Source: an optimization exercise on an open RTL-to-GDS flow (aim: small area, a short achievable clock period and few clock cycles per item). Production flows keep margins and buffers that such runs may drop.
At most, simulation tests tie the RTL to the original design; equivalence was not proved.
The series may have gaps, and a smaller design here may also do less where the tests do not look.
Function not checked in runs 10 and 12: the RTL went through the layout flow alone.

**Run 1: metal 4**

Scale: 1 px per µm. Supply wires on this layer in grey.
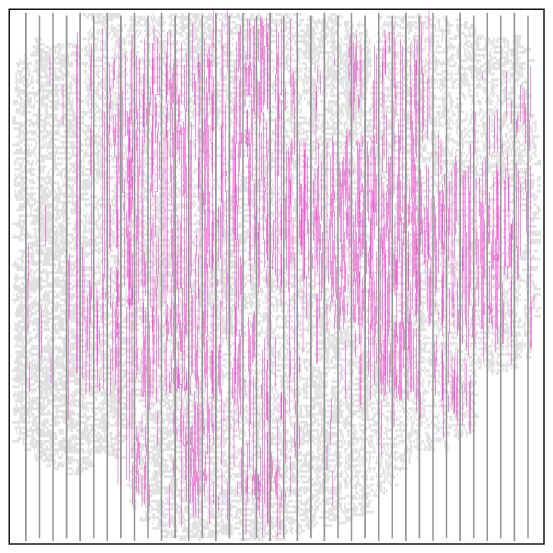
**Run 1: wires after detailed routing**

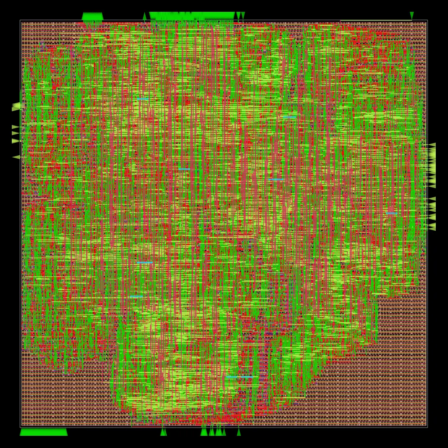
**Run 1: where the registers sit**

Scale: 1 px per µm. Other sequential cells in the stronger grey, the rest of the logic in the fainter grey.
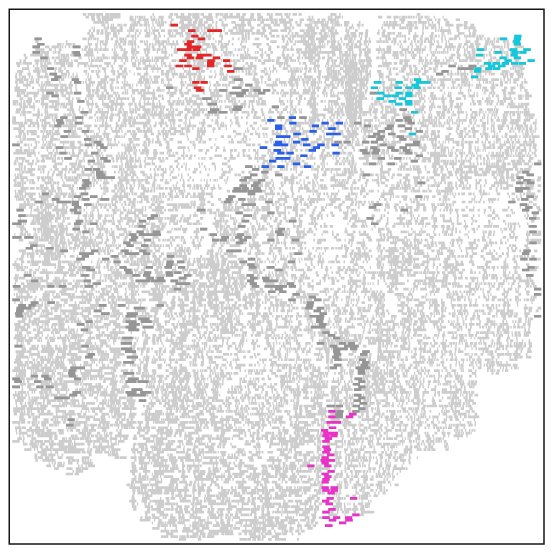
--- flow/design.v: outline only ---
// module lzc: 22 lines
// module gen_lzc: 25 lines
// module lzc_4: 10 lines
// module int_div: 122 lines
// module ks_sub: 36 lines
// module ks_add: 34 lines
// module int_sqrt: 90 lines
// module fp_rnd: 240 lines
// module fp_add_head: 168 lines
// module fp_add_spec: 160 lines
// module fp_add_tail: 141 lines
// module fp_mul_head: 130 lines
// module fp_mul_tail: 174 lines
// module mul24: 1955 lines
// module fp_fma_s2: 291 lines
// module fp_fma_tail: 186 lines
// module fp_fma_add_head: 302 lines
// module fma_addsub: 35 lines
// module fp_div: 225 lines
// module fp_div_tail: 124 lines
// module fp_sqrt: 189 lines
// module fp_i2f: 155 lines
// module fp_f2i: 229 lines
// module fp_cmp: 154 lines
// module fp_classify: 113 lines
// module f2d: 146 lines
// module d2f: 153 lines
// module fp_top: 866 lines
module fp_top
#(
    parameter fp_pkg::fp_format_e  FP_FORMAT   = fp_pkg::FP32,
    parameter fp_pkg::int_format_e INT_FORMAT  = fp_pkg::INT32,
    parameter logic        RISCV_MODE  = 1'b0
)
(
    input clk_i,
    input rst_i,
    input start_i,
    output logic ready_o,
    input [63:0] a_i,
    input [63:0] b_i,
    input [63:0] c_i,
    input fp_pkg::roundmode_e rnd_i,
    input fp_pkg::float_op_e op_i,
    input [1:0] op_modify_i,
    output logic [63:0] result_o,
    output logic valid_o,
    output fp_pkg::status_t flags_o
);
  // ...
==> flow/flow/run.sh <==
#!/bin/bash
set -euo pipefail
bash standard.sh SETUP_SLACK_MARGIN=7 finish > flow_make.log 2>&1
==> flow/standard.sh <==
#!/bin/bash
# synth_recipe.tcl (not shown) runs the flow's synth.tcl, then flattens the netlist and writes it again
# the make line also repeats each setting of config.mk as NAME=value (left out here)
make -C /OpenROAD-flow-scripts/flow DESIGN_CONFIG=/design/flow/config.mk WORK_HOME=/design/flow/orfs CLKGATE_MAP_FILE= SYNTH_SCRIPT=/design/flow/synth_recipe.tcl "${@:-finish}"
==> flow/config.mk <==
export PLATFORM = sky130hd
export DESIGN_NAME = fp_top
export DESIGN_NICKNAME = fp_top
export VERILOG_FILES = /design/flow/design.v
export SDC_FILE = /design/flow/constraint.sdc
export NUM_CORES = 8
export LEC_CHECK = 0
export ABC_AREA = 1
export CAP_MARGIN = 20
export CORE_MARGIN = 2
export CORE_UTILIZATION = 40
export SETUP_SLACK_MARGIN = 5
export SLEW_MARGIN = 20
==> flow/constraint.sdc <==
create_clock -name core_clock -period 20.0 [get_ports {clk_i}]
set_input_delay 4.0000 -clock core_clock [delete_from_list [all_inputs] [get_ports {clk_i}]]
set_output_delay 4.0000 -clock core_clock [all_outputs]
set_load 0.01 [all_outputs]
==> impl_metrics.py, run 1 <==
metrics = {
    "status": {
        "status": "complete, no violations",
    },
    "floorplan": {
        "io_pins": 275,
        "tap_cells": 3724,
        "die_h_um": 533.4,
        "die_area_um2": 284500,
        "initial_core_util_pct": 40.15,
        "core_area_um2": 279100,
    },
    "synth": {
        "yosys_warnings": 54,
        "synth.most_common_cell": "nand2_1",
        "ys.flop_type": "dfxtp_1",
        "synthArstFlopShare_pct": 2.973,
        "synth_top_cell_area_share_pct": 14.43,
        "syn_avg_cell_area_um2": 6.065,
        "syn_inst": 18480,
        "synthAdderAreaFrac_pct": 16.43,
        "synth_edf_count": 24,
        "synth-compound-area-share_pct": 23.02,
        "yosys.area.top_type": "nand2_1",
        "synthDistinctLibCells": 94,
        "synth_common_cells": "4310 x nand2_1, 2349 x inv_1, 1988 x o21ai_0",
        "yosys.area_share.simple_pct": 29.41,
        "synth-xor-area-share_pct": 6.353,
        "syn_nets": 19860,
    },
    "finish": {
        "utilization_pct": 45.81,
        "largest_register_ffs": 53,
        "n_clock_buffer": 101,
        "layout.nets": 19930,
        "layout.nonclk_buf_share_pct": 6.642,
        "final_area_um2": 127900,
        "multi_input_area_share_pct": 69.47,
        "area_growth_pct": 14.09,
        "clk_share_pct": 2.197,
        "final_common_cell": "nand2_1",
        "fin_cells": 22380,
        "seqCellArea_um2": 13210,
        "inverters_excl_clock": 2486,
        "n_all_buffers": 938,
        "seq_area_share_pct": 10.33,
        "dominant_cells": "multi-input combinational cells",
        "nFillCells": 30180,
        "numSequentialCells": 639,
        "final_cell_mix": "4222 x nand2_1, 2249 x inv_1, 1853 x o21ai_0",
    },
    "place": {
        "gp_congestion": 1.101,
        "pre_cts_slack_ps": 3213,
        "port_buffers": 210,
        "dp_hpwl_um": 434500,
    },
    "timing": {
        "relSlewSlack_pct": 16.21,
        "whs_ps": 347.1,
        "timing.fmax_mhz": 74.90,
        "post-route-period-util_pct": 66.76,
        "fin_tns_setup_ps": 0,
        "finalClockSkew_ps": 78.30,
        "slew_violations": 0,
        "hold_viol": 0,
        "rsz0062_at_grt": "yes",
        "max_slew.worst_pin.slew_ps": 1244,
        "setup_viol": 0,
        "period_minus_slack_ps": 13350,
    },
    "cts": {
        "clock_path_buffers": 3,
        "numCtsBuffers": 81,
        "htree_levels": 3,
        "cts_tree": "done",
        "cts.clk_slew.worst_paths_ps": 80,
        "cts-root-buf": "clkbuf_16",
        "post_cts_buffers": 185,
        "postCtsHoldBufs": 0,
        "cts_num_sinks": 639,
        "clkLatencyLatePin_ps": 790,
    },
    "global_routing": {
        "antenna_found_initial": 42,
        "use_met1_pct": 47.58,
        "grt-ovfl-total": 0,
        "grt_max_degree": 76,
        "grt_use_met3_pct": 7.821,
        "met2_usage_pct": 57.11,
        "grt_pass1_vias": 120400,
        "grt.busiest_layer": "met2",
    },
    "drt": {
        "drtAntennaViolNets": 0,
        "routed.top_layer": "met5",
        "routed_via_density": 5.933,
        "drtIter0Drc": 17520,
        "drc_errors": 0,
        "first_pass_iters": 10,
    },
    "setup_path": {
        "crit_fanout": 5,
        "end_kind": "output pin",
        "worstPathRequired_ps": 16000,
        "r2r_cells": 64,
        "path_common_cell": "buf_6",
        "crit_cells": 57,
        "arrival_ps": 9350,
        "start_kind": "flip-flop",
    },
    "worst_hold_path": {
        "hold_path_depth": 0,
        "min_path_type": "reg2reg",
    },
    "flow_run": {
        "cap_violations": 0,
    },
}
Testbench counts for the RTL of run 1, summed over its fixed seeds: cycles 35,466, ops 24,000.
## Picture notes: 'metal 4'
wire length on this layer: 50.8 mm
share of all routed wire: 8.9%

## Picture notes: 'wires after detailed routing'
WL per Instance: 25.39 µm
DR WL met2: 238600 µm
Vias: 132800
drt total wl: 568100 µm

## Picture notes: 'where the registers sit'
| colour | signal | sequential cells |
|---|---|---|
| blue | `urnd_q` | 38 |
| cyan | `f_aurpr_mant_q` | 53 |
| red | `direct_result_q` | 33 |
| magenta | `m_prod_q` | 48 |

**Run 1: placement density heat map**

27 x 27 tiles, from dark purple (low) to yellow (high), 0 to 100% covered.
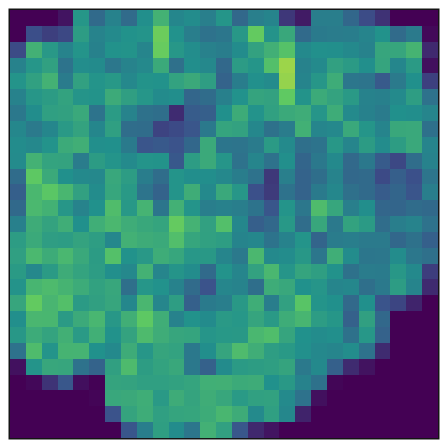

## Run 2: what changed since run 1
--- a/flow/design.v
+++ b/flow/design.v
@@ -1214,3 +1214,2 @@
     output logic [47:0] prod_o,      
-    output logic [5:0]  lsum_o,      
     output logic [9:0]  expa_o,      
@@ -1322,9 +1321,12 @@
 lzc #(.WIDTH(MANT_WIDTH+1)) lzc_b (.a_i(mb), .cnt_o(lb), .zero_o(zb));
+logic [MANT_WIDTH:0] ma_n;
+logic [MANT_WIDTH:0] mb_n;
+assign ma_n = ma << la;
+assign mb_n = mb << lb;
 mul24 mul24_inst
 (
-    .x_i(ma),
-    .y_i(mb),
+    .x_i(ma_n),
+    .y_i(mb_n),
     .p_o(prod_o)
 );
-assign lsum_o = la + lb;
 logic [EXP_WIDTH + 1:0] urpr_exp;
@@ -1344,3 +1346,2 @@
     input  [47:0] prod_i,
-    input  [5:0]  lsum_i,
     input  [9:0]  expa_i,
@@ -1456,3 +1457,3 @@
 assign b_info = fp_info(b_i);
-assign prod_n = prod_i << lsum_i;
+assign prod_n = prod_i;
 always_comb
@@ -3471,3 +3472,2 @@
     input  [47:0] prod_i,
-    input  [5:0]  lsum_i,
     input  [9:0]  expa_i,
@@ -3647,3 +3647,3 @@
 assign mul_urpr_s = a_decoded.sign ^ b_decoded.sign;
-assign prod_n = prod_i << lsum_i;
+assign prod_n = prod_i;
 assign mul_sign = mul_urpr_s;
@@ -6003,3 +6003,2 @@
 logic [47:0] m_prod;
-logic [5:0]  m_lsum;
 logic [9:0]  m_expa;
@@ -6011,3 +6010,2 @@
     .prod_o(m_prod),
-    .lsum_o(m_lsum),
     .expa_o(m_expa),
@@ -6016,3 +6014,2 @@
 logic [47:0] m_prod_q;
-logic [5:0]  m_lsum_q;
 logic [9:0]  m_expa_q;
@@ -6023,5 +6020,6 @@
 logic        m_sub_q;
+logic        m_mod1_q;
 always_ff @(posedge clk_i) begin
+    m_mod1_q  <= op_modify_i[1];
     m_prod_q  <= m_prod;
-    m_lsum_q  <= m_lsum;
     m_expa_q  <= m_expa;
@@ -6039,3 +6037,2 @@
     .prod_i(m_prod_q),
-    .lsum_i(m_lsum_q),
     .expa_i(m_expa_q),
@@ -6065,3 +6062,2 @@
     .prod_i(m_prod_q),
-    .lsum_i(m_lsum_q),
     .expa_i(m_expa_q),
@@ -6474,3 +6470,2 @@
     .prod_i(m_prod_q),
-    .lsum_i(m_lsum_q),
     .expa_i(m_expa_q),
@@ -6594,2 +6589,120 @@
 );
+logic [1:0] r_mod;
+assign r_mod = {m_mod1_q, m_sub_q};
+fp_encoding_t r_a_decoded;
+fp_encoding_t r_b_decoded;
+fp_pkg::fp_info_t r_a_info;
+fp_pkg::fp_info_t r_b_info;
+assign r_a_decoded = m_a_q;
+assign r_b_decoded = m_b_q;
+assign r_a_info = fp_info(m_a_q);
+assign r_b_info = fp_info(m_b_q);
+logic [INT_WIDTH-1:0] r_f2i_result;
+fp_pkg::status_t r_f2i_flags;
+fp_f2i #(.FP_FORMAT(FP_FORMAT), .INT_FORMAT(INT_FORMAT)) fp_f2i_r_inst
+(
+    .a_i(m_a_q),
+    .signed_i(r_mod == 2'b01),
+    .start_i(1'b1),
+    .rnd_i(rnd_q),
+    .result_o(r_f2i_result),
+    .flags_o(r_f2i_flags),
+    .done_o()
+);
+logic r_cmp_lt;
+logic r_cmp_le;
+logic r_cmp_eq;
+fp_pkg::status_t r_cmp_flags;
+fp_cmp #(.FP_FORMAT(FP_FORMAT)) fp_cmp_r_inst
+(
+    .a_i(m_a_q),
+    .b_i(m_b_q),
+    .start_i(1'b1),
+    .eq_en_i(r_mod == 2'b01),
+    .lt_o(r_cmp_lt),
+    .le_o(r_cmp_le),
+    .eq_o(r_cmp_eq),
+    .done_o(),
+    .flags_o(r_cmp_flags)
+);
+fp_pkg::classmask_e r_class_mask;
+fp_classify #(.FP_FORMAT(FP_FORMAT)) fp_classify_r_inst
+(
+    .a_i(m_a_q),
+    .start_i(1'b1),
+    .class_o(r_class_mask),
+    .done_o()
+);
+logic [FP_WIDTH-1:0] r_minmax_result;
+fp_pkg::status_t r_minmax_flags;
+always_comb begin
+    r_minmax_flags = '0;
+    r_minmax_flags.NV = r_a_info.is_signalling | r_b_info.is_signalling;
+    if (r_a_info.is_nan || r_b_info.is_nan) begin
+        if (RISCV_MODE && r_a_info.is_nan && !r_b_info.is_nan)
+            r_minmax_result = m_b_q;
+        else if (RISCV_MODE && r_b_info.is_nan && !r_a_info.is_nan)
+            r_minmax_result = m_a_q;
+        else
+            r_minmax_result = QNAN_FP;
+    end else if (r_a_info.is_zero && r_b_info.is_zero) begin
+        r_minmax_result = '0;
+        if (op_q == fp_pkg::FMIN) begin
+            r_minmax_result[FP_WIDTH-1] = r_a_decoded.sign | r_b_decoded.sign;
+        end else begin
+            r_minmax_result[FP_WIDTH-1] = r_a_decoded.sign & r_b_decoded.sign;
+        end
+    end else if (op_q == fp_pkg::FMIN) begin
+        r_minmax_result = r_cmp_lt ? m_a_q : m_b_q;
+    end else begin
+        r_minmax_result = r_cmp_lt ? m_b_q : m_a_q;
+    end
+end
+logic [FP_WIDTH-1:0] r_sgnj_result;
+always_comb begin
+    r_sgnj_result = m_a_q;
+    case (r_mod)
+        2'b00: r_sgnj_result[FP_WIDTH-1] = r_b_decoded.sign;
+        2'b01: r_sgnj_result[FP_WIDTH-1] = ~r_b_decoded.sign;
+        2'b10: r_sgnj_result[FP_WIDTH-1] = r_a_decoded.sign ^ r_b_decoded.sign;
+        default: r_sgnj_result[FP_WIDTH-1] = r_b_decoded.sign;
+    endcase
+end
+logic r_cmp_bit;
+always_comb begin
+    case (r_mod)
+        2'b00: r_cmp_bit = r_cmp_le;
+        2'b01: r_cmp_bit = r_cmp_eq;
+        default: r_cmp_bit = r_cmp_lt;
+    endcase
+end
+logic signed [63:0] r_f2i_signed_ext;
+assign r_f2i_signed_ext = $signed(r_f2i_result);
+logic [63:0] direct_result_r;
+fp_pkg::status_t direct_flags_r;
+always_comb begin
+    direct_result_r = '0;
+    direct_flags_r = '0;
+    case (op_q)
+        fp_pkg::F2I: begin
+            direct_result_r = r_mod[0] ? r_f2i_signed_ext : {{(64-INT_WIDTH){1'b0}}, r_f2i_result};
+            direct_flags_r = r_f2i_flags;
+        end
+        fp_pkg::FCMP: begin
+            direct_result_r = {63'b0, r_cmp_bit};
+            direct_flags_r = r_cmp_flags;
+        end
+        fp_pkg::FCLASS: begin
+            direct_result_r = {54'b0, r_class_mask};
+        end
+        fp_pkg::FMIN, fp_pkg::FMAX: begin
+            direct_result_r = {{(64-FP_WIDTH){1'b0}}, r_minmax_result};
+            direct_flags_r = r_minmax_flags;
+        end
+        fp_pkg::FSGNJ: begin
+            direct_result_r = {{(64-FP_WIDTH){1'b0}}, r_sgnj_result};
+        end
+        default: ;
+    endcase
+end
 logic fma_uf_fix;
@@ -6608,3 +6721,3 @@
 assign raw_fp_result = need_rnd_q ? rnd_result.result
-                                  : direct_result_q[FP_WIDTH-1:0];
+                                  : direct_result_r[FP_WIDTH-1:0];
 always_comb begin
@@ -6617,4 +6730,4 @@
     end else begin
-        result_o = direct_result_q;
-        flags_o = direct_flags_q;
+        result_o = direct_result_r;
+        flags_o = direct_flags_r;
     end
==> flow/run.sh (new file) <==
#!/bin/bash
# synth_recipe.tcl (not shown) runs the flow's synth.tcl, then flattens the netlist and writes it again
# the make line also repeats each setting of config.mk as NAME=value (left out here)
make -C /OpenROAD-flow-scripts/flow DESIGN_CONFIG=/design/flow/config.mk WORK_HOME=/design/flow/orfs CLKGATE_MAP_FILE= SYNTH_SCRIPT=/design/flow/synth_recipe.tcl finish
--- a/flow/config.mk
+++ b/flow/config.mk
@@ -7,3 +7,2 @@
 export LEC_CHECK = 0
-export ABC_AREA = 1
 export CAP_MARGIN = 20
@@ -13 +12,3 @@
 export SLEW_MARGIN = 20
+export SYNTH_HIERARCHICAL = 1
+export SYNTH_MINIMUM_KEEP_SIZE = 200
removed: flow/flow/run.sh
removed: flow/standard.sh
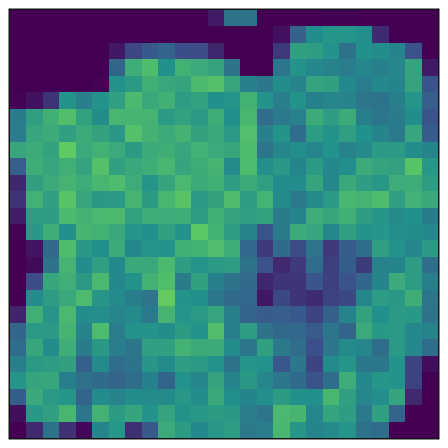
**Above:** run 2 (placement density heat map).
26 x 26 tiles, from dark purple (low) to yellow (high), 0 to 100% covered.
mean over tiles: 43%
tiles over 75% full: 0.30%
fullest tile: 76%
emptiest ninth of the die: north-west

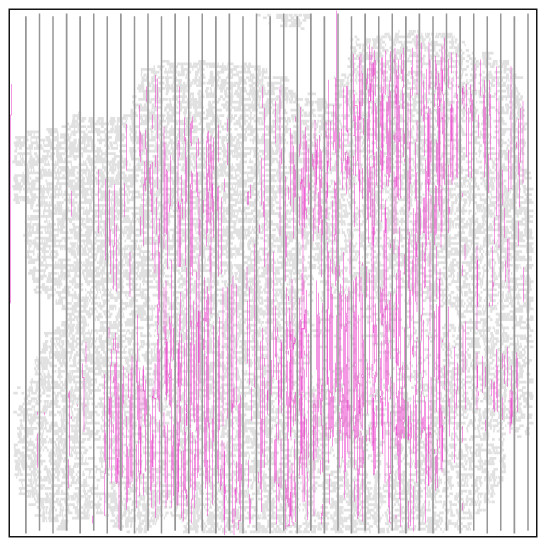
**Above:** run 2 (metal 4).
Scale: 1 px per µm. Supply wires on this layer in grey.
wire length on this layer: 43.1 mm
nets with wire on the layer: 627

==> run 2 against run 1 <==
  * First-iteration DRC count shrank 6.7%
  * Fmax shrank 11%
  * Wire length shrank 4.5%
  * Highest routed layer unchanged
  * Register-to-register slack lost 2100 ps
  * Still clean on timing, DRC and antenna
  * Clock-buffer cell count shrank 2
  * Via count shrank 9.6%
  * Critical path type unchanged
==> impl_metrics.py, run 2 <==
metrics = {
    "timing": {
        "fin_tns_setup_ps": 0,
        "hold_viol": 0,
        "finalClockSkew_ps": 43.59,
        "post-route-period-util_pct": 74.78,
        "relSlewSlack_pct": 11.92,
        "setup_viol": 0,
        "timing.fmax_mhz": 66.87,
        "period_minus_slack_ps": 14960,
        "whs_ps": 349.7,
        "slew_violations": 0,
        "max_slew.worst_pin.slew_ps": 1312,
    },
    "cts": {
        "cts_num_sinks": 599,
        "htree_levels": 3,
        "clock_path_buffers": 3,
        "cts.clk_slew.worst_paths_ps": 60,
        "cts_tree": "done",
        "cts-root-buf": "clkbuf_16",
        "clkLatencyLatePin_ps": 760,
        "post_cts_buffers": 49,
    },
    "global_routing": {
        "grt_pass1_vias": 110800,
        "antenna_found_initial": 40,
        "grt_use_met3_pct": 9.254,
        "grt-ovfl-total": 0,
        "grt_max_degree": 84,
        "grt.busiest_layer": "met2",
    },
    "synth": {
        "synth-compound-area-share_pct": 26.39,
        "synthAdderAreaFrac_pct": 17.31,
        "ys.flop_type": "dfxtp_1",
        "synth_edf_count": 24,
        "yosys_warnings": 60,
        "synthDistinctLibCells": 132,
        "syn_nets": 16350,
        "synth_common_cells": "1575 x nand2_1, 1438 x nor2_1, 1194 x a21oi_1",
        "synthArstFlopShare_pct": 3.172,
        "yosys.area_share.simple_pct": 19.94,
        "yosys.area.top_type": "dfxtp_1",
    },
    "finish": {
        "seqCellArea_um2": 12360,
        "nFillCells": 27880,
        "inverters_excl_clock": 1128,
        "multi_input_area_share_pct": 74.04,
        "clk_share_pct": 2.084,
        "n_clock_buffer": 99,
        "n_all_buffers": 935,
        "seq_area_share_pct": 10.09,
        "final_area_um2": 122600,
        "dominant_cells": "multi-input combinational cells",
        "layout.nets": 16310,
        "area_growth_pct": 12.52,
        "final_cell_mix": "1558 x nand2_1, 1393 x nor2_1, 1148 x a21oi_1",
        "fin_cells": 18550,
        "numSequentialCells": 599,
    },
    "drt": {
        "drtIter0Drc": 16350,
        "drc_errors": 0,
        "routed.top_layer": "met5",
        "dr_wl_met2_um": 225800,
        "drt_wl_total_um": 542500,
        "routed_via_density": 6.475,
        "first_pass_iters": 12,
        "vias": 120100,
        "drtAntennaViolNets": 0,
    },
    "setup_path": {
        "arrival_ps": 10960,
        "crit_cells": 36,
        "path_common_cell": "buf_4",
        "worstPathRequired_ps": 16000,
        "r2r_cells": 62,
        "end_kind": "output pin",
        "crit_fanout": 34,
    },
    "status": {
        "status": "complete, no violations",
    },
    "place": {
        "port_buffers": 210,
        "gp_congestion": 1.134,
        "dp_hpwl_um": 417500,
    },
    "floorplan": {
        "core_area_um2": 270800,
        "die_area_um2": 276600,
        "die_h_um": 525.9,
    },
    "flow_run": {
        "cap_violations": 0,
    },
    "worst_hold_path": {
        "hold_path_depth": 0,
    },
}
Testbench counts for the RTL of run 2, summed over its fixed seeds: cycles 35,466, ops 24,000.
**Run 2: signal wires on met1**

Scale: 1 px per µm. Supply wires on this layer in grey.
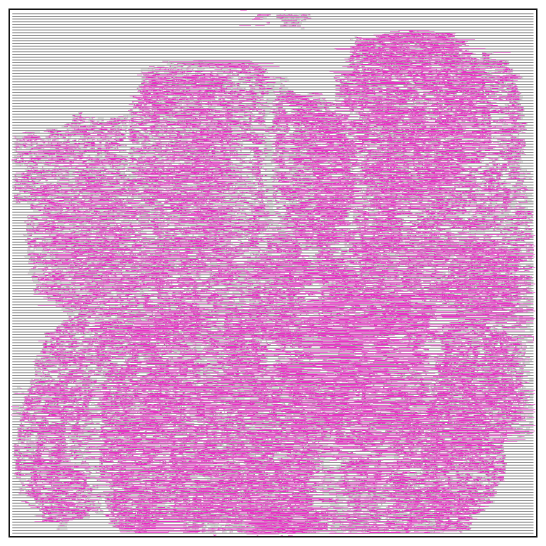

## Run 3: what changed since run 2
--- a/flow/config.mk
+++ b/flow/config.mk
@@ -12,3 +12 @@
 export SLEW_MARGIN = 20
-export SYNTH_HIERARCHICAL = 1
-export SYNTH_MINIMUM_KEEP_SIZE = 200
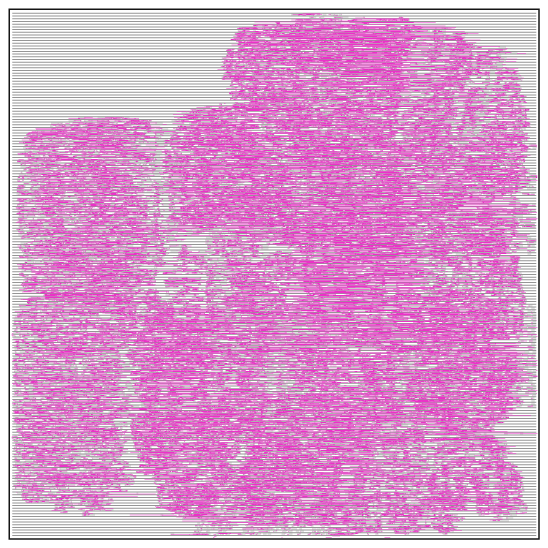
**Above:** run 3 (signal wires on met1).
Scale: 1 px per µm. Supply wires on this layer in grey.
main direction: horizontal
nets with wire on the layer: 15448
wire length on this layer: 219 mm

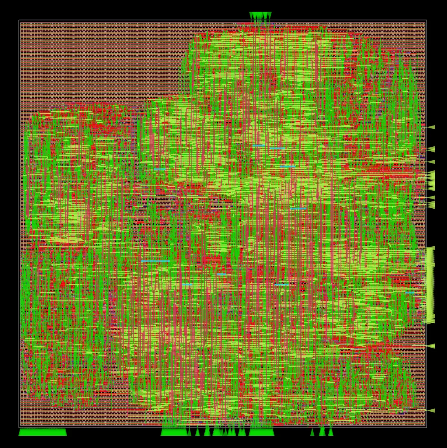
**Above:** run 3 (wires after detailed routing).
All-Layer GR Usage: 37.23%
Top Layer Used: met5
DR WL met2: 224900 µm
WL per Instance: 28.98 µm

==> run 3 against run 2 <==
  * Register-to-register slack worse by 120 ps
  * Clock-buffer cell count down 1
  * Still clean
  * Flip-flop and latch count unchanged
  * Critical path depth up 24
  * Critical endpoint is now f_ashamt_q[1]$_SDFF_PN0_
  * Worst setup slack better by 140 ps
  * Wire length up 0.21%
  * Fmax up 0.91%
  * Highest routed layer unchanged
  * Clock skew up 32 ps
==> impl_metrics.py, run 3 <==
metrics = {
    "timing": {
        "rsz0062_at_grt": "yes",
        "slew_violations": 0,
        "post-route-period-util_pct": 74.10,
        "relSlewSlack_pct": 9.427,
        "finalClockSkew_ps": 75.62,
        "fin_tns_setup_ps": 0,
        "hold_viol": 0,
        "period_minus_slack_ps": 14820,
        "timing.fmax_mhz": 67.48,
        "max_slew.worst_pin.slew_ps": 1342,
    },
    "synth": {
        "synth_edf_count": 24,
        "syn_avg_cell_area_um2": 7.259,
        "synth.most_common_cell": "nand2_1",
        "ys.flop_type": "dfxtp_1",
        "synthDistinctLibCells": 138,
        "yosys.area_share.simple_pct": 20.13,
        "synth_top_cell_area_share_pct": 10.12,
        "synthArstFlopShare_pct": 3.172,
        "synth-compound-area-share_pct": 27.78,
    },
    "drt": {
        "first_pass_iters": 13,
        "drtAntennaViolNets": 0,
        "drtIter0Drc": 17590,
        "drt_wl_total_um": 543700,
    },
    "finish": {
        "multi_input_area_share_pct": 74.41,
        "layout.nets": 16490,
        "nFillCells": 28070,
        "final_cell_mix": "1586 x nand2_1, 1366 x nor2_1, 1189 x a21oi_1",
        "seq_area_share_pct": 9.935,
        "largest_register_ffs": 53,
        "fin_cells": 18760,
        "n_clock_buffer": 98,
        "inverters_excl_clock": 1096,
    },
    "global_routing": {
        "use_met1_pct": 49.18,
        "grt_pass1_vias": 112200,
        "grt.busiest_layer": "met2",
        "grt_max_degree": 80,
        "met2_usage_pct": 54.54,
        "antenna_found_initial": 31,
        "grt-ovfl-total": 0,
    },
    "status": {
        "status": "complete, no violations",
    },
    "cts": {
        "cts_num_sinks": 599,
        "postCtsHoldBufs": 0,
        "post_cts_buffers": 59,
        "cts.clk_slew.worst_paths_ps": 70,
        "numCtsBuffers": 79,
        "cts-root-buf": "clkbuf_16",
    },
    "place": {
        "dp_hpwl_um": 412300,
        "gp_congestion": 1.080,
    },
    "floorplan": {
        "initial_core_util_pct": 40.18,
        "tap_cells": 3589,
        "io_pins": 275,
        "core_area_um2": 273600,
        "die_h_um": 528.3,
        "die_area_um2": 279100,
    },
    "worst_hold_path": {
        "min_path_type": "reg2reg",
    },
    "setup_path": {
        "end_kind": "flip-flop",
        "worstPathRequired_ps": 20610,
        "arrival_ps": 15430,
        "r2r_cells": 60,
        "crit_cells": 60,
        "path_common_cell": "buf_4",
    },
}
**Run 3: where the registers sit**

Scale: 1 px per µm. Other sequential cells in the stronger grey, the rest of the logic in the fainter grey.
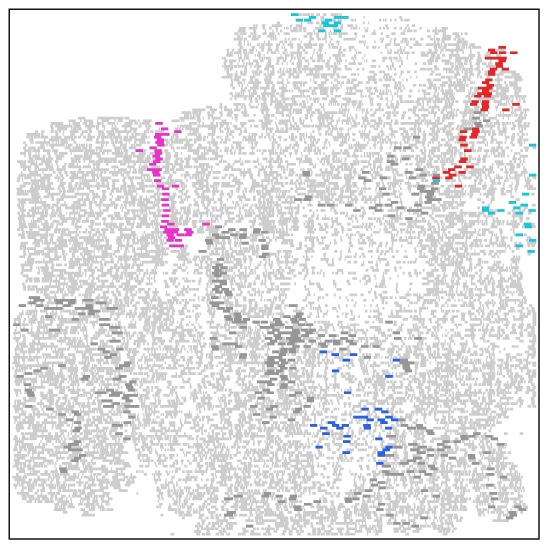

## Run 4: what changed since run 3
--- a/flow/config.mk
+++ b/flow/config.mk
@@ -7,2 +7,3 @@
 export LEC_CHECK = 0
+export ABC_AREA = 1
 export CAP_MARGIN = 20
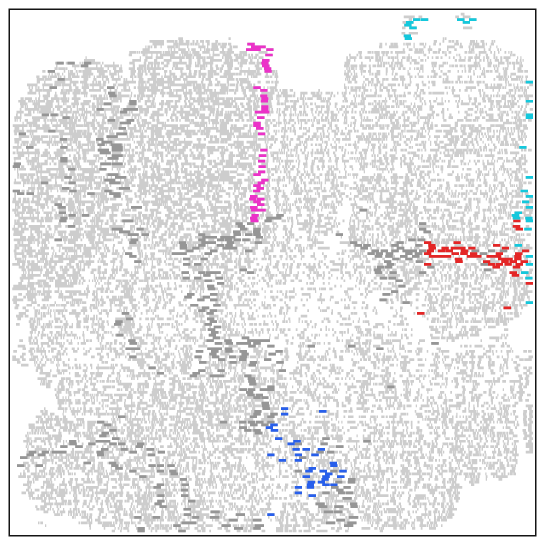
**Above:** run 4 (where the registers sit).
Scale: 1 px per µm. Other sequential cells in the stronger grey, the rest of the logic in the fainter grey.
| colour | signal | sequential cells |
|---|---|---|
| red | `f_aurpr_mant_q` | 53 |
| magenta | `m_prod_q` | 48 |
| cyan | `m_c_q` | 32 |
| blue | `urnd_q` | 38 |
not coloured: 428

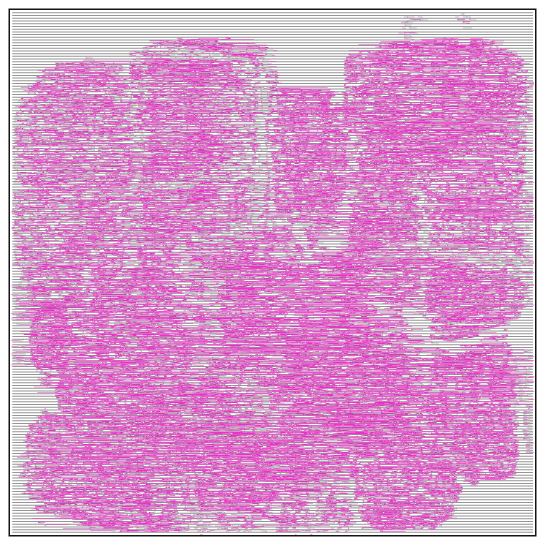
**Above:** run 4 (signal wires on met1).
Scale: 1 px per µm. Supply wires on this layer in grey.
nets with wire on the layer: 17860
share of all routed wire: 42%
wire length on this layer: 216 mm
Vias: 125200
GR Util met1: 48.66%
drt total wl: 515100 µm

==> run 4 against run 3 <==
  * Cell area fell by 5.0%
  * Largest cell class unchanged
  * Via count grew 2.4%
  * Synthesized cell count increased by 18%
  * Fmax is 0.13% higher
  * Still clean on timing, DRC and antenna
  * Global-route usage down 1.6 points
  * Die area fell by 1.2%
  * Sequential share of layout area increased by 0.50 points
  * Utilization shrank 1.8 points
  * Highest routed layer unchanged
  * First-iteration DRC count is 7.0% lower
==> impl_metrics.py, run 4 <==
metrics = {
    "global_routing": {
        "grt_pass1_vias": 113300,
        "grt.busiest_layer": "met2",
        "antenna_found_initial": 40,
        "met2_usage_pct": 53.08,
        "grt_max_degree": 84,
        "grt-ovfl-total": 0,
        "grt_use_met3_pct": 6.822,
    },
    "finish": {
        "multi_input_area_share_pct": 71.63,
        "layout.nonclk_buf_share_pct": 4.143,
        "n_clock_buffer": 101,
        "dominant_cells": "multi-input combinational cells",
        "clk_share_pct": 2.294,
        "inverters_excl_clock": 2383,
        "seq_area_share_pct": 10.43,
        "final_common_cell": "nand2_1",
        "layout.nets": 19010,
        "final_cell_mix": "4098 x nand2_1, 2225 x inv_1, 1991 x o21ai_0",
        "n_all_buffers": 560,
        "fin_cells": 21250,
        "nFillCells": 29580,
        "area_growth_pct": 8.886,
        "final_area_um2": 118300,
    },
    "setup_path": {
        "worstPathRequired_ps": 16000,
        "crit_fanout": 41,
        "start_kind": "flip-flop",
        "r2r_cells": 69,
    },
    "synth": {
        "ys.flop_type": "dfxtp_1",
        "syn_nets": 19240,
        "synthArstFlopShare_pct": 3.172,
        "synth_common_cells": "4120 x nand2_1, 2245 x inv_1, 2032 x o21ai_0",
        "yosys.area_share.simple_pct": 29.38,
        "syn_avg_cell_area_um2": 6.090,
        "synth_edf_count": 24,
        "syn_inst": 17830,
        "synth.most_common_cell": "nand2_1",
        "yosys.area.top_type": "nand2_1",
        "synth-xor-area-share_pct": 6.628,
        "yosys_warnings": 54,
        "synth_top_cell_area_share_pct": 14.24,
    },
    "cts": {
        "post_cts_buffers": 14,
        "clock_path_buffers": 4,
        "postCtsHoldBufs": 0,
        "cts_tree": "done",
        "cts-root-buf": "clkbuf_16",
        "numCtsBuffers": 80,
        "clkLatencyLatePin_ps": 840,
    },
    "drt": {
        "dr_wl_met2_um": 214300,
        "wire_per_inst_um": 24.24,
        "routed.top_layer": "met5",
        "routed_via_density": 5.889,
        "first_pass_iters": 8,
        "drc_errors": 0,
    },
    "timing": {
        "finalClockSkew_ps": 89.28,
        "period_minus_slack_ps": 14800,
        "fin_tns_setup_ps": 0,
        "max_slew.worst_pin.slew_ps": 1333,
        "whs_ps": 351.3,
        "slew_violations": 0,
        "relSlewSlack_pct": 8.831,
        "timing.fmax_mhz": 67.56,
    },
    "floorplan": {
        "io_pins": 275,
        "initial_core_util_pct": 40.15,
        "die_h_um": 525.1,
        "tap_cells": 3570,
    },
    "place": {
        "pre_cts_slack_ps": 3135,
        "dp_hpwl_um": 408200,
        "port_buffers": 210,
    },
    "worst_hold_path": {
        "min_path_type": "reg2reg",
    },
    "status": {
        "status": "complete, no violations",
    },
}
**Run 4: placement density heat map**

26 x 26 tiles, from dark purple (low) to yellow (high), 0 to 100% covered.
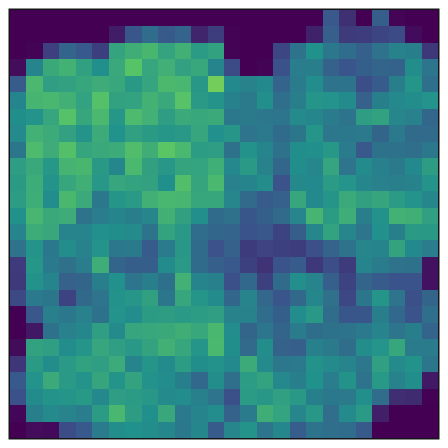

## Run 5: what changed since run 4
==> flow/flow/run.sh (new file) <==
#!/bin/bash
set -euo pipefail
bash standard.sh SETUP_SLACK_MARGIN=8 finish > flow_make.log 2>&1
==> flow/standard.sh (new file) <==
#!/bin/bash
# synth_recipe.tcl (not shown) runs the flow's synth.tcl, then flattens the netlist and writes it again
# the make line also repeats each setting of config.mk as NAME=value (left out here)
make -C /OpenROAD-flow-scripts/flow DESIGN_CONFIG=/design/flow/config.mk WORK_HOME=/design/flow/orfs CLKGATE_MAP_FILE= SYNTH_SCRIPT=/design/flow/synth_recipe.tcl "${@:-finish}"
removed: flow/run.sh
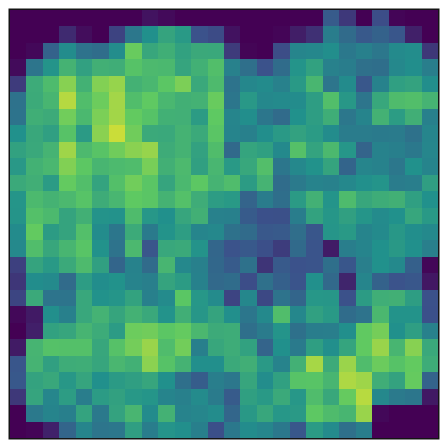
**Above:** run 5 (placement density heat map).
26 x 26 tiles, from dark purple (low) to yellow (high), 0 to 100% covered.
densest ninth of the die: west
mean over tiles: 48%
nearly empty tiles: 6.5%
fullest tile: 92%
Core ar.: 270500 µm²
initial core utilization: 40.15%
Finished Core Util: 50.76%

==> run 5 against run 4 <==
  * Worst hold slack better by 3.8 ps
  * Clock skew is 3.7 ps lower
  * Via count is 6.6% higher
  * Flip-flop and latch count stayed put
  * Clock-buffer cell count is 3 higher
  * Wire length is 9.7% higher
  * Fmax is 12% higher
  * Non-clock buffer count is 1040 higher
  * Highest routed layer unchanged
  * Critical endpoint is now result_o[7]
==> impl_metrics.py, run 5 <==
metrics = {
    "drt": {
        "drtAntennaViolNets": 0,
        "dr_wl_met2_um": 234400,
        "routed_via_density": 5.978,
        "wire_per_inst_um": 25.31,
    },
    "place": {
        "pre_cts_slack_ps": 3599,
    },
    "synth": {
        "yosys_warnings": 54,
        "ys.flop_type": "dfxtp_1",
        "syn_nets": 19240,
        "synth.most_common_cell": "nand2_1",
        "synth-xor-area-share_pct": 6.628,
        "synth-compound-area-share_pct": 22.77,
        "synthArstFlopShare_pct": 3.172,
        "synth_top_cell_area_share_pct": 14.24,
        "yosys.area.top_type": "nand2_1",
        "yosys.area_share.simple_pct": 29.38,
    },
    "finish": {
        "numSequentialCells": 599,
        "n_all_buffers": 1600,
        "final_common_cell": "nand2_1",
        "area_growth_pct": 26.42,
        "final_area_um2": 137300,
        "dominant_cells": "multi-input combinational cells",
    },
    "cts": {
        "htree_levels": 3,
        "clock_path_buffers": 4,
    },
    "setup_path": {
        "r2r_cells": 83,
        "arrival_ps": 9200,
        "crit_cells": 62,
        "worstPathRequired_ps": 16000,
        "path_common_cell": "buf_4",
        "crit_fanout": 6,
    },
    "worst_hold_path": {
        "hold_path_depth": 0,
        "min_path_type": "reg2reg",
    },
    "global_routing": {
        "use_met1_pct": 50.15,
        "antenna_found_initial": 27,
    },
    "timing": {
        "hold_viol": 0,
        "whs_ps": 355.2,
        "setup_viol": 0,
        "timing.fmax_mhz": 75.75,
    },
    "floorplan": {
        "io_pins": 275,
    },
    "status": {
        "status": "complete, no violations",
    },
}
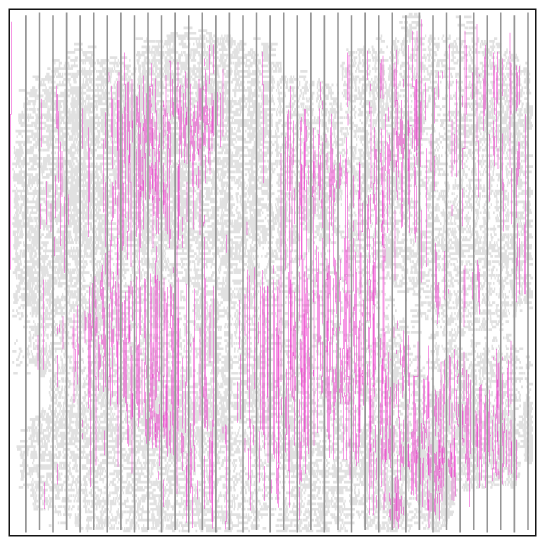
**Above:** run 5 (metal 4).
Scale: 1 px per µm. Supply wires on this layer in grey.
share of all routed wire: 7.6%
wire length on this layer: 43.2 mm
main direction: vertical
drt total wl: 565200 µm
Vias: 133500

**Run 5: wires after detailed routing**

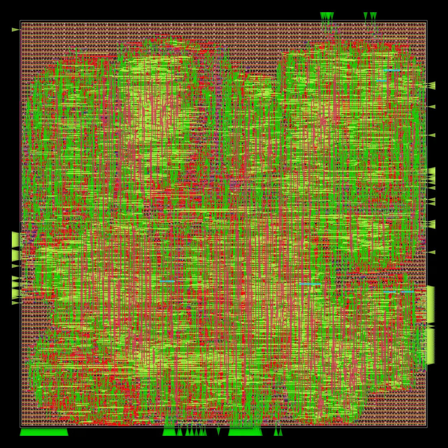

## Run 6: what changed since run 5
==> flow/flow/run.sh (replaced) <==
#!/bin/bash
set -euo pipefail
bash standard.sh SETUP_SLACK_MARGIN=7 finish > flow_make.log 2>&1
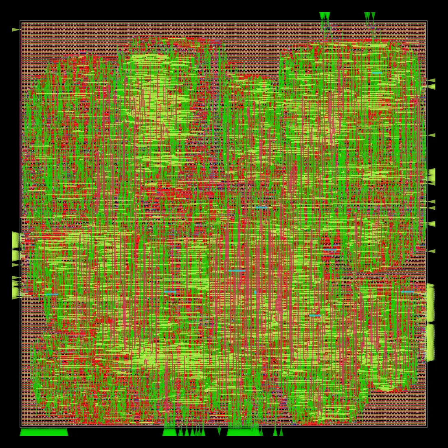
**Above:** run 6 (wires after detailed routing).
Vias: 128300
drt total wl: 537000 µm

==> run 6 against run 5 <==
  * Synthesized cell count stayed put
  * Highest routed layer unchanged
  * Final cell count decreased by 2.8%
  * Critical endpoint is now result_o[8]
  * Worst hold slack worse by 5.1 ps
==> impl_metrics.py, run 6 <==
metrics = {
    "status": {
        "status": "complete, no violations",
    },
    "drt": {
        "drc_errors": 0,
        "wire_per_inst_um": 24.75,
        "dr_wl_met2_um": 225400,
        "drtAntennaViolNets": 0,
        "first_pass_iters": 9,
        "routed_via_density": 5.915,
    },
    "finish": {
        "clk_share_pct": 2.228,
        "dominant_cells": "multi-input combinational cells",
        "n_clock_buffer": 101,
        "final_area_um2": 126400,
        "final_cell_mix": "3984 x nand2_1, 2168 x inv_1, 1828 x o21ai_0",
        "nFillCells": 29010,
        "n_all_buffers": 983,
        "area_growth_pct": 16.41,
        "layout.nets": 19450,
        "numSequentialCells": 599,
        "multi_input_area_share_pct": 69.58,
        "inverters_excl_clock": 2390,
    },
    "setup_path": {
        "crit_fanout": 16,
        "start_kind": "flip-flop",
        "path_common_cell": "nor2_4",
        "worstPathRequired_ps": 16000,
        "r2r_cells": 60,
    },
    "cts": {
        "postCtsHoldBufs": 0,
        "cts_tree": "done",
        "cts.clk_slew.worst_paths_ps": 60,
        "cts-root-buf": "clkbuf_16",
        "htree_levels": 3,
        "clkLatencyLatePin_ps": 850,
    },
    "floorplan": {
        "die_area_um2": 275700,
        "initial_core_util_pct": 40.15,
        "core_area_um2": 270500,
        "tap_cells": 3570,
        "io_pins": 275,
    },
    "global_routing": {
        "grt_max_degree": 90,
        "met2_usage_pct": 55.17,
        "grt-ovfl-total": 0,
        "grt.busiest_layer": "met2",
        "track_usage_pct": 36.72,
        "grt_pass1_vias": 115700,
    },
    "place": {
        "dp_hpwl_um": 412100,
        "gp_congestion": 1.067,
        "pre_cts_slack_ps": 3310,
    },
    "worst_hold_path": {
        "min_path_type": "reg2reg",
        "hold_path_depth": 0,
    },
    "timing": {
        "finalClockSkew_ps": 96.81,
        "rsz0062_at_grt": "yes",
        "slew_violations": 0,
        "whs_ps": 350.0,
        "timing.fmax_mhz": 76.65,
        "fin_tns_setup_ps": 0,
        "period_minus_slack_ps": 13050,
        "setup_viol": 0,
    },
    "synth": {
        "synthDistinctLibCells": 86,
        "synthAdderAreaFrac_pct": 17.25,
        "yosys.area.top_type": "nand2_1",
        "ys.flop_type": "dfxtp_1",
        "synth-compound-area-share_pct": 22.77,
        "synth.most_common_cell": "nand2_1",
        "syn_inst": 17830,
        "synth-xor-area-share_pct": 6.628,
        "synth_edf_count": 24,
        "yosys_warnings": 54,
        "yosys.area_share.simple_pct": 29.38,
        "syn_nets": 19240,
    },
}
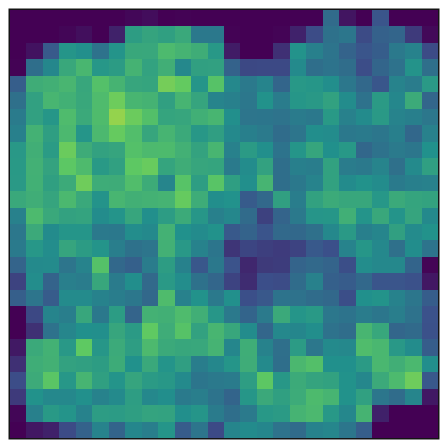
**Above:** run 6 (placement density heat map).
26 x 26 tiles, from dark purple (low) to yellow (high), 0 to 100% covered.
mean over tiles: 44%
nearly empty tiles: 7.0%
fullest tile: 84%
tiles over 75% full: 1.9%
Finished Core Util: 46.74%

**Run 6: metal 4**

Scale: 1 px per µm. Supply wires on this layer in grey.
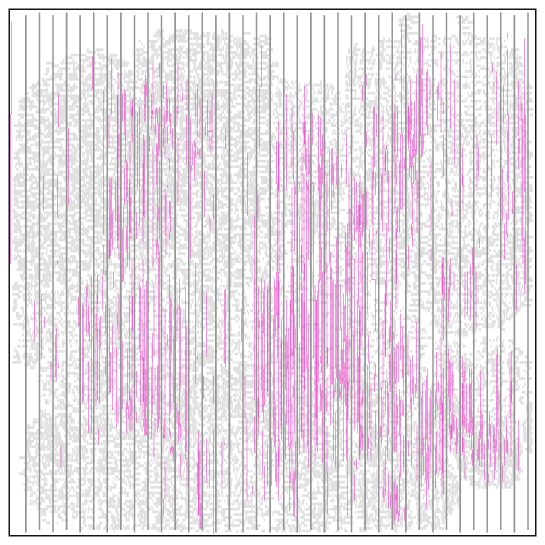

## Run 7: what changed since run 6
==> flow/flow/run.sh (replaced) <==
#!/bin/bash
set -euo pipefail
bash standard.sh SETUP_SLACK_MARGIN=6.5 finish > flow_make.log 2>&1
--- a/flow/config.mk
+++ b/flow/config.mk
@@ -7,3 +7,2 @@
 export LEC_CHECK = 0
-export ABC_AREA = 1
 export CAP_MARGIN = 20
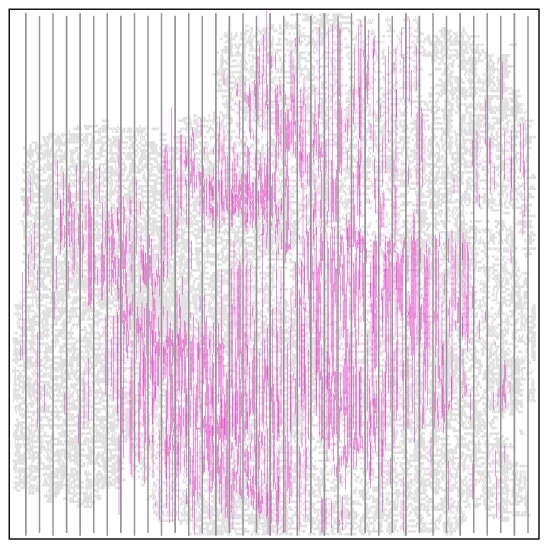
**Above:** run 7 (metal 4).
Scale: 1 px per µm. Supply wires on this layer in grey.
wire length on this layer: 42.8 mm
nets with wire on the layer: 750
main direction: vertical
longest straight run: 226 µm
drt total wl: 570300 µm
Vias: 128000

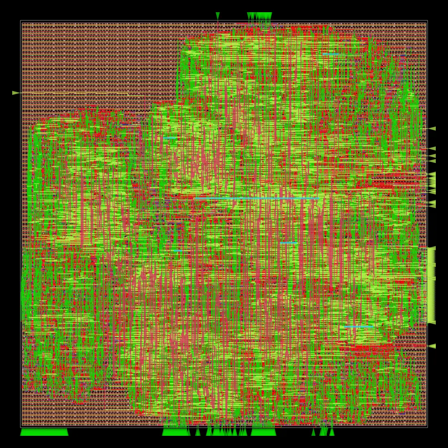
**Above:** run 7 (wires after detailed routing).
DR WL met2: 231000 µm
All-Layer GR Usage: 38.55%

==> run 7 against run 6 <==
  * Still clean
  * First-iteration DRC count is 9.1% higher
  * Global-route usage is 1.8 points higher
  * Wire length is 6.2% higher
  * Area after synthesis is 1.2% higher
  * Clock-buffer cell count is 2 higher
  * Fmax is 10% lower
  * Critical path depth is 14 lower
==> impl_metrics.py, run 7 <==
metrics = {
    "cts": {
        "clock_path_buffers": 4,
        "cts-root-buf": "clkbuf_16",
        "numCtsBuffers": 81,
        "cts.clk_slew.worst_paths_ps": 60,
        "clkLatencyLatePin_ps": 880,
        "cts_tree": "done",
        "post_cts_buffers": 442,
        "postCtsHoldBufs": 0,
        "htree_levels": 3,
        "cts_num_sinks": 599,
    },
    "drt": {
        "first_pass_iters": 12,
        "drtIter0Drc": 18260,
        "wire_per_inst_um": 29.13,
        "routed_via_density": 6.536,
        "routed.top_layer": "met5",
        "drtAntennaViolNets": 0,
        "drc_errors": 0,
    },
    "global_routing": {
        "antenna_found_initial": 28,
        "met2_usage_pct": 55.41,
        "use_met1_pct": 49.87,
        "grt_use_met3_pct": 12.33,
        "grt-ovfl-total": 0,
        "grt_max_degree": 77,
        "grt_pass1_vias": 117200,
        "grt.busiest_layer": "met2",
    },
    "synth": {
        "synth_top_cell_area_share_pct": 10.12,
        "synthArstFlopShare_pct": 3.172,
        "syn_nets": 16560,
        "ys.flop_type": "dfxtp_1",
        "syn_inst": 15150,
        "synth-compound-area-share_pct": 27.78,
        "synth-xor-area-share_pct": 7.255,
        "synth_common_cells": "1604 x nand2_1, 1411 x nor2_1, 1250 x a21oi_1",
        "yosys.area_share.simple_pct": 20.13,
        "synthDistinctLibCells": 138,
        "synth_edf_count": 24,
        "synthAdderAreaFrac_pct": 17.12,
        "synth.most_common_cell": "nand2_1",
        "synth_top_family_by_area": "compound AO/OA/AOI/OAI gates",
        "yosys_warnings": 54,
        "syn_avg_cell_area_um2": 7.259,
        "yosys.area.top_type": "dfxtp_1",
    },
    "floorplan": {
        "tap_cells": 3589,
        "core_area_um2": 273600,
        "io_pins": 275,
        "initial_core_util_pct": 40.18,
        "die_area_um2": 279100,
        "die_h_um": 528.3,
    },
    "timing": {
        "timing.fmax_mhz": 68.82,
        "finalClockSkew_ps": 119.7,
        "max_slew.worst_pin.slew_ps": 1435,
        "whs_ps": 354.8,
        "fin_tns_setup_ps": 0,
        "rsz0062_at_grt": "yes",
        "period_minus_slack_ps": 14530,
        "slew_violations": 0,
        "setup_viol": 0,
        "post-route-period-util_pct": 72.65,
        "hold_viol": 0,
        "relSlewSlack_pct": 3.316,
    },
    "finish": {
        "inverters_excl_clock": 1101,
        "numSequentialCells": 599,
        "diodes": 19,
        "seqCellArea_um2": 12370,
        "n_all_buffers": 1733,
        "clk_share_pct": 1.980,
        "area_growth_pct": 23.67,
        "fin_cells": 19580,
        "final_cell_mix": "1564 x nand2_1, 1333 x nor2_1, 1287 x buf_4",
        "seq_area_share_pct": 9.096,
        "utilization_pct": 49.69,
        "final_area_um2": 136000,
        "largest_register_ffs": 53,
        "final_common_cell": "nand2_1",
        "multi_input_area_share_pct": 70.90,
        "layout.nonclk_buf_share_pct": 11.48,
        "dominant_cells": "multi-input combinational cells",
        "n_clock_buffer": 103,
        "layout.nets": 17320,
        "nFillCells": 26880,
    },
    "place": {
        "placed_cells": 18600,
        "gp_congestion": 1.100,
        "pre_cts_slack_ps": 2344,
        "dp_hpwl_um": 411800,
        "port_buffers": 210,
    },
    "worst_hold_path": {
        "min_path_type": "reg2reg",
        "hold_path_depth": 0,
    },
    "status": {
        "status": "complete, no violations",
    },
    "setup_path": {
        "r2r_cells": 60,
        "worstPathRequired_ps": 16000,
        "arrival_ps": 10530,
        "path_common_cell": "a21o_1",
        "end_kind": "output pin",
        "crit_fanout": 9,
        "start_kind": "flip-flop",
        "crit_cells": 42,
    },
    "flow_run": {
        "cap_violations": 0,
    },
}
**Run 7: signal wires on met1**

Scale: 1 px per µm. Supply wires on this layer in grey.
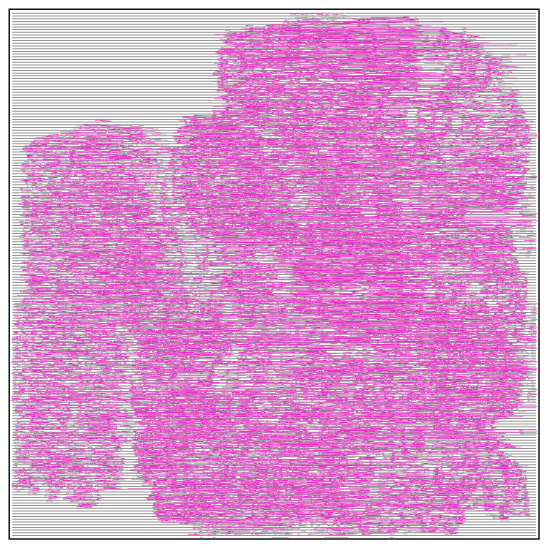

## Run 8: what changed since run 7
--- a/flow/config.mk
+++ b/flow/config.mk
@@ -7,2 +7,3 @@
 export LEC_CHECK = 0
+export ABC_AREA = 1
 export CAP_MARGIN = 20
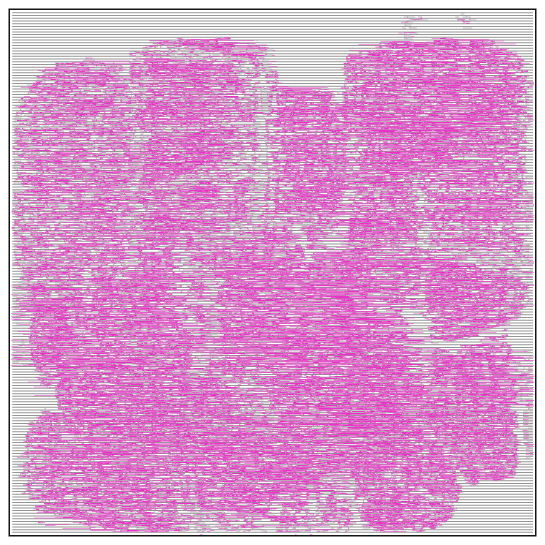
**Above:** run 8 (signal wires on met1).
Scale: 1 px per µm. Supply wires on this layer in grey.
main direction: horizontal
share of all routed wire: 42%
longest straight run: 102 µm
nets with wire on the layer: 18103
GR Util met1: 49.00%
Vias: 126700

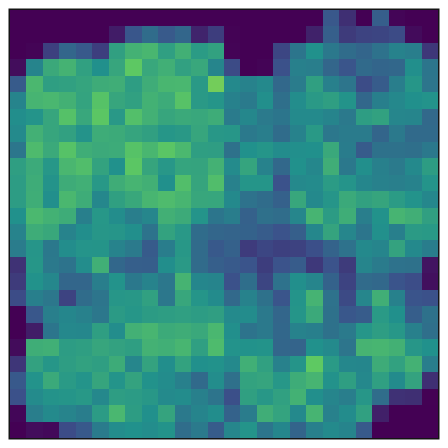
**Above:** run 8 (placement density heat map).
26 x 26 tiles, from dark purple (low) to yellow (high), 0 to 100% covered.
tiles over 75% full: 0.10%
fullest tile: 78%
mean over tiles: 43%
nearly empty tiles: 8.0%
Finished Core Util: 45.36%

==> run 8 against run 7 <==
  * Area after synthesis shrank 1.2%
  * Critical endpoint is now result_o[20]
  * Still clean on timing, DRC and antenna
  * Via count shrank 1.0%
  * Cell area shrank 9.8%
  * Largest cell class unchanged
==> impl_metrics.py, run 8 <==
metrics = {
    "status": {
        "status": "complete, no violations",
    },
    "timing": {
        "finalClockSkew_ps": 84.03,
        "whs_ps": 351.7,
        "rsz0062_at_grt": "yes",
        "max_slew.worst_pin.slew_ps": 1315,
        "fin_tns_setup_ps": 0,
        "slew_violations": 0,
        "hold_viol": 0,
        "relSlewSlack_pct": 11.44,
        "setup_viol": 0,
        "period_minus_slack_ps": 13360,
        "timing.fmax_mhz": 74.83,
    },
    "finish": {
        "multi_input_area_share_pct": 70.55,
        "dominant_cells": "multi-input combinational cells",
        "layout.nonclk_buf_share_pct": 5.848,
        "final_cell_mix": "4039 x nand2_1, 2188 x inv_1, 1880 x o21ai_0",
        "nFillCells": 29180,
        "n_clock_buffer": 101,
        "largest_register_ffs": 53,
        "numSequentialCells": 599,
        "n_all_buffers": 761,
        "inverters_excl_clock": 2387,
        "clk_share_pct": 2.211,
        "diodes": 24,
        "seq_area_share_pct": 10.11,
        "area_growth_pct": 12.97,
    },
    "cts": {
        "cts_num_sinks": 599,
        "cts_tree": "done",
        "numCtsBuffers": 80,
        "clkLatencyLatePin_ps": 840,
        "cts.clk_slew.worst_paths_ps": 70,
        "htree_levels": 3,
        "cts-root-buf": "clkbuf_16",
        "post_cts_buffers": 74,
    },
    "synth": {
        "synthAdderAreaFrac_pct": 17.25,
        "syn_avg_cell_area_um2": 6.090,
        "synth_edf_count": 24,
        "yosys_warnings": 54,
        "synthArstFlopShare_pct": 3.172,
        "synth_top_family_by_area": "simple AND/OR/NAND/NOR gates",
        "ys.flop_type": "dfxtp_1",
        "synthDistinctLibCells": 86,
        "syn_nets": 19240,
        "synth.most_common_cell": "nand2_1",
        "synth_common_cells": "4120 x nand2_1, 2245 x inv_1, 2032 x o21ai_0",
        "synth-xor-area-share_pct": 6.628,
        "yosys.area_share.simple_pct": 29.38,
    },
    "setup_path": {
        "r2r_cells": 69,
        "start_kind": "flip-flop",
        "worstPathRequired_ps": 16000,
        "crit_cells": 54,
    },
    "place": {
        "gp_congestion": 1.098,
        "pre_cts_slack_ps": 3135,
        "port_buffers": 210,
    },
    "global_routing": {
        "met2_usage_pct": 53.53,
        "grt_pass1_vias": 114400,
        "grt_max_degree": 85,
        "track_usage_pct": 35.98,
        "grt-ovfl-total": 0,
        "grt.busiest_layer": "met2",
        "grt_use_met3_pct": 6.820,
    },
    "drt": {
        "drtIter0Drc": 16310,
        "wire_per_inst_um": 24.36,
        "routed.top_layer": "met5",
        "routed_via_density": 5.903,
        "dr_wl_met2_um": 217600,
        "drt_wl_total_um": 522800,
        "drc_errors": 0,
        "drtAntennaViolNets": 0,
    },
    "worst_hold_path": {
        "min_path_type": "reg2reg",
        "hold_path_depth": 0,
    },
    "floorplan": {
        "die_area_um2": 275700,
        "core_area_um2": 270500,
        "initial_core_util_pct": 40.15,
        "die_h_um": 525.1,
        "tap_cells": 3570,
    },
    "flow_run": {
        "cap_violations": 0,
    },
}
**Run 8: metal 4**

Scale: 1 px per µm. Supply wires on this layer in grey.
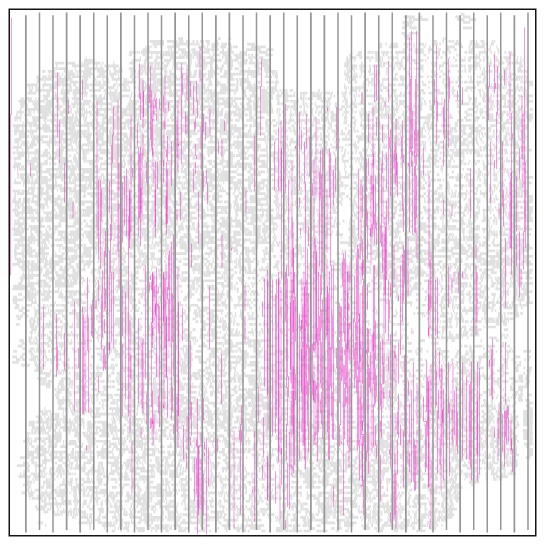

## Run 9: what changed since run 8
--- a/flow/design.v
+++ b/flow/design.v
@@ -4631,3 +4631,3 @@
     parameter fp_pkg::fp_format_e FP_FORMAT = fp_pkg::FP32,
-    parameter int SQRT_S = 3
+    parameter int SQRT_S = 4
 )
@@ -4789,3 +4789,3 @@
 assign sqrt_v = {2'b0, a_info.is_normal, a_decoded.mant} << shamt_val;
-int_sqrt #(.S(SQRT_S)) int_sqrt_inst
+int_sqrt #(.S(SQRT_S), .L0(5)) int_sqrt_inst
 (
==> flow/run.sh (new file) <==
#!/bin/bash
# synth_recipe.tcl (not shown) runs the flow's synth.tcl, then flattens the netlist and writes it again
# the make line also repeats each setting of config.mk as NAME=value (left out here)
make -C /OpenROAD-flow-scripts/flow DESIGN_CONFIG=/design/flow/config.mk WORK_HOME=/design/flow/orfs CLKGATE_MAP_FILE= SYNTH_SCRIPT=/design/flow/synth_recipe.tcl finish
--- a/flow/config.mk
+++ b/flow/config.mk
@@ -7,3 +7,2 @@
 export LEC_CHECK = 0
-export ABC_AREA = 1
 export CAP_MARGIN = 20
removed: flow/flow/run.sh
removed: flow/standard.sh
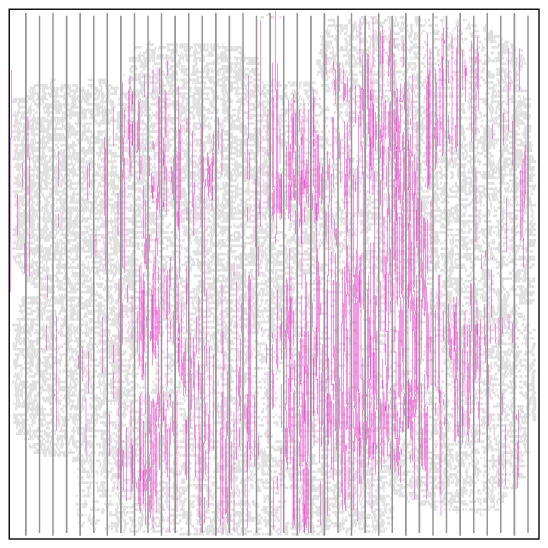
**Above:** run 9 (metal 4).
Scale: 1 px per µm. Supply wires on this layer in grey.
main direction: vertical
nets with wire on the layer: 644
wire length on this layer: 42.9 mm
longest straight run: 216 µm
drt total wl: 568700 µm
Vias: 123800

==> run 9 against run 8 <==
  * Still clean
  * Critical endpoint is now flags_o[1]
  * Die area up 1.2%
  * Largest cell class unchanged
  * Wire length up 8.8%
  * Clock skew down 33 ps
  * Critical path depth down 21
  * Non-clock buffer count up 235
  * Highest routed layer unchanged
==> impl_metrics.py, run 9 <==
metrics = {
    "synth": {
        "synth_top_cell_area_share_pct": 10.23,
        "yosys_warnings": 54,
        "ys.flop_type": "dfxtp_1",
        "synth_top_family_by_area": "compound AO/OA/AOI/OAI gates",
        "syn_avg_cell_area_um2": 7.200,
        "synth_edf_count": 24,
        "synth.most_common_cell": "nand2_1",
        "yosys.area.top_type": "dfxtp_1",
        "yosys.area_share.simple_pct": 20.00,
        "syn_nets": 16710,
        "synthDistinctLibCells": 126,
        "synthArstFlopShare_pct": 3.140,
    },
    "finish": {
        "dominant_cells": "multi-input combinational cells",
        "fin_cells": 19000,
        "largest_register_ffs": 53,
        "numSequentialCells": 605,
        "inverters_excl_clock": 1105,
        "layout.nets": 16760,
        "nFillCells": 28130,
        "n_clock_buffer": 96,
        "n_all_buffers": 996,
        "final_cell_mix": "1572 x nand2_1, 1415 x nor2_1, 1231 x a21oi_1",
        "utilization_pct": 45.81,
        "area_growth_pct": 14.01,
        "seq_area_share_pct": 9.961,
        "final_area_um2": 125400,
        "multi_input_area_share_pct": 74.06,
        "seqCellArea_um2": 12490,
    },
    "floorplan": {
        "die_h_um": 528.3,
        "core_area_um2": 273600,
        "io_pins": 275,
        "tap_cells": 3589,
    },
    "drt": {
        "routed.top_layer": "met5",
        "drtIter0Drc": 17340,
        "drc_errors": 0,
        "first_pass_iters": 10,
        "dr_wl_met2_um": 238600,
        "drtAntennaViolNets": 0,
    },
    "place": {
        "dp_hpwl_um": 435700,
        "placed_cells": 18550,
        "pre_cts_slack_ps": 2286,
        "port_buffers": 210,
        "gp_congestion": 1.095,
    },
    "setup_path": {
        "crit_fanout": 19,
        "arrival_ps": 11190,
        "start_kind": "flip-flop",
        "end_kind": "output pin",
    },
    "global_routing": {
        "grt_max_degree": 83,
        "met2_usage_pct": 58.10,
        "grt.busiest_layer": "met2",
        "antenna_found_initial": 50,
        "grt_pass1_vias": 112600,
        "grt-ovfl-total": 0,
        "use_met1_pct": 50.70,
    },
    "timing": {
        "slew_violations": 0,
        "rsz0062_at_grt": "yes",
        "hold_viol": 0,
        "max_slew.worst_pin.slew_ps": 1313,
        "timing.fmax_mhz": 65.82,
        "relSlewSlack_pct": 12.19,
        "setup_viol": 0,
        "post-route-period-util_pct": 75.96,
        "period_minus_slack_ps": 15190,
    },
    "cts": {
        "postCtsHoldBufs": 0,
        "cts_tree": "done",
        "clkLatencyLatePin_ps": 740,
        "htree_levels": 3,
        "clock_path_buffers": 3,
        "post_cts_buffers": 81,
        "numCtsBuffers": 75,
    },
    "worst_hold_path": {
        "min_path_type": "reg2reg",
        "hold_path_depth": 0,
    },
    "flow_run": {
        "cap_violations": 0,
    },
    "status": {
        "status": "complete, no violations",
    },
}
Testbench counts for the RTL of run 9, summed over its fixed seeds: cycles 34,992, ops 24,000.
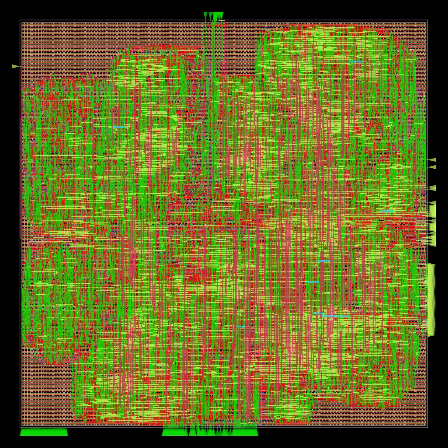
**Above:** run 9 (wires after detailed routing).
WL per Instance: 29.94 µm
All-Layer GR Usage: 38.65%

**Run 9: signal wires on met1**

Scale: 1 px per µm. Supply wires on this layer in grey.
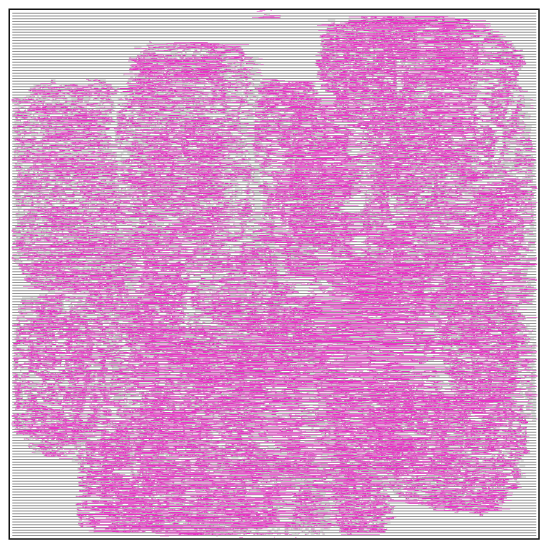

## Run 10: what changed since run 9
--- a/flow/design.v
+++ b/flow/design.v
@@ -1214,2 +1214,3 @@
     output logic [47:0] prod_o,      
+    output logic [5:0]  lsum_o,      
     output logic [9:0]  expa_o,      
@@ -1321,12 +1322,9 @@
 lzc #(.WIDTH(MANT_WIDTH+1)) lzc_b (.a_i(mb), .cnt_o(lb), .zero_o(zb));
-logic [MANT_WIDTH:0] ma_n;
-logic [MANT_WIDTH:0] mb_n;
-assign ma_n = ma << la;
-assign mb_n = mb << lb;
 mul24 mul24_inst
 (
-    .x_i(ma_n),
-    .y_i(mb_n),
+    .x_i(ma),
+    .y_i(mb),
     .p_o(prod_o)
 );
+assign lsum_o = la + lb;
 logic [EXP_WIDTH + 1:0] urpr_exp;
@@ -1346,2 +1344,3 @@
     input  [47:0] prod_i,
+    input  [5:0]  lsum_i,
     input  [9:0]  expa_i,
@@ -1457,3 +1456,3 @@
 assign b_info = fp_info(b_i);
-assign prod_n = prod_i;
+assign prod_n = prod_i << lsum_i;
 always_comb
@@ -3472,2 +3471,3 @@
     input  [47:0] prod_i,
+    input  [5:0]  lsum_i,
     input  [9:0]  expa_i,
@@ -3647,3 +3647,3 @@
 assign mul_urpr_s = a_decoded.sign ^ b_decoded.sign;
-assign prod_n = prod_i;
+assign prod_n = prod_i << lsum_i;
 assign mul_sign = mul_urpr_s;
@@ -4631,3 +4631,3 @@
     parameter fp_pkg::fp_format_e FP_FORMAT = fp_pkg::FP32,
-    parameter int SQRT_S = 4
+    parameter int SQRT_S = 3
 )
@@ -4789,3 +4789,3 @@
 assign sqrt_v = {2'b0, a_info.is_normal, a_decoded.mant} << shamt_val;
-int_sqrt #(.S(SQRT_S), .L0(5)) int_sqrt_inst
+int_sqrt #(.S(SQRT_S)) int_sqrt_inst
 (
@@ -6003,2 +6003,3 @@
 logic [47:0] m_prod;
+logic [5:0]  m_lsum;
 logic [9:0]  m_expa;
@@ -6010,2 +6011,3 @@
     .prod_o(m_prod),
+    .lsum_o(m_lsum),
     .expa_o(m_expa),
@@ -6014,2 +6016,3 @@
 logic [47:0] m_prod_q;
+logic [5:0]  m_lsum_q;
 logic [9:0]  m_expa_q;
@@ -6024,2 +6027,3 @@
     m_prod_q  <= m_prod;
+    m_lsum_q  <= m_lsum;
     m_expa_q  <= m_expa;
@@ -6037,2 +6041,3 @@
     .prod_i(m_prod_q),
+    .lsum_i(m_lsum_q),
     .expa_i(m_expa_q),
@@ -6062,2 +6067,3 @@
     .prod_i(m_prod_q),
+    .lsum_i(m_lsum_q),
     .expa_i(m_expa_q),
@@ -6470,2 +6476,3 @@
     .prod_i(m_prod_q),
+    .lsum_i(m_lsum_q),
     .expa_i(m_expa_q),
==> flow/flow/run.sh (new file) <==
#!/bin/bash
set -euo pipefail
bash standard.sh SETUP_SLACK_MARGIN=6.5 finish > flow_make.log 2>&1
==> flow/standard.sh (new file) <==
#!/bin/bash
# synth_recipe.tcl (not shown) runs the flow's synth.tcl, then flattens the netlist and writes it again
# the make line also repeats each setting of config.mk as NAME=value (left out here)
make -C /OpenROAD-flow-scripts/flow DESIGN_CONFIG=/design/flow/config.mk WORK_HOME=/design/flow/orfs CLKGATE_MAP_FILE= SYNTH_SCRIPT=/design/flow/synth_recipe.tcl "${@:-finish}"
--- a/flow/config.mk
+++ b/flow/config.mk
@@ -7,2 +7,3 @@
 export LEC_CHECK = 0
+export ABC_AREA = 1
 export CAP_MARGIN = 20
removed: flow/run.sh
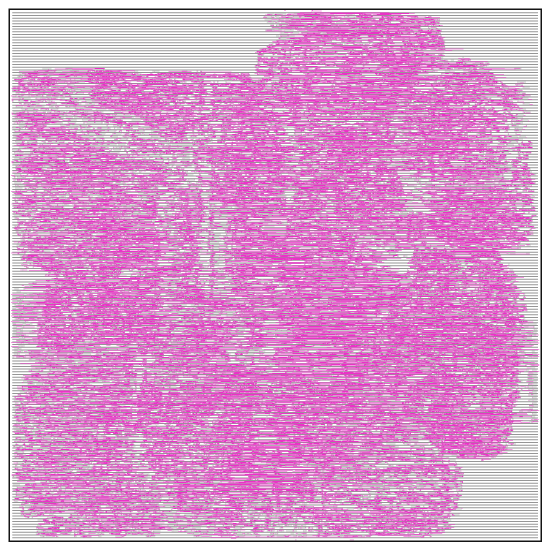
**Above:** run 10 (signal wires on met1).
Scale: 1 px per µm. Supply wires on this layer in grey.
wire length on this layer: 228 mm
share of all routed wire: 42%
nets with wire on the layer: 18485
longest straight run: 110 µm
main direction: horizontal

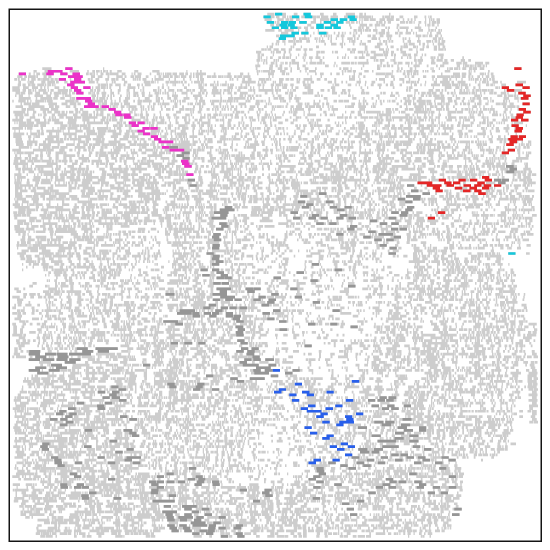
**Above:** run 10 (where the registers sit).
Scale: 1 px per µm. Other sequential cells in the stronger grey, the rest of the logic in the fainter grey.
| colour | signal | sequential cells |
|---|---|---|
| magenta | `m_prod_q` | 48 |
| red | `f_aurpr_mant_q` | 53 |
| cyan | `m_c_q` | 32 |
| blue | `urnd_q` | 38 |
not coloured: 434
sequential cell area share: 9.977%
Finished Core Util: 45.36%

==> run 10 against run 9 <==
  * Area after synthesis increased by 0.83%
  * First-iteration DRC count grew 0.67%
  * Largest cell class unchanged
  * Die area rose by 0.82%
  * Worst hold slack got worse by 2.7 ps
  * Synthesized cell count increased by 20%
  * Register-to-register slack improved by 1800 ps
  * Final cell count up 16%
  * Still clean
  * Fmax is 14% higher
==> impl_metrics.py, run 10 <==
metrics = {
    "timing": {
        "whs_ps": 344.9,
        "period_minus_slack_ps": 13370,
        "fin_tns_setup_ps": 0,
        "setup_viol": 0,
        "relSlewSlack_pct": 2.316,
        "hold_viol": 0,
        "max_slew.worst_pin.slew_ps": 1460,
        "timing.fmax_mhz": 74.78,
        "finalClockSkew_ps": 40.48,
        "post-route-period-util_pct": 66.86,
        "slew_violations": 0,
    },
    "cts": {
        "postCtsHoldBufs": 0,
        "ctsResizeCount": 434,
        "clkLatencyLatePin_ps": 750,
        "htree_levels": 3,
        "cts.clk_slew.worst_paths_ps": 70,
        "cts-root-buf": "clkbuf_16",
        "post_cts_buffers": 55,
        "cts_tree": "done",
    },
    "drt": {
        "drt_wl_total_um": 544600,
        "drtIter0Drc": 17460,
        "drc_errors": 0,
        "routed.top_layer": "met5",
        "first_pass_iters": 7,
        "drtAntennaViolNets": 0,
        "vias": 130500,
        "routed_via_density": 5.928,
        "wire_per_inst_um": 24.75,
    },
    "floorplan": {
        "io_pins": 275,
        "core_area_um2": 276000,
        "die_h_um": 530.5,
        "tap_cells": 3705,
        "die_area_um2": 281400,
        "initial_core_util_pct": 40.17,
    },
    "finish": {
        "dominant_cells": "multi-input combinational cells",
        "fin_cells": 22010,
        "clk_share_pct": 2.261,
        "area_growth_pct": 12.92,
        "final_common_cell": "nand2_1",
        "inverters_excl_clock": 2416,
        "layout.nonclk_buf_share_pct": 6.051,
        "nFillCells": 29790,
        "largest_register_ffs": 53,
        "seqCellArea_um2": 12490,
        "diodes": 27,
        "layout.nets": 19610,
        "final_cell_mix": "4277 x nand2_1, 2197 x inv_1, 1818 x o21ai_0",
    },
    "global_routing": {
        "met2_usage_pct": 54.03,
        "antenna_found_initial": 42,
        "grt-ovfl-total": 0,
        "grt_pass1_wl_um": 779800,
        "grt_pass1_vias": 117200,
        "grt_use_met3_pct": 6.494,
        "track_usage_pct": 36.73,
        "grt_max_degree": 86,
        "use_met1_pct": 50.49,
    },
    "setup_path": {
        "end_kind": "output pin",
        "critPathBufInv": 7,
        "path_common_cell": "nand2_1",
        "start_kind": "flip-flop",
        "arrival_ps": 9370,
        "crit_fanout": 21,
        "worstPathRequired_ps": 16000,
    },
    "synth": {
        "synthAdderAreaFrac_pct": 16.85,
        "synth-xor-area-share_pct": 6.503,
        "syn_nets": 19670,
        "synth-compound-area-share_pct": 22.88,
        "yosys_warnings": 54,
        "synth_edf_count": 24,
        "syn_inst": 18270,
        "yosys.area_share.simple_pct": 29.69,
        "synth_common_cells": "4345 x nand2_1, 2252 x inv_1, 1967 x o21ai_0",
        "synthArstFlopShare_pct": 3.140,
        "ys.flop_type": "dfxtp_1",
        "synthDistinctLibCells": 89,
        "syn_avg_cell_area_um2": 6.068,
        "synth_top_cell_area_share_pct": 14.71,
        "yosys.area.top_type": "nand2_1",
    },
    "worst_hold_path": {
        "min_path_type": "reg2reg",
        "hold_path_depth": 0,
    },
    "place": {
        "port_buffers": 210,
        "placed_cells": 21540,
        "dp_hpwl_um": 419300,
        "gp_congestion": 1.065,
        "pre_cts_slack_ps": 2821,
    },
    "flow_run": {
        "cap_violations": 0,
    },
    "status": {
        "status": "complete, no violations",
    },
}
**Run 10: metal 4**

Scale: 1 px per µm. Supply wires on this layer in grey.
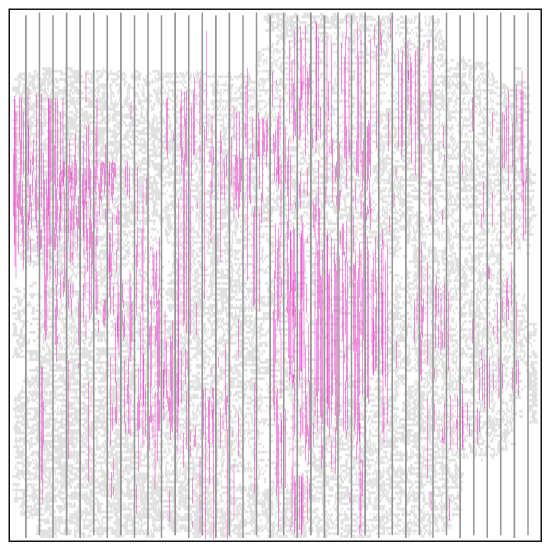

## Run 11: what changed since run 10
--- a/flow/design.v
+++ b/flow/design.v
@@ -873,4 +873,9 @@
 assign urpr_s = lt? sub_i ^ b_decoded.sign : a_decoded.sign;
-assign urpr_mant = (a_decoded.sign ^ (sub_i ^ b_decoded.sign))? ({1'b0, bigger_mant,{fp_pkg::GUARD_BITS{1'b0}},1'b0} - {1'b0,shifted_mant,stickybit})
-                                                            : ({1'b0, bigger_mant,{fp_pkg::GUARD_BITS{1'b0}},1'b0} + {1'b0,shifted_mant,stickybit});
+ks_addsub #(.W(MANT_WIDTH + fp_pkg::GUARD_BITS + 3)) addsub_inst
+(
+    .x_i({1'b0, bigger_mant,{fp_pkg::GUARD_BITS{1'b0}},1'b0}),
+    .y_i({1'b0,shifted_mant,stickybit}),
+    .sub_i(a_decoded.sign ^ (sub_i ^ b_decoded.sign)),
+    .s_o(urpr_mant)
+);
 assign urpr_exp = lt? b_decoded.exp : a_decoded.exp;
@@ -1206,2 +1211,39 @@
 endmodule
+module ks_addsub
+#(
+    parameter int W = 29
+)
+(
+    input  [W-1:0] x_i,
+    input  [W-1:0] y_i,
+    input          sub_i,
+    output [W-1:0] s_o
+);
+localparam int L = $clog2(W);
+logic [W-1:0] yy;
+logic [W-1:0] p0;
+logic [W-1:0] g0;
+assign yy = y_i ^ {W{sub_i}};
+assign p0 = x_i ^ yy;
+assign g0 = x_i & yy;
+logic [W-1:0] p [0:L];
+logic [W-1:0] g [0:L];
+assign p[0] = p0;
+assign g[0] = {g0[W-1:1], g0[0] | (p0[0] & sub_i)};
+genvar l, j;
+generate
+    for (l = 0; l < L; l++) begin : g_lvl
+        for (j = 0; j < W; j++) begin : g_bit
+            if (j >= (1 << l)) begin : g_op
+                assign g[l+1][j] = g[l][j] | (p[l][j] & g[l][j - (1 << l)]);
+                assign p[l+1][j] = p[l][j] & p[l][j - (1 << l)];
+            end else begin : g_pass
+                assign g[l+1][j] = g[l][j];
+                assign p[l+1][j] = p[l][j];
+            end
+        end
+    end
+endgenerate
+assign s_o = p0 ^ {g[L][W-2:0], sub_i};
+endmodule
 module fp_mul_head
@@ -1214,3 +1256,2 @@
     output logic [47:0] prod_o,      
-    output logic [5:0]  lsum_o,      
     output logic [9:0]  expa_o,      
@@ -1322,9 +1363,12 @@
 lzc #(.WIDTH(MANT_WIDTH+1)) lzc_b (.a_i(mb), .cnt_o(lb), .zero_o(zb));
+logic [MANT_WIDTH:0] ma_n;
+logic [MANT_WIDTH:0] mb_n;
+assign ma_n = ma << la;
+assign mb_n = mb << lb;
 mul24 mul24_inst
 (
-    .x_i(ma),
-    .y_i(mb),
+    .x_i(ma_n),
+    .y_i(mb_n),
     .p_o(prod_o)
 );
-assign lsum_o = la + lb;
 logic [EXP_WIDTH + 1:0] urpr_exp;
@@ -1344,3 +1388,2 @@
     input  [47:0] prod_i,
-    input  [5:0]  lsum_i,
     input  [9:0]  expa_i,
@@ -1456,3 +1499,3 @@
 assign b_info = fp_info(b_i);
-assign prod_n = prod_i << lsum_i;
+assign prod_n = prod_i;
 always_comb
@@ -3471,3 +3514,2 @@
     input  [47:0] prod_i,
-    input  [5:0]  lsum_i,
     input  [9:0]  expa_i,
@@ -3647,3 +3689,3 @@
 assign mul_urpr_s = a_decoded.sign ^ b_decoded.sign;
-assign prod_n = prod_i << lsum_i;
+assign prod_n = prod_i;
 assign mul_sign = mul_urpr_s;
@@ -6003,3 +6045,2 @@
 logic [47:0] m_prod;
-logic [5:0]  m_lsum;
 logic [9:0]  m_expa;
@@ -6011,3 +6052,2 @@
     .prod_o(m_prod),
-    .lsum_o(m_lsum),
     .expa_o(m_expa),
@@ -6016,3 +6056,2 @@
 logic [47:0] m_prod_q;
-logic [5:0]  m_lsum_q;
 logic [9:0]  m_expa_q;
@@ -6027,3 +6066,2 @@
     m_prod_q  <= m_prod;
-    m_lsum_q  <= m_lsum;
     m_expa_q  <= m_expa;
@@ -6041,3 +6079,2 @@
     .prod_i(m_prod_q),
-    .lsum_i(m_lsum_q),
     .expa_i(m_expa_q),
@@ -6067,3 +6104,2 @@
     .prod_i(m_prod_q),
-    .lsum_i(m_lsum_q),
     .expa_i(m_expa_q),
@@ -6476,3 +6512,2 @@
     .prod_i(m_prod_q),
-    .lsum_i(m_lsum_q),
     .expa_i(m_expa_q),
==> flow/run.sh (new file) <==
#!/bin/bash
# synth_recipe.tcl (not shown) runs the flow's synth.tcl, then flattens the netlist and writes it again
# the make line also repeats each setting of config.mk as NAME=value (left out here)
make -C /OpenROAD-flow-scripts/flow DESIGN_CONFIG=/design/flow/config.mk WORK_HOME=/design/flow/orfs CLKGATE_MAP_FILE= SYNTH_SCRIPT=/design/flow/synth_recipe.tcl finish
removed: flow/flow/run.sh
removed: flow/standard.sh
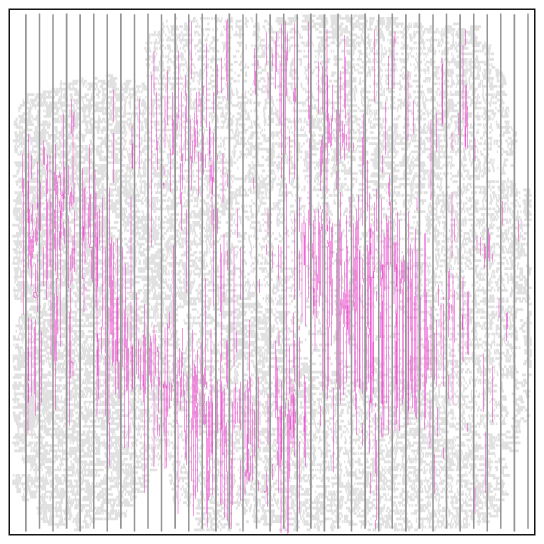
**Above:** run 11 (metal 4).
Scale: 1 px per µm. Supply wires on this layer in grey.
share of all routed wire: 6.0%
longest straight run: 216 µm
wire length on this layer: 32.2 mm
nets with wire on the layer: 463

==> run 11 against run 10 <==
  * Now fails the layout checks on max-capacitance violations, max-slew violations
  * Global-route usage increased by 0.95 points
  * Clock-buffer cell count increased by 3
  * Critical path depth increased by 10
  * Utilization decreased by 1.4 points
==> impl_metrics.py, run 11 <==
metrics = {
    "status": {
        "status": "complete, but fails checks",
        "failed_checks": "max-capacitance violations, max-slew violations",
    },
    "floorplan": {
        "tap_cells": 3552,
        "core_area_um2": 268400,
        "die_area_um2": 274500,
        "die_h_um": 523.9,
        "io_pins": 275,
    },
    "finish": {
        "final_common_cell": "nand2_1",
        "inverters_excl_clock": 2404,
        "clk_share_pct": 2.330,
        "n_all_buffers": 607,
        "final_area_um2": 118100,
        "n_clock_buffer": 101,
        "final_cell_mix": "4078 x nand2_1, 2233 x inv_1, 1861 x o21ai_0",
        "area_growth_pct": 9.234,
        "diodes": 18,
        "nFillCells": 29290,
        "largest_register_ffs": 53,
        "utilization_pct": 44.00,
        "seqCellArea_um2": 12340,
        "fin_cells": 21200,
        "numSequentialCells": 599,
    },
    "place": {
        "gp_congestion": 1.070,
        "dp_hpwl_um": 426900,
        "port_buffers": 210,
    },
    "worst_hold_path": {
        "hold_path_depth": 0,
    },
    "synth": {
        "synth.most_common_cell": "nand2_1",
        "synth-xor-area-share_pct": 6.664,
        "ys.flop_type": "dfxtp_1",
        "yosys.area.top_type": "nand2_1",
        "syn_nets": 19140,
        "yosys.area_share.simple_pct": 29.64,
        "synth_common_cells": "4103 x nand2_1, 2253 x inv_1, 1926 x o21ai_0",
        "syn_inst": 17770,
    },
    "drt": {
        "drtIter0Drc": 16040,
        "routed.top_layer": "met5",
        "wire_per_inst_um": 25.43,
        "first_pass_iters": 9,
        "drt_wl_total_um": 539200,
        "drc_errors": 0,
        "routed_via_density": 5.912,
    },
    "timing": {
        "post-route-period-util_pct": 73.72,
        "max_slew.worst_pin.slew_ps": 1710,
        "slew_violations": 3,
        "relSlewSlack_pct": -15.19,
        "rsz0062_at_grt": "yes",
    },
    "global_routing": {
        "track_usage_pct": 37.68,
        "grt_pass1_vias": 114100,
        "antenna_found_initial": 40,
        "grt.busiest_layer": "met2",
        "grt_use_met3_pct": 7.344,
        "use_met1_pct": 51.28,
    },
    "setup_path": {
        "path_common_cell": "nand2_1",
        "crit_cells": 50,
        "critPathBufInv": 7,
        "end_kind": "output pin",
        "r2r_cells": 72,
    },
    "cts": {
        "cts_tree": "done",
        "htree_levels": 3,
        "cts-root-buf": "clkbuf_16",
        "post_cts_buffers": 12,
        "cts_num_sinks": 599,
        "clkLatencyLatePin_ps": 870,
    },
    "flow_run": {
        "cap_violations": 1,
    },
}
Testbench counts for the RTL of run 11, summed over its fixed seeds: cycles 35,466, ops 24,000.
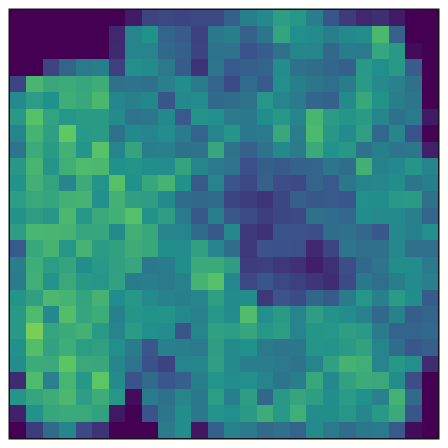
**Above:** run 11 (placement density heat map).
26 x 26 tiles, from dark purple (low) to yellow (high), 0 to 100% covered.
mean over tiles: 41%
densest ninth of the die: west
nearly empty tiles: 5.8%

**Run 11: wires after detailed routing**

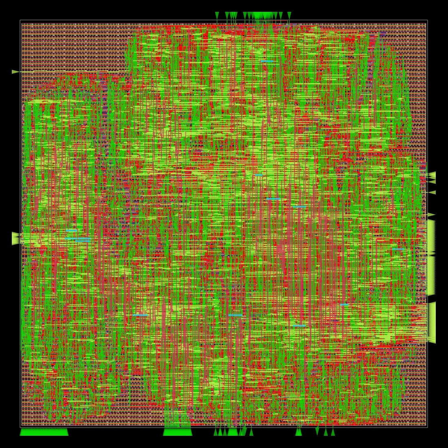

## Run 12: what changed since run 11
--- a/flow/design.v
+++ b/flow/design.v
@@ -217,3 +217,3 @@
 #(
-  parameter int S = 6
+  parameter int S = 4
 )
@@ -229,6 +229,6 @@
 );
-localparam int W  = 28;
-localparam int K  = (28 + S - 1) / S;    
-localparam int E  = K * S - 28;          
-localparam int QW = K * S;               
+localparam int W  = 30;
+localparam int ND = 16;                  
+localparam int K  = ND / S;              
+localparam int QW = 2 * ND;
 localparam int CW = $clog2(K + 1);
@@ -241,10 +241,25 @@
 logic [QW-1:0] n_q;      
+logic signed [6:0] m2;
+logic signed [6:0] m1;
+logic signed [6:0] m0;
+logic signed [6:0] mn1;
+always_comb begin
+  case (d_q[25:23])
+    3'd0: begin m2 = 7'sd12; m1 = 7'sd4; m0 = -7'sd4; mn1 = -7'sd13; end
+    3'd1: begin m2 = 7'sd14; m1 = 7'sd5; m0 = -7'sd5; mn1 = -7'sd15; end
+    3'd2: begin m2 = 7'sd15; m1 = 7'sd5; m0 = -7'sd5; mn1 = -7'sd16; end
+    3'd3: begin m2 = 7'sd17; m1 = 7'sd6; m0 = -7'sd5; mn1 = -7'sd17; end
+    3'd4: begin m2 = 7'sd19; m1 = 7'sd7; m0 = -7'sd6; mn1 = -7'sd19; end
+    3'd5: begin m2 = 7'sd20; m1 = 7'sd7; m0 = -7'sd6; mn1 = -7'sd20; end
+    3'd6: begin m2 = 7'sd22; m1 = 7'sd8; m0 = -7'sd6; mn1 = -7'sd21; end
+    3'd7: begin m2 = 7'sd24; m1 = 7'sd9; m0 = -7'sd7; mn1 = -7'sd23; end
+    default: begin m2 = '0; m1 = '0; m0 = '0; mn1 = '0; end
+  endcase
+end
 logic [W-1:0] ss [0:S];
 logic [W-1:0] cs [0:S];
-logic [3:0] es [0:S];      
-logic [S-1:0] dp;
-logic [S-1:0] dn;
+logic [2*S-1:0] dp;
+logic [2*S-1:0] dn;
 assign ss[0] = s_q;
 assign cs[0] = c_q;
-assign es[0] = s_q[W-2 -: 4] + c_q[W-2 -: 4];
 genvar i;
@@ -252,35 +267,31 @@
   for (i = 0; i < S; i++) begin : g_step
-    logic [W-1:0] s2;
-    logic [W-1:0] c2;
-    logic [W-1:0] dd;
-    logic pos;
-    logic neg;
-    assign s2 = {ss[i][W-2:0], 1'b0};
-    assign c2 = {cs[i][W-2:0], 1'b0};
-    assign pos = ~es[i][3];
-    assign neg = es[i][3] & ~(&es[i][2:0]);
-    assign dd = ({W{pos}} & ~d_q) | ({W{neg}} & d_q);
-    assign ss[i+1] = s2 ^ c2 ^ dd;
-    assign cs[i+1] = {(s2[W-2:0] & c2[W-2:0]) | (s2[W-2:0] & dd[W-2:0]) | (c2[W-2:0] & dd[W-2:0]), pos};
-    assign dp[S-1-i] = pos;
-    assign dn[S-1-i] = neg;
-    logic [W-1:0] sp;
-    logic [W-1:0] cp;
-    logic [W-1:0] sn;
-    logic [W-1:0] cn;
-    logic [W-1:0] sz;
-    logic [W-1:0] cz;
-    assign sp = s2 ^ c2 ^ ~d_q;
-    assign cp = {(s2[W-2:0] & c2[W-2:0]) | (s2[W-2:0] & ~d_q[W-2:0]) | (c2[W-2:0] & ~d_q[W-2:0]), 1'b1};
-    assign sn = s2 ^ c2 ^ d_q;
-    assign cn = {(s2[W-2:0] & c2[W-2:0]) | (s2[W-2:0] & d_q[W-2:0]) | (c2[W-2:0] & d_q[W-2:0]), 1'b0};
-    assign sz = s2 ^ c2;
-    assign cz = {s2[W-2:0] & c2[W-2:0], 1'b0};
-    logic [3:0] ep;
-    logic [3:0] en;
-    logic [3:0] ez;
-    assign ep = sp[W-2 -: 4] + cp[W-2 -: 4];
-    assign en = sn[W-2 -: 4] + cn[W-2 -: 4];
-    assign ez = sz[W-2 -: 4] + cz[W-2 -: 4];
-    assign es[i+1] = pos ? ep : (neg ? en : ez);
+    logic [W-1:0] s4;
+    logic [W-1:0] c4;
+    logic [W-1:0] mm;
+    logic signed [6:0] e;
+    logic ge2;
+    logic ge1;
+    logic ge0;
+    logic gen1;
+    logic p2;
+    logic p1;
+    logic n1;
+    logic n2;
+    assign s4 = {ss[i][W-3:0], 2'b00};
+    assign c4 = {cs[i][W-3:0], 2'b00};
+    assign e = s4[W-1 -: 7] + c4[W-1 -: 7];
+    assign ge2 = e >= m2;
+    assign ge1 = e >= m1;
+    assign ge0 = e >= m0;
+    assign gen1 = e >= mn1;
+    assign p2 = ge2;
+    assign p1 = ge1 & ~ge2;
+    assign n1 = gen1 & ~ge0;
+    assign n2 = ~gen1;
+    assign mm = ({W{p1}} & ~d_q) | ({W{p2}} & ~{d_q[W-2:0], 1'b0})
+              | ({W{n1}} & d_q) | ({W{n2}} & {d_q[W-2:0], 1'b0});
+    assign ss[i+1] = s4 ^ c4 ^ mm;
+    assign cs[i+1] = {(s4[W-2:0] & c4[W-2:0]) | (s4[W-2:0] & mm[W-2:0]) | (c4[W-2:0] & mm[W-2:0]), p1 | p2};
+    assign dp[2*(S-1-i) +: 2] = {p2, p1};
+    assign dn[2*(S-1-i) +: 2] = {n2, n1};
   end
@@ -304,7 +315,7 @@
   if (start_i)
-    d_q <= {{(W-25){1'b0}}, y_i, 1'b0};
+    d_q <= {{(W-27){1'b0}}, y_i, 3'b000};
   s_q <= start_i ? {{(W-24){1'b0}}, x_i} : ss[S];
   c_q <= start_i ? '0 : cs[S];
-  p_q <= {p_q[QW-S-1:0], dp};
-  n_q <= {n_q[QW-S-1:0], dn};
+  p_q <= {p_q[QW-2*S-1:0], dp};
+  n_q <= {n_q[QW-2*S-1:0], dn};
 end
@@ -328,10 +339,4 @@
 assign q_full = rem_neg ? q_pn1 : q_pn;
-assign q_o = q_full[QW-1:E];
-generate
-  if (E > 0) begin : g_e
-    assign sticky_o = (rem_neg ? ~fix_zero : ~rem_zero) | (q_full[E-1:0] != '0);
-  end else begin : g_ne
-    assign sticky_o = (rem_neg ? ~fix_zero : ~rem_zero);
-  end
-endgenerate
+assign q_o = q_full[29:2];
+assign sticky_o = (rem_neg ? ~fix_zero : ~rem_zero) | (q_full[1:0] != '0);
 endmodule
@@ -873,9 +878,4 @@
 assign urpr_s = lt? sub_i ^ b_decoded.sign : a_decoded.sign;
-ks_addsub #(.W(MANT_WIDTH + fp_pkg::GUARD_BITS + 3)) addsub_inst
-(
-    .x_i({1'b0, bigger_mant,{fp_pkg::GUARD_BITS{1'b0}},1'b0}),
-    .y_i({1'b0,shifted_mant,stickybit}),
-    .sub_i(a_decoded.sign ^ (sub_i ^ b_decoded.sign)),
-    .s_o(urpr_mant)
-);
+assign urpr_mant = (a_decoded.sign ^ (sub_i ^ b_decoded.sign))? ({1'b0, bigger_mant,{fp_pkg::GUARD_BITS{1'b0}},1'b0} - {1'b0,shifted_mant,stickybit})
+                                                            : ({1'b0, bigger_mant,{fp_pkg::GUARD_BITS{1'b0}},1'b0} + {1'b0,shifted_mant,stickybit});
 assign urpr_exp = lt? b_decoded.exp : a_decoded.exp;
@@ -1211,39 +1211,2 @@
 endmodule
-module ks_addsub
-#(
-    parameter int W = 29
-)
-(
-    input  [W-1:0] x_i,
-    input  [W-1:0] y_i,
-    input          sub_i,
-    output [W-1:0] s_o
-);
-localparam int L = $clog2(W);
-logic [W-1:0] yy;
-logic [W-1:0] p0;
-logic [W-1:0] g0;
-assign yy = y_i ^ {W{sub_i}};
-assign p0 = x_i ^ yy;
-assign g0 = x_i & yy;
-logic [W-1:0] p [0:L];
-logic [W-1:0] g [0:L];
-assign p[0] = p0;
-assign g[0] = {g0[W-1:1], g0[0] | (p0[0] & sub_i)};
-genvar l, j;
-generate
-    for (l = 0; l < L; l++) begin : g_lvl
-        for (j = 0; j < W; j++) begin : g_bit
-            if (j >= (1 << l)) begin : g_op
-                assign g[l+1][j] = g[l][j] | (p[l][j] & g[l][j - (1 << l)]);
-                assign p[l+1][j] = p[l][j] & p[l][j - (1 << l)];
-            end else begin : g_pass
-                assign g[l+1][j] = g[l][j];
-                assign p[l+1][j] = p[l][j];
-            end
-        end
-    end
-endgenerate
-assign s_o = p0 ^ {g[L][W-2:0], sub_i};
-endmodule
 module fp_mul_head
@@ -6189,3 +6152,3 @@
 logic div_sticky;
-int_div #(.S(7)) int_div_inst
+int_div #(.S(4)) int_div_inst
 (
==> flow/flow/run.sh (new file) <==
#!/bin/bash
set -euo pipefail
bash standard.sh SETUP_SLACK_MARGIN=6.5 finish > flow_make.log 2>&1
==> flow/standard.sh (new file) <==
#!/bin/bash
# synth_recipe.tcl (not shown) runs the flow's synth.tcl, then flattens the netlist and writes it again
# the make line also repeats each setting of config.mk as NAME=value (left out here)
make -C /OpenROAD-flow-scripts/flow DESIGN_CONFIG=/design/flow/config.mk WORK_HOME=/design/flow/orfs CLKGATE_MAP_FILE= SYNTH_SCRIPT=/design/flow/synth_recipe.tcl "${@:-finish}"
removed: flow/run.sh
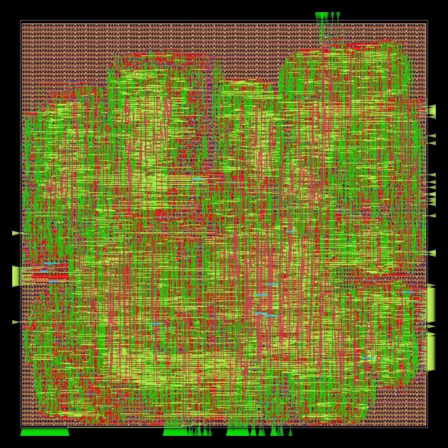
**Above:** run 12 (wires after detailed routing).
All-Layer GR Usage: 36.33%
drt total wl: 536300 µm

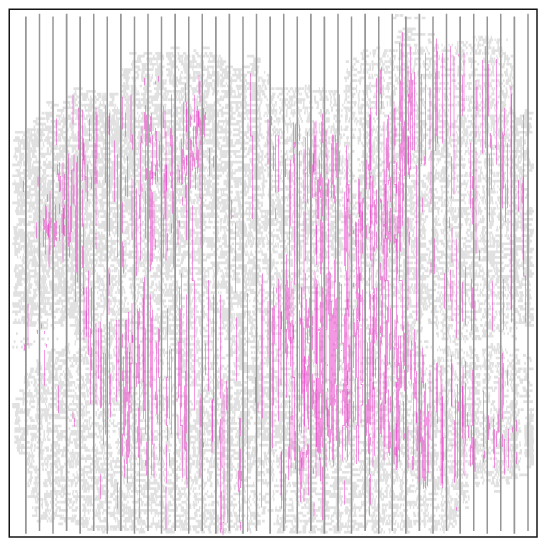
**Above:** run 12 (metal 4).
Scale: 1 px per µm. Supply wires on this layer in grey.
wire length on this layer: 37.2 mm
longest straight run: 241 µm
Vias: 129400

==> run 12 against run 11 <==
  * Now clean on timing, DRC and antenna
  * Utilization grew 1.8 points
  * Synthesized cell count grew 1.3%
  * Non-clock buffer count increased by 213
  * Wire length fell by 0.55%
  * Worst hold slack worse by 1.4 ps
==> impl_metrics.py, run 12 <==
metrics = {
    "status": {
        "status": "complete, no violations",
    },
    "synth": {
        "ys.flop_type": "dfxtp_1",
        "synth_top_cell_area_share_pct": 13.75,
        "synth-compound-area-share_pct": 23.78,
        "syn_nets": 19320,
        "syn_inst": 18010,
        "yosys.area_share.simple_pct": 29.33,
        "synth_edf_count": 24,
        "synth_top_family_by_area": "simple AND/OR/NAND/NOR gates",
    },
    "setup_path": {
        "arrival_ps": 9560,
        "r2r_cells": 58,
        "path_common_cell": "nand2_1",
        "critPathBufInv": 9,
        "start_kind": "flip-flop",
        "end_kind": "output pin",
        "crit_fanout": 33,
    },
    "global_routing": {
        "grt_pass1_vias": 116000,
        "use_met1_pct": 47.42,
        "met2_usage_pct": 55.14,
        "grt_pass1_wl_um": 766300,
        "antenna_found_initial": 36,
        "grt_max_degree": 104,
        "grt_use_met3_pct": 7.948,
    },
    "cts": {
        "ctsResizeCount": 644,
        "cts-root-buf": "clkbuf_16",
        "postCtsHoldBufs": 0,
    },
    "finish": {
        "final_common_cell": "nand2_1",
        "n_clock_buffer": 102,
        "area_growth_pct": 13.88,
        "utilization_pct": 45.83,
        "seqCellArea_um2": 12900,
        "clk_share_pct": 2.143,
        "final_area_um2": 124200,
        "n_all_buffers": 820,
        "inverters_excl_clock": 2536,
        "diodes": 12,
        "seq_area_share_pct": 10.39,
    },
    "floorplan": {
        "core_area_um2": 271000,
        "die_h_um": 526.2,
        "die_area_um2": 276800,
        "tap_cells": 3570,
    },
    "timing": {
        "fin_tns_setup_ps": 0,
        "max_slew.worst_pin.slew_ps": 1338,
        "hold_viol": 0,
    },
    "worst_hold_path": {
        "min_path_type": "reg2reg",
    },
    "place": {
        "placed_cells": 21140,
        "pre_cts_slack_ps": 3123,
        "dp_hpwl_um": 411600,
    },
    "drt": {
        "routed.top_layer": "met5",
    },
}
**Run 12: signal wires on met1**

Scale: 1 px per µm. Supply wires on this layer in grey.
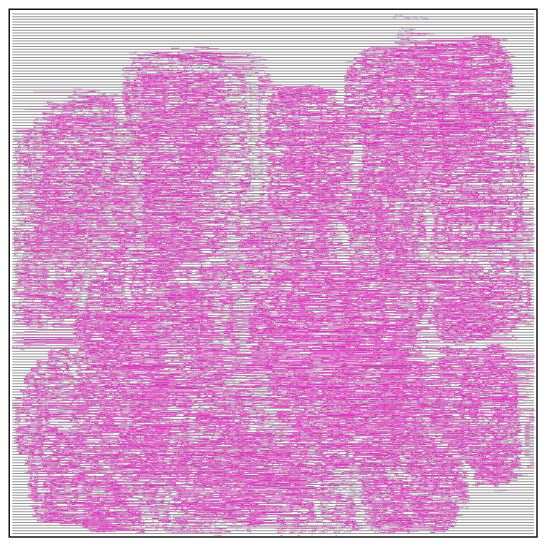

## Run 13: what changed since run 12
--- a/flow/design.v
+++ b/flow/design.v
@@ -6025,5 +6025,3 @@
 logic        m_sub_q;
-logic        m_mod1_q;
 always_ff @(posedge clk_i) begin
-    m_mod1_q  <= op_modify_i[1];
     m_prod_q  <= m_prod;
@@ -6594,120 +6592,2 @@
 );
-logic [1:0] r_mod;
-assign r_mod = {m_mod1_q, m_sub_q};
-fp_encoding_t r_a_decoded;
-fp_encoding_t r_b_decoded;
-fp_pkg::fp_info_t r_a_info;
-fp_pkg::fp_info_t r_b_info;
-assign r_a_decoded = m_a_q;
-assign r_b_decoded = m_b_q;
-assign r_a_info = fp_info(m_a_q);
-assign r_b_info = fp_info(m_b_q);
-logic [INT_WIDTH-1:0] r_f2i_result;
-fp_pkg::status_t r_f2i_flags;
-fp_f2i #(.FP_FORMAT(FP_FORMAT), .INT_FORMAT(INT_FORMAT)) fp_f2i_r_inst
-(
-    .a_i(m_a_q),
-    .signed_i(r_mod == 2'b01),
-    .start_i(1'b1),
-    .rnd_i(rnd_q),
-    .result_o(r_f2i_result),
-    .flags_o(r_f2i_flags),
-    .done_o()
-);
-logic r_cmp_lt;
-logic r_cmp_le;
-logic r_cmp_eq;
-fp_pkg::status_t r_cmp_flags;
-fp_cmp #(.FP_FORMAT(FP_FORMAT)) fp_cmp_r_inst
-(
-    .a_i(m_a_q),
-    .b_i(m_b_q),
-    .start_i(1'b1),
-    .eq_en_i(r_mod == 2'b01),
-    .lt_o(r_cmp_lt),
-    .le_o(r_cmp_le),
-    .eq_o(r_cmp_eq),
-    .done_o(),
-    .flags_o(r_cmp_flags)
-);
-fp_pkg::classmask_e r_class_mask;
-fp_classify #(.FP_FORMAT(FP_FORMAT)) fp_classify_r_inst
-(
-    .a_i(m_a_q),
-    .start_i(1'b1),
-    .class_o(r_class_mask),
-    .done_o()
-);
-logic [FP_WIDTH-1:0] r_minmax_result;
-fp_pkg::status_t r_minmax_flags;
-always_comb begin
-    r_minmax_flags = '0;
-    r_minmax_flags.NV = r_a_info.is_signalling | r_b_info.is_signalling;
-    if (r_a_info.is_nan || r_b_info.is_nan) begin
-        if (RISCV_MODE && r_a_info.is_nan && !r_b_info.is_nan)
-            r_minmax_result = m_b_q;
-        else if (RISCV_MODE && r_b_info.is_nan && !r_a_info.is_nan)
-            r_minmax_result = m_a_q;
-        else
-            r_minmax_result = QNAN_FP;
-    end else if (r_a_info.is_zero && r_b_info.is_zero) begin
-        r_minmax_result = '0;
-        if (op_q == fp_pkg::FMIN) begin
-            r_minmax_result[FP_WIDTH-1] = r_a_decoded.sign | r_b_decoded.sign;
-        end else begin
-            r_minmax_result[FP_WIDTH-1] = r_a_decoded.sign & r_b_decoded.sign;
-        end
-    end else if (op_q == fp_pkg::FMIN) begin
-        r_minmax_result = r_cmp_lt ? m_a_q : m_b_q;
-    end else begin
-        r_minmax_result = r_cmp_lt ? m_b_q : m_a_q;
-    end
-end
-logic [FP_WIDTH-1:0] r_sgnj_result;
-always_comb begin
-    r_sgnj_result = m_a_q;
-    case (r_mod)
-        2'b00: r_sgnj_result[FP_WIDTH-1] = r_b_decoded.sign;
-        2'b01: r_sgnj_result[FP_WIDTH-1] = ~r_b_decoded.sign;
-        2'b10: r_sgnj_result[FP_WIDTH-1] = r_a_decoded.sign ^ r_b_decoded.sign;
-        default: r_sgnj_result[FP_WIDTH-1] = r_b_decoded.sign;
-    endcase
-end
-logic r_cmp_bit;
-always_comb begin
-    case (r_mod)
-        2'b00: r_cmp_bit = r_cmp_le;
-        2'b01: r_cmp_bit = r_cmp_eq;
-        default: r_cmp_bit = r_cmp_lt;
-    endcase
-end
-logic signed [63:0] r_f2i_signed_ext;
-assign r_f2i_signed_ext = $signed(r_f2i_result);
-logic [63:0] direct_result_r;
-fp_pkg::status_t direct_flags_r;
-always_comb begin
-    direct_result_r = '0;
-    direct_flags_r = '0;
-    case (op_q)
-        fp_pkg::F2I: begin
-            direct_result_r = r_mod[0] ? r_f2i_signed_ext : {{(64-INT_WIDTH){1'b0}}, r_f2i_result};
-            direct_flags_r = r_f2i_flags;
-        end
-        fp_pkg::FCMP: begin
-            direct_result_r = {63'b0, r_cmp_bit};
-            direct_flags_r = r_cmp_flags;
-        end
-        fp_pkg::FCLASS: begin
-            direct_result_r = {54'b0, r_class_mask};
-        end
-        fp_pkg::FMIN, fp_pkg::FMAX: begin
-            direct_result_r = {{(64-FP_WIDTH){1'b0}}, r_minmax_result};
-            direct_flags_r = r_minmax_flags;
-        end
-        fp_pkg::FSGNJ: begin
-            direct_result_r = {{(64-FP_WIDTH){1'b0}}, r_sgnj_result};
-        end
-        default: ;
-    endcase
-end
 logic fma_uf_fix;
@@ -6726,3 +6606,3 @@
 assign raw_fp_result = need_rnd_q ? rnd_result.result
-                                  : direct_result_r[FP_WIDTH-1:0];
+                                  : direct_result_q[FP_WIDTH-1:0];
 always_comb begin
@@ -6735,4 +6615,4 @@
     end else begin
-        result_o = direct_result_r;
-        flags_o = direct_flags_r;
+        result_o = direct_result_q;
+        flags_o = direct_flags_q;
     end
==> flow/run.sh (new file) <==
#!/bin/bash
# synth_recipe.tcl (not shown) runs the flow's synth.tcl, then flattens the netlist and writes it again
# the make line also repeats each setting of config.mk as NAME=value (left out here)
make -C /OpenROAD-flow-scripts/flow DESIGN_CONFIG=/design/flow/config.mk WORK_HOME=/design/flow/orfs CLKGATE_MAP_FILE= SYNTH_SCRIPT=/design/flow/synth_recipe.tcl finish
--- a/flow/config.mk
+++ b/flow/config.mk
@@ -7,3 +7,2 @@
 export LEC_CHECK = 0
-export ABC_AREA = 1
 export CAP_MARGIN = 20
removed: flow/flow/run.sh
removed: flow/standard.sh
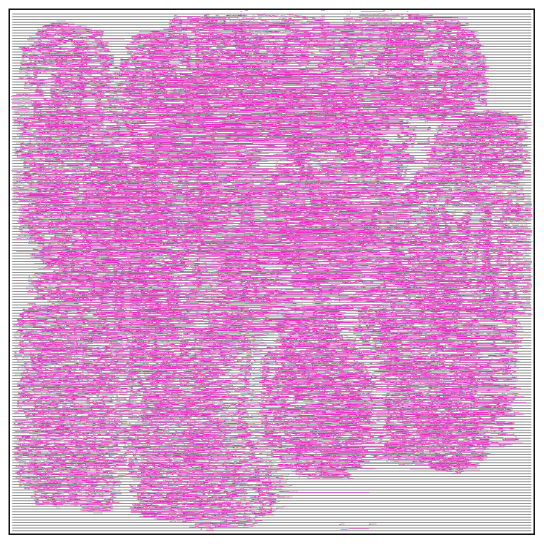
**Above:** run 13 (signal wires on met1).
Scale: 1 px per µm. Supply wires on this layer in grey.
wire length on this layer: 223 mm
nets with wire on the layer: 15152
GR Util met1: 51.57%
drt total wl: 551100 µm
Vias: 120300

==> run 13 against run 12 <==
  * Still clean on timing, DRC and antenna
  * Worst hold slack improved by 17 ps
  * Global-route usage rose by 2.0 points
  * Via count fell by 7.0%
  * Critical path type unchanged
  * Largest cell class unchanged
  * Highest routed layer unchanged
==> impl_metrics.py, run 13 <==
metrics = {
    "floorplan": {
        "core_area_um2": 268200,
        "die_area_um2": 274100,
        "initial_core_util_pct": 40.26,
        "io_pins": 275,
        "tap_cells": 3552,
    },
    "finish": {
        "clk_share_pct": 2.395,
        "seqCellArea_um2": 13480,
        "dominant_cells": "multi-input combinational cells",
        "n_clock_buffer": 96,
        "area_growth_pct": 12.07,
        "layout.nets": 16080,
        "layout.nonclk_buf_share_pct": 6.060,
        "nFillCells": 27670,
        "fin_cells": 18450,
        "largest_register_ffs": 53,
        "n_all_buffers": 859,
        "final_common_cell": "nand2_1",
        "multi_input_area_share_pct": 73.38,
    },
    "drt": {
        "routed.top_layer": "met5",
        "routed_via_density": 6.521,
        "first_pass_iters": 9,
        "drtAntennaViolNets": 0,
        "drc_errors": 0,
    },
    "timing": {
        "fin_tns_setup_ps": 0,
        "setup_viol": 0,
        "slew_violations": 0,
        "whs_ps": 353.2,
        "timing.fmax_mhz": 67.41,
        "rsz0062_at_grt": "yes",
        "relSlewSlack_pct": 13.36,
        "max_slew.worst_pin.slew_ps": 1292,
        "post-route-period-util_pct": 74.17,
        "hold_viol": 0,
        "finalClockSkew_ps": 56.50,
    },
    "place": {
        "placed_cells": 18090,
        "gp_congestion": 1.054,
    },
    "worst_hold_path": {
        "min_path_type": "reg2reg",
    },
    "synth": {
        "synth-compound-area-share_pct": 27.78,
        "yosys.area_share.simple_pct": 20.41,
        "synth-xor-area-share_pct": 7.471,
        "yosys.area.top_type": "dfxtp_1",
        "synthDistinctLibCells": 135,
        "synthAdderAreaFrac_pct": 15.21,
        "synth.most_common_cell": "nand2_1",
        "ys.flop_type": "dfxtp_1",
    },
    "cts": {
        "post_cts_buffers": 41,
        "htree_levels": 3,
        "cts_tree": "done",
        "ctsResizeCount": 183,
        "postCtsHoldBufs": 0,
        "clock_path_buffers": 3,
        "cts_num_sinks": 655,
        "numCtsBuffers": 83,
        "cts-root-buf": "clkbuf_16",
        "clkLatencyLatePin_ps": 760,
    },
    "global_routing": {
        "met2_usage_pct": 55.91,
        "grt_use_met3_pct": 8.327,
        "antenna_found_initial": 52,
        "grt-ovfl-total": 0,
    },
    "setup_path": {
        "path_common_cell": "nor2_1",
        "arrival_ps": 10830,
        "worstPathRequired_ps": 16000,
        "critPathBufInv": 2,
        "crit_cells": 33,
    },
    "status": {
        "status": "complete, no violations",
    },
}
Testbench counts for the RTL of run 13, summed over its fixed seeds: cycles 35,466, ops 24,000.
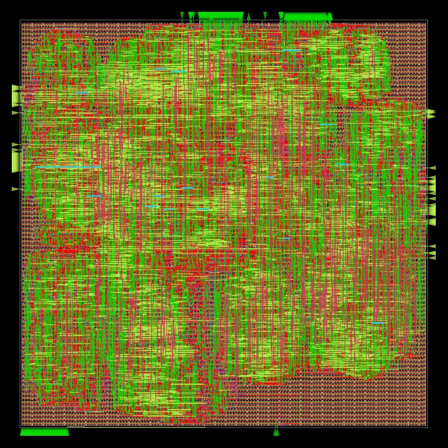
**Above:** run 13 (wires after detailed routing).
DR WL met2: 225800 µm
Metal-1 WL: 222900 µm
WL per Instance: 29.87 µm
WL met3: 61410 µm
All-Layer GR Usage: 38.31%


## Gallery

Signal wires on met1.
Scale: 1 px per µm. Supply wires on this layer in grey.
shot_01.png
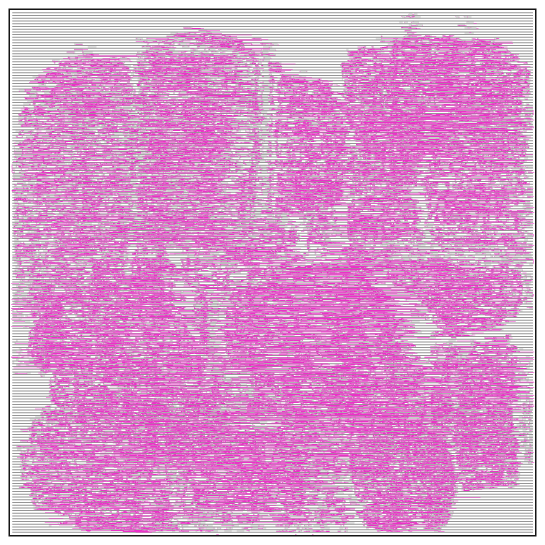
shot_02.png
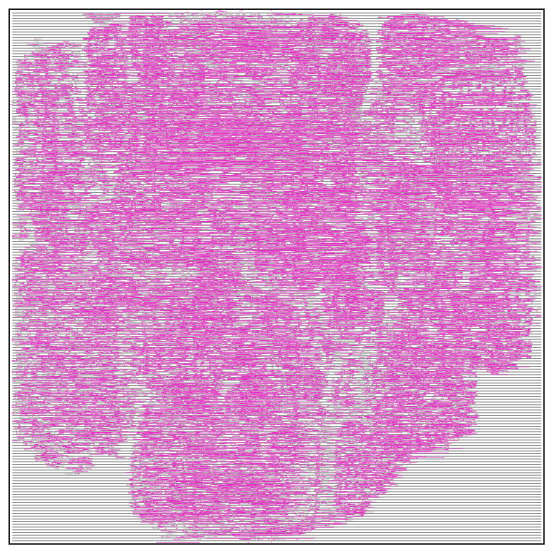
shot_03.png
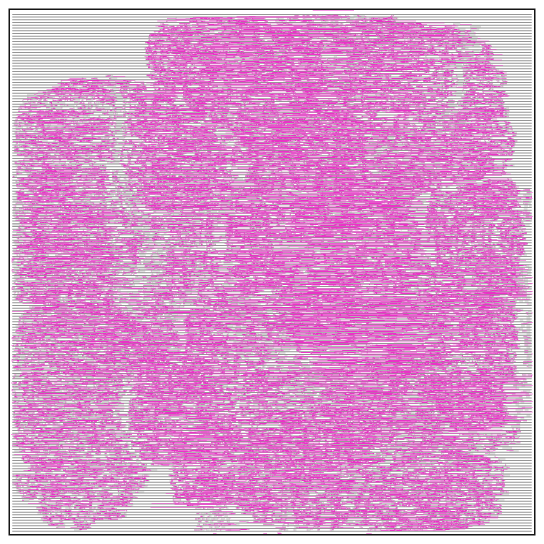
- shot_01.png = run 5
- shot_03.png = run 11
- shot_02.png = run 1


## Gallery

Metal 4.
Scale: 1 px per µm. Supply wires on this layer in grey.
image #1
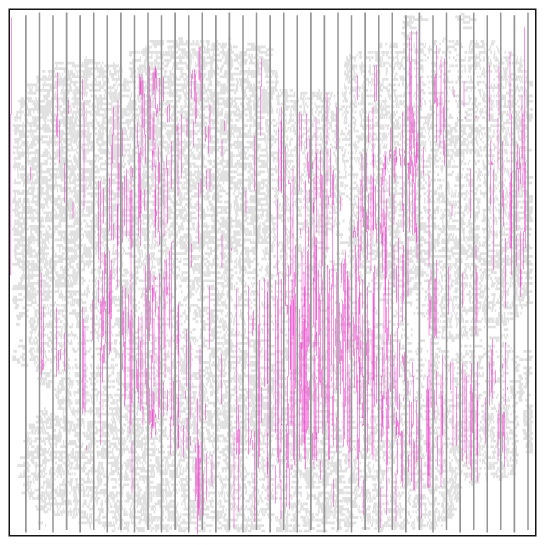
image #2
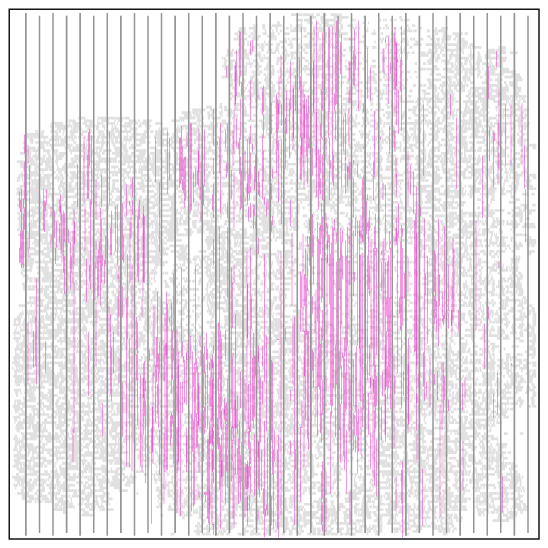
image #3
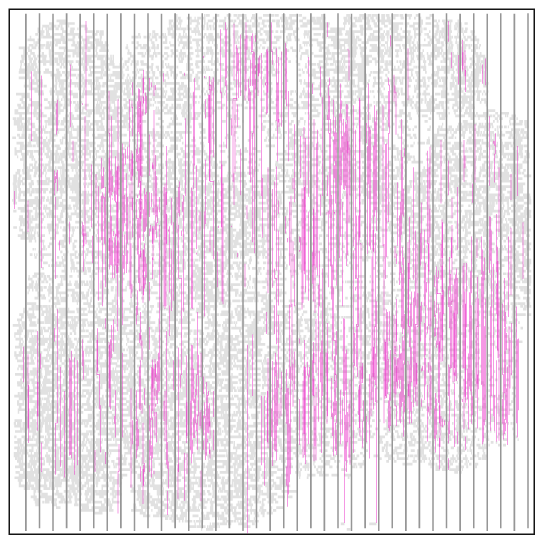
run 3 -> image #2
run 13 -> image #3
run 4 -> image #1

Key to image #3:
main direction: vertical
wire length on this layer: 40.7 mm
nets with wire on the layer: 566

static timing again, ports no longer ideal:
No port has a modelled driver above. Below, the same layouts with a new extraction and two added sets of constraints.
Step 1 assumes that a clkbuf_16 drives the clock port and a buf_2 every other input.
Step 2 also shifts input and output timing later by t, the mid clock arrival at the registers, as if the neighbouring blocks saw the same clock.
Three values: ideal, step 1, step 2; two values: the first two.
run | shift t [ns] | setup WS [ns] | worst setup path at the end | cell pins on the clock port's net
run 1 | 0.858 | 6.649 / 6.537 / 6.274 | input to register | 1
run 2 | 0.828 | 5.045 / 4.954 / 4.667 | input to register | 1
run 3 | 0.856 | 5.180 / 5.123 / 4.501 | input to register | 1
run 4 | 0.902 | 5.199 / 5.096 / 4.718 | input to register | 1
run 5 | 0.899 | 6.799 / 6.699 / 7.150 | input to register | 1
run 6 | 0.900 | 6.953 / 6.855 / 6.351 | input to register | 1
run 7 | 0.906 | 5.470 / 5.387 / 5.634 | input to register | 1
run 8 | 0.906 | 6.636 / 6.531 / 5.989 | input to register | 1
run 9 | 0.814 | 4.808 / 4.715 / 4.514 | input to register | 1
run 10 | 0.827 | 6.627 / 6.527 / 6.252 | input to register | 1
run 11 | 0.915 | 5.257 / 5.157 / 4.677 | input to register | 1
run 12 | 0.831 | 6.443 / 6.346 / 6.094 | input to register | 1
run 13 | 0.820 | 5.166 / 5.079 / 4.592 | input to register | 1
The setup slack of run 3, which loses most, moves by -0.057 ns with the drivers and by -0.679 ns with both steps.
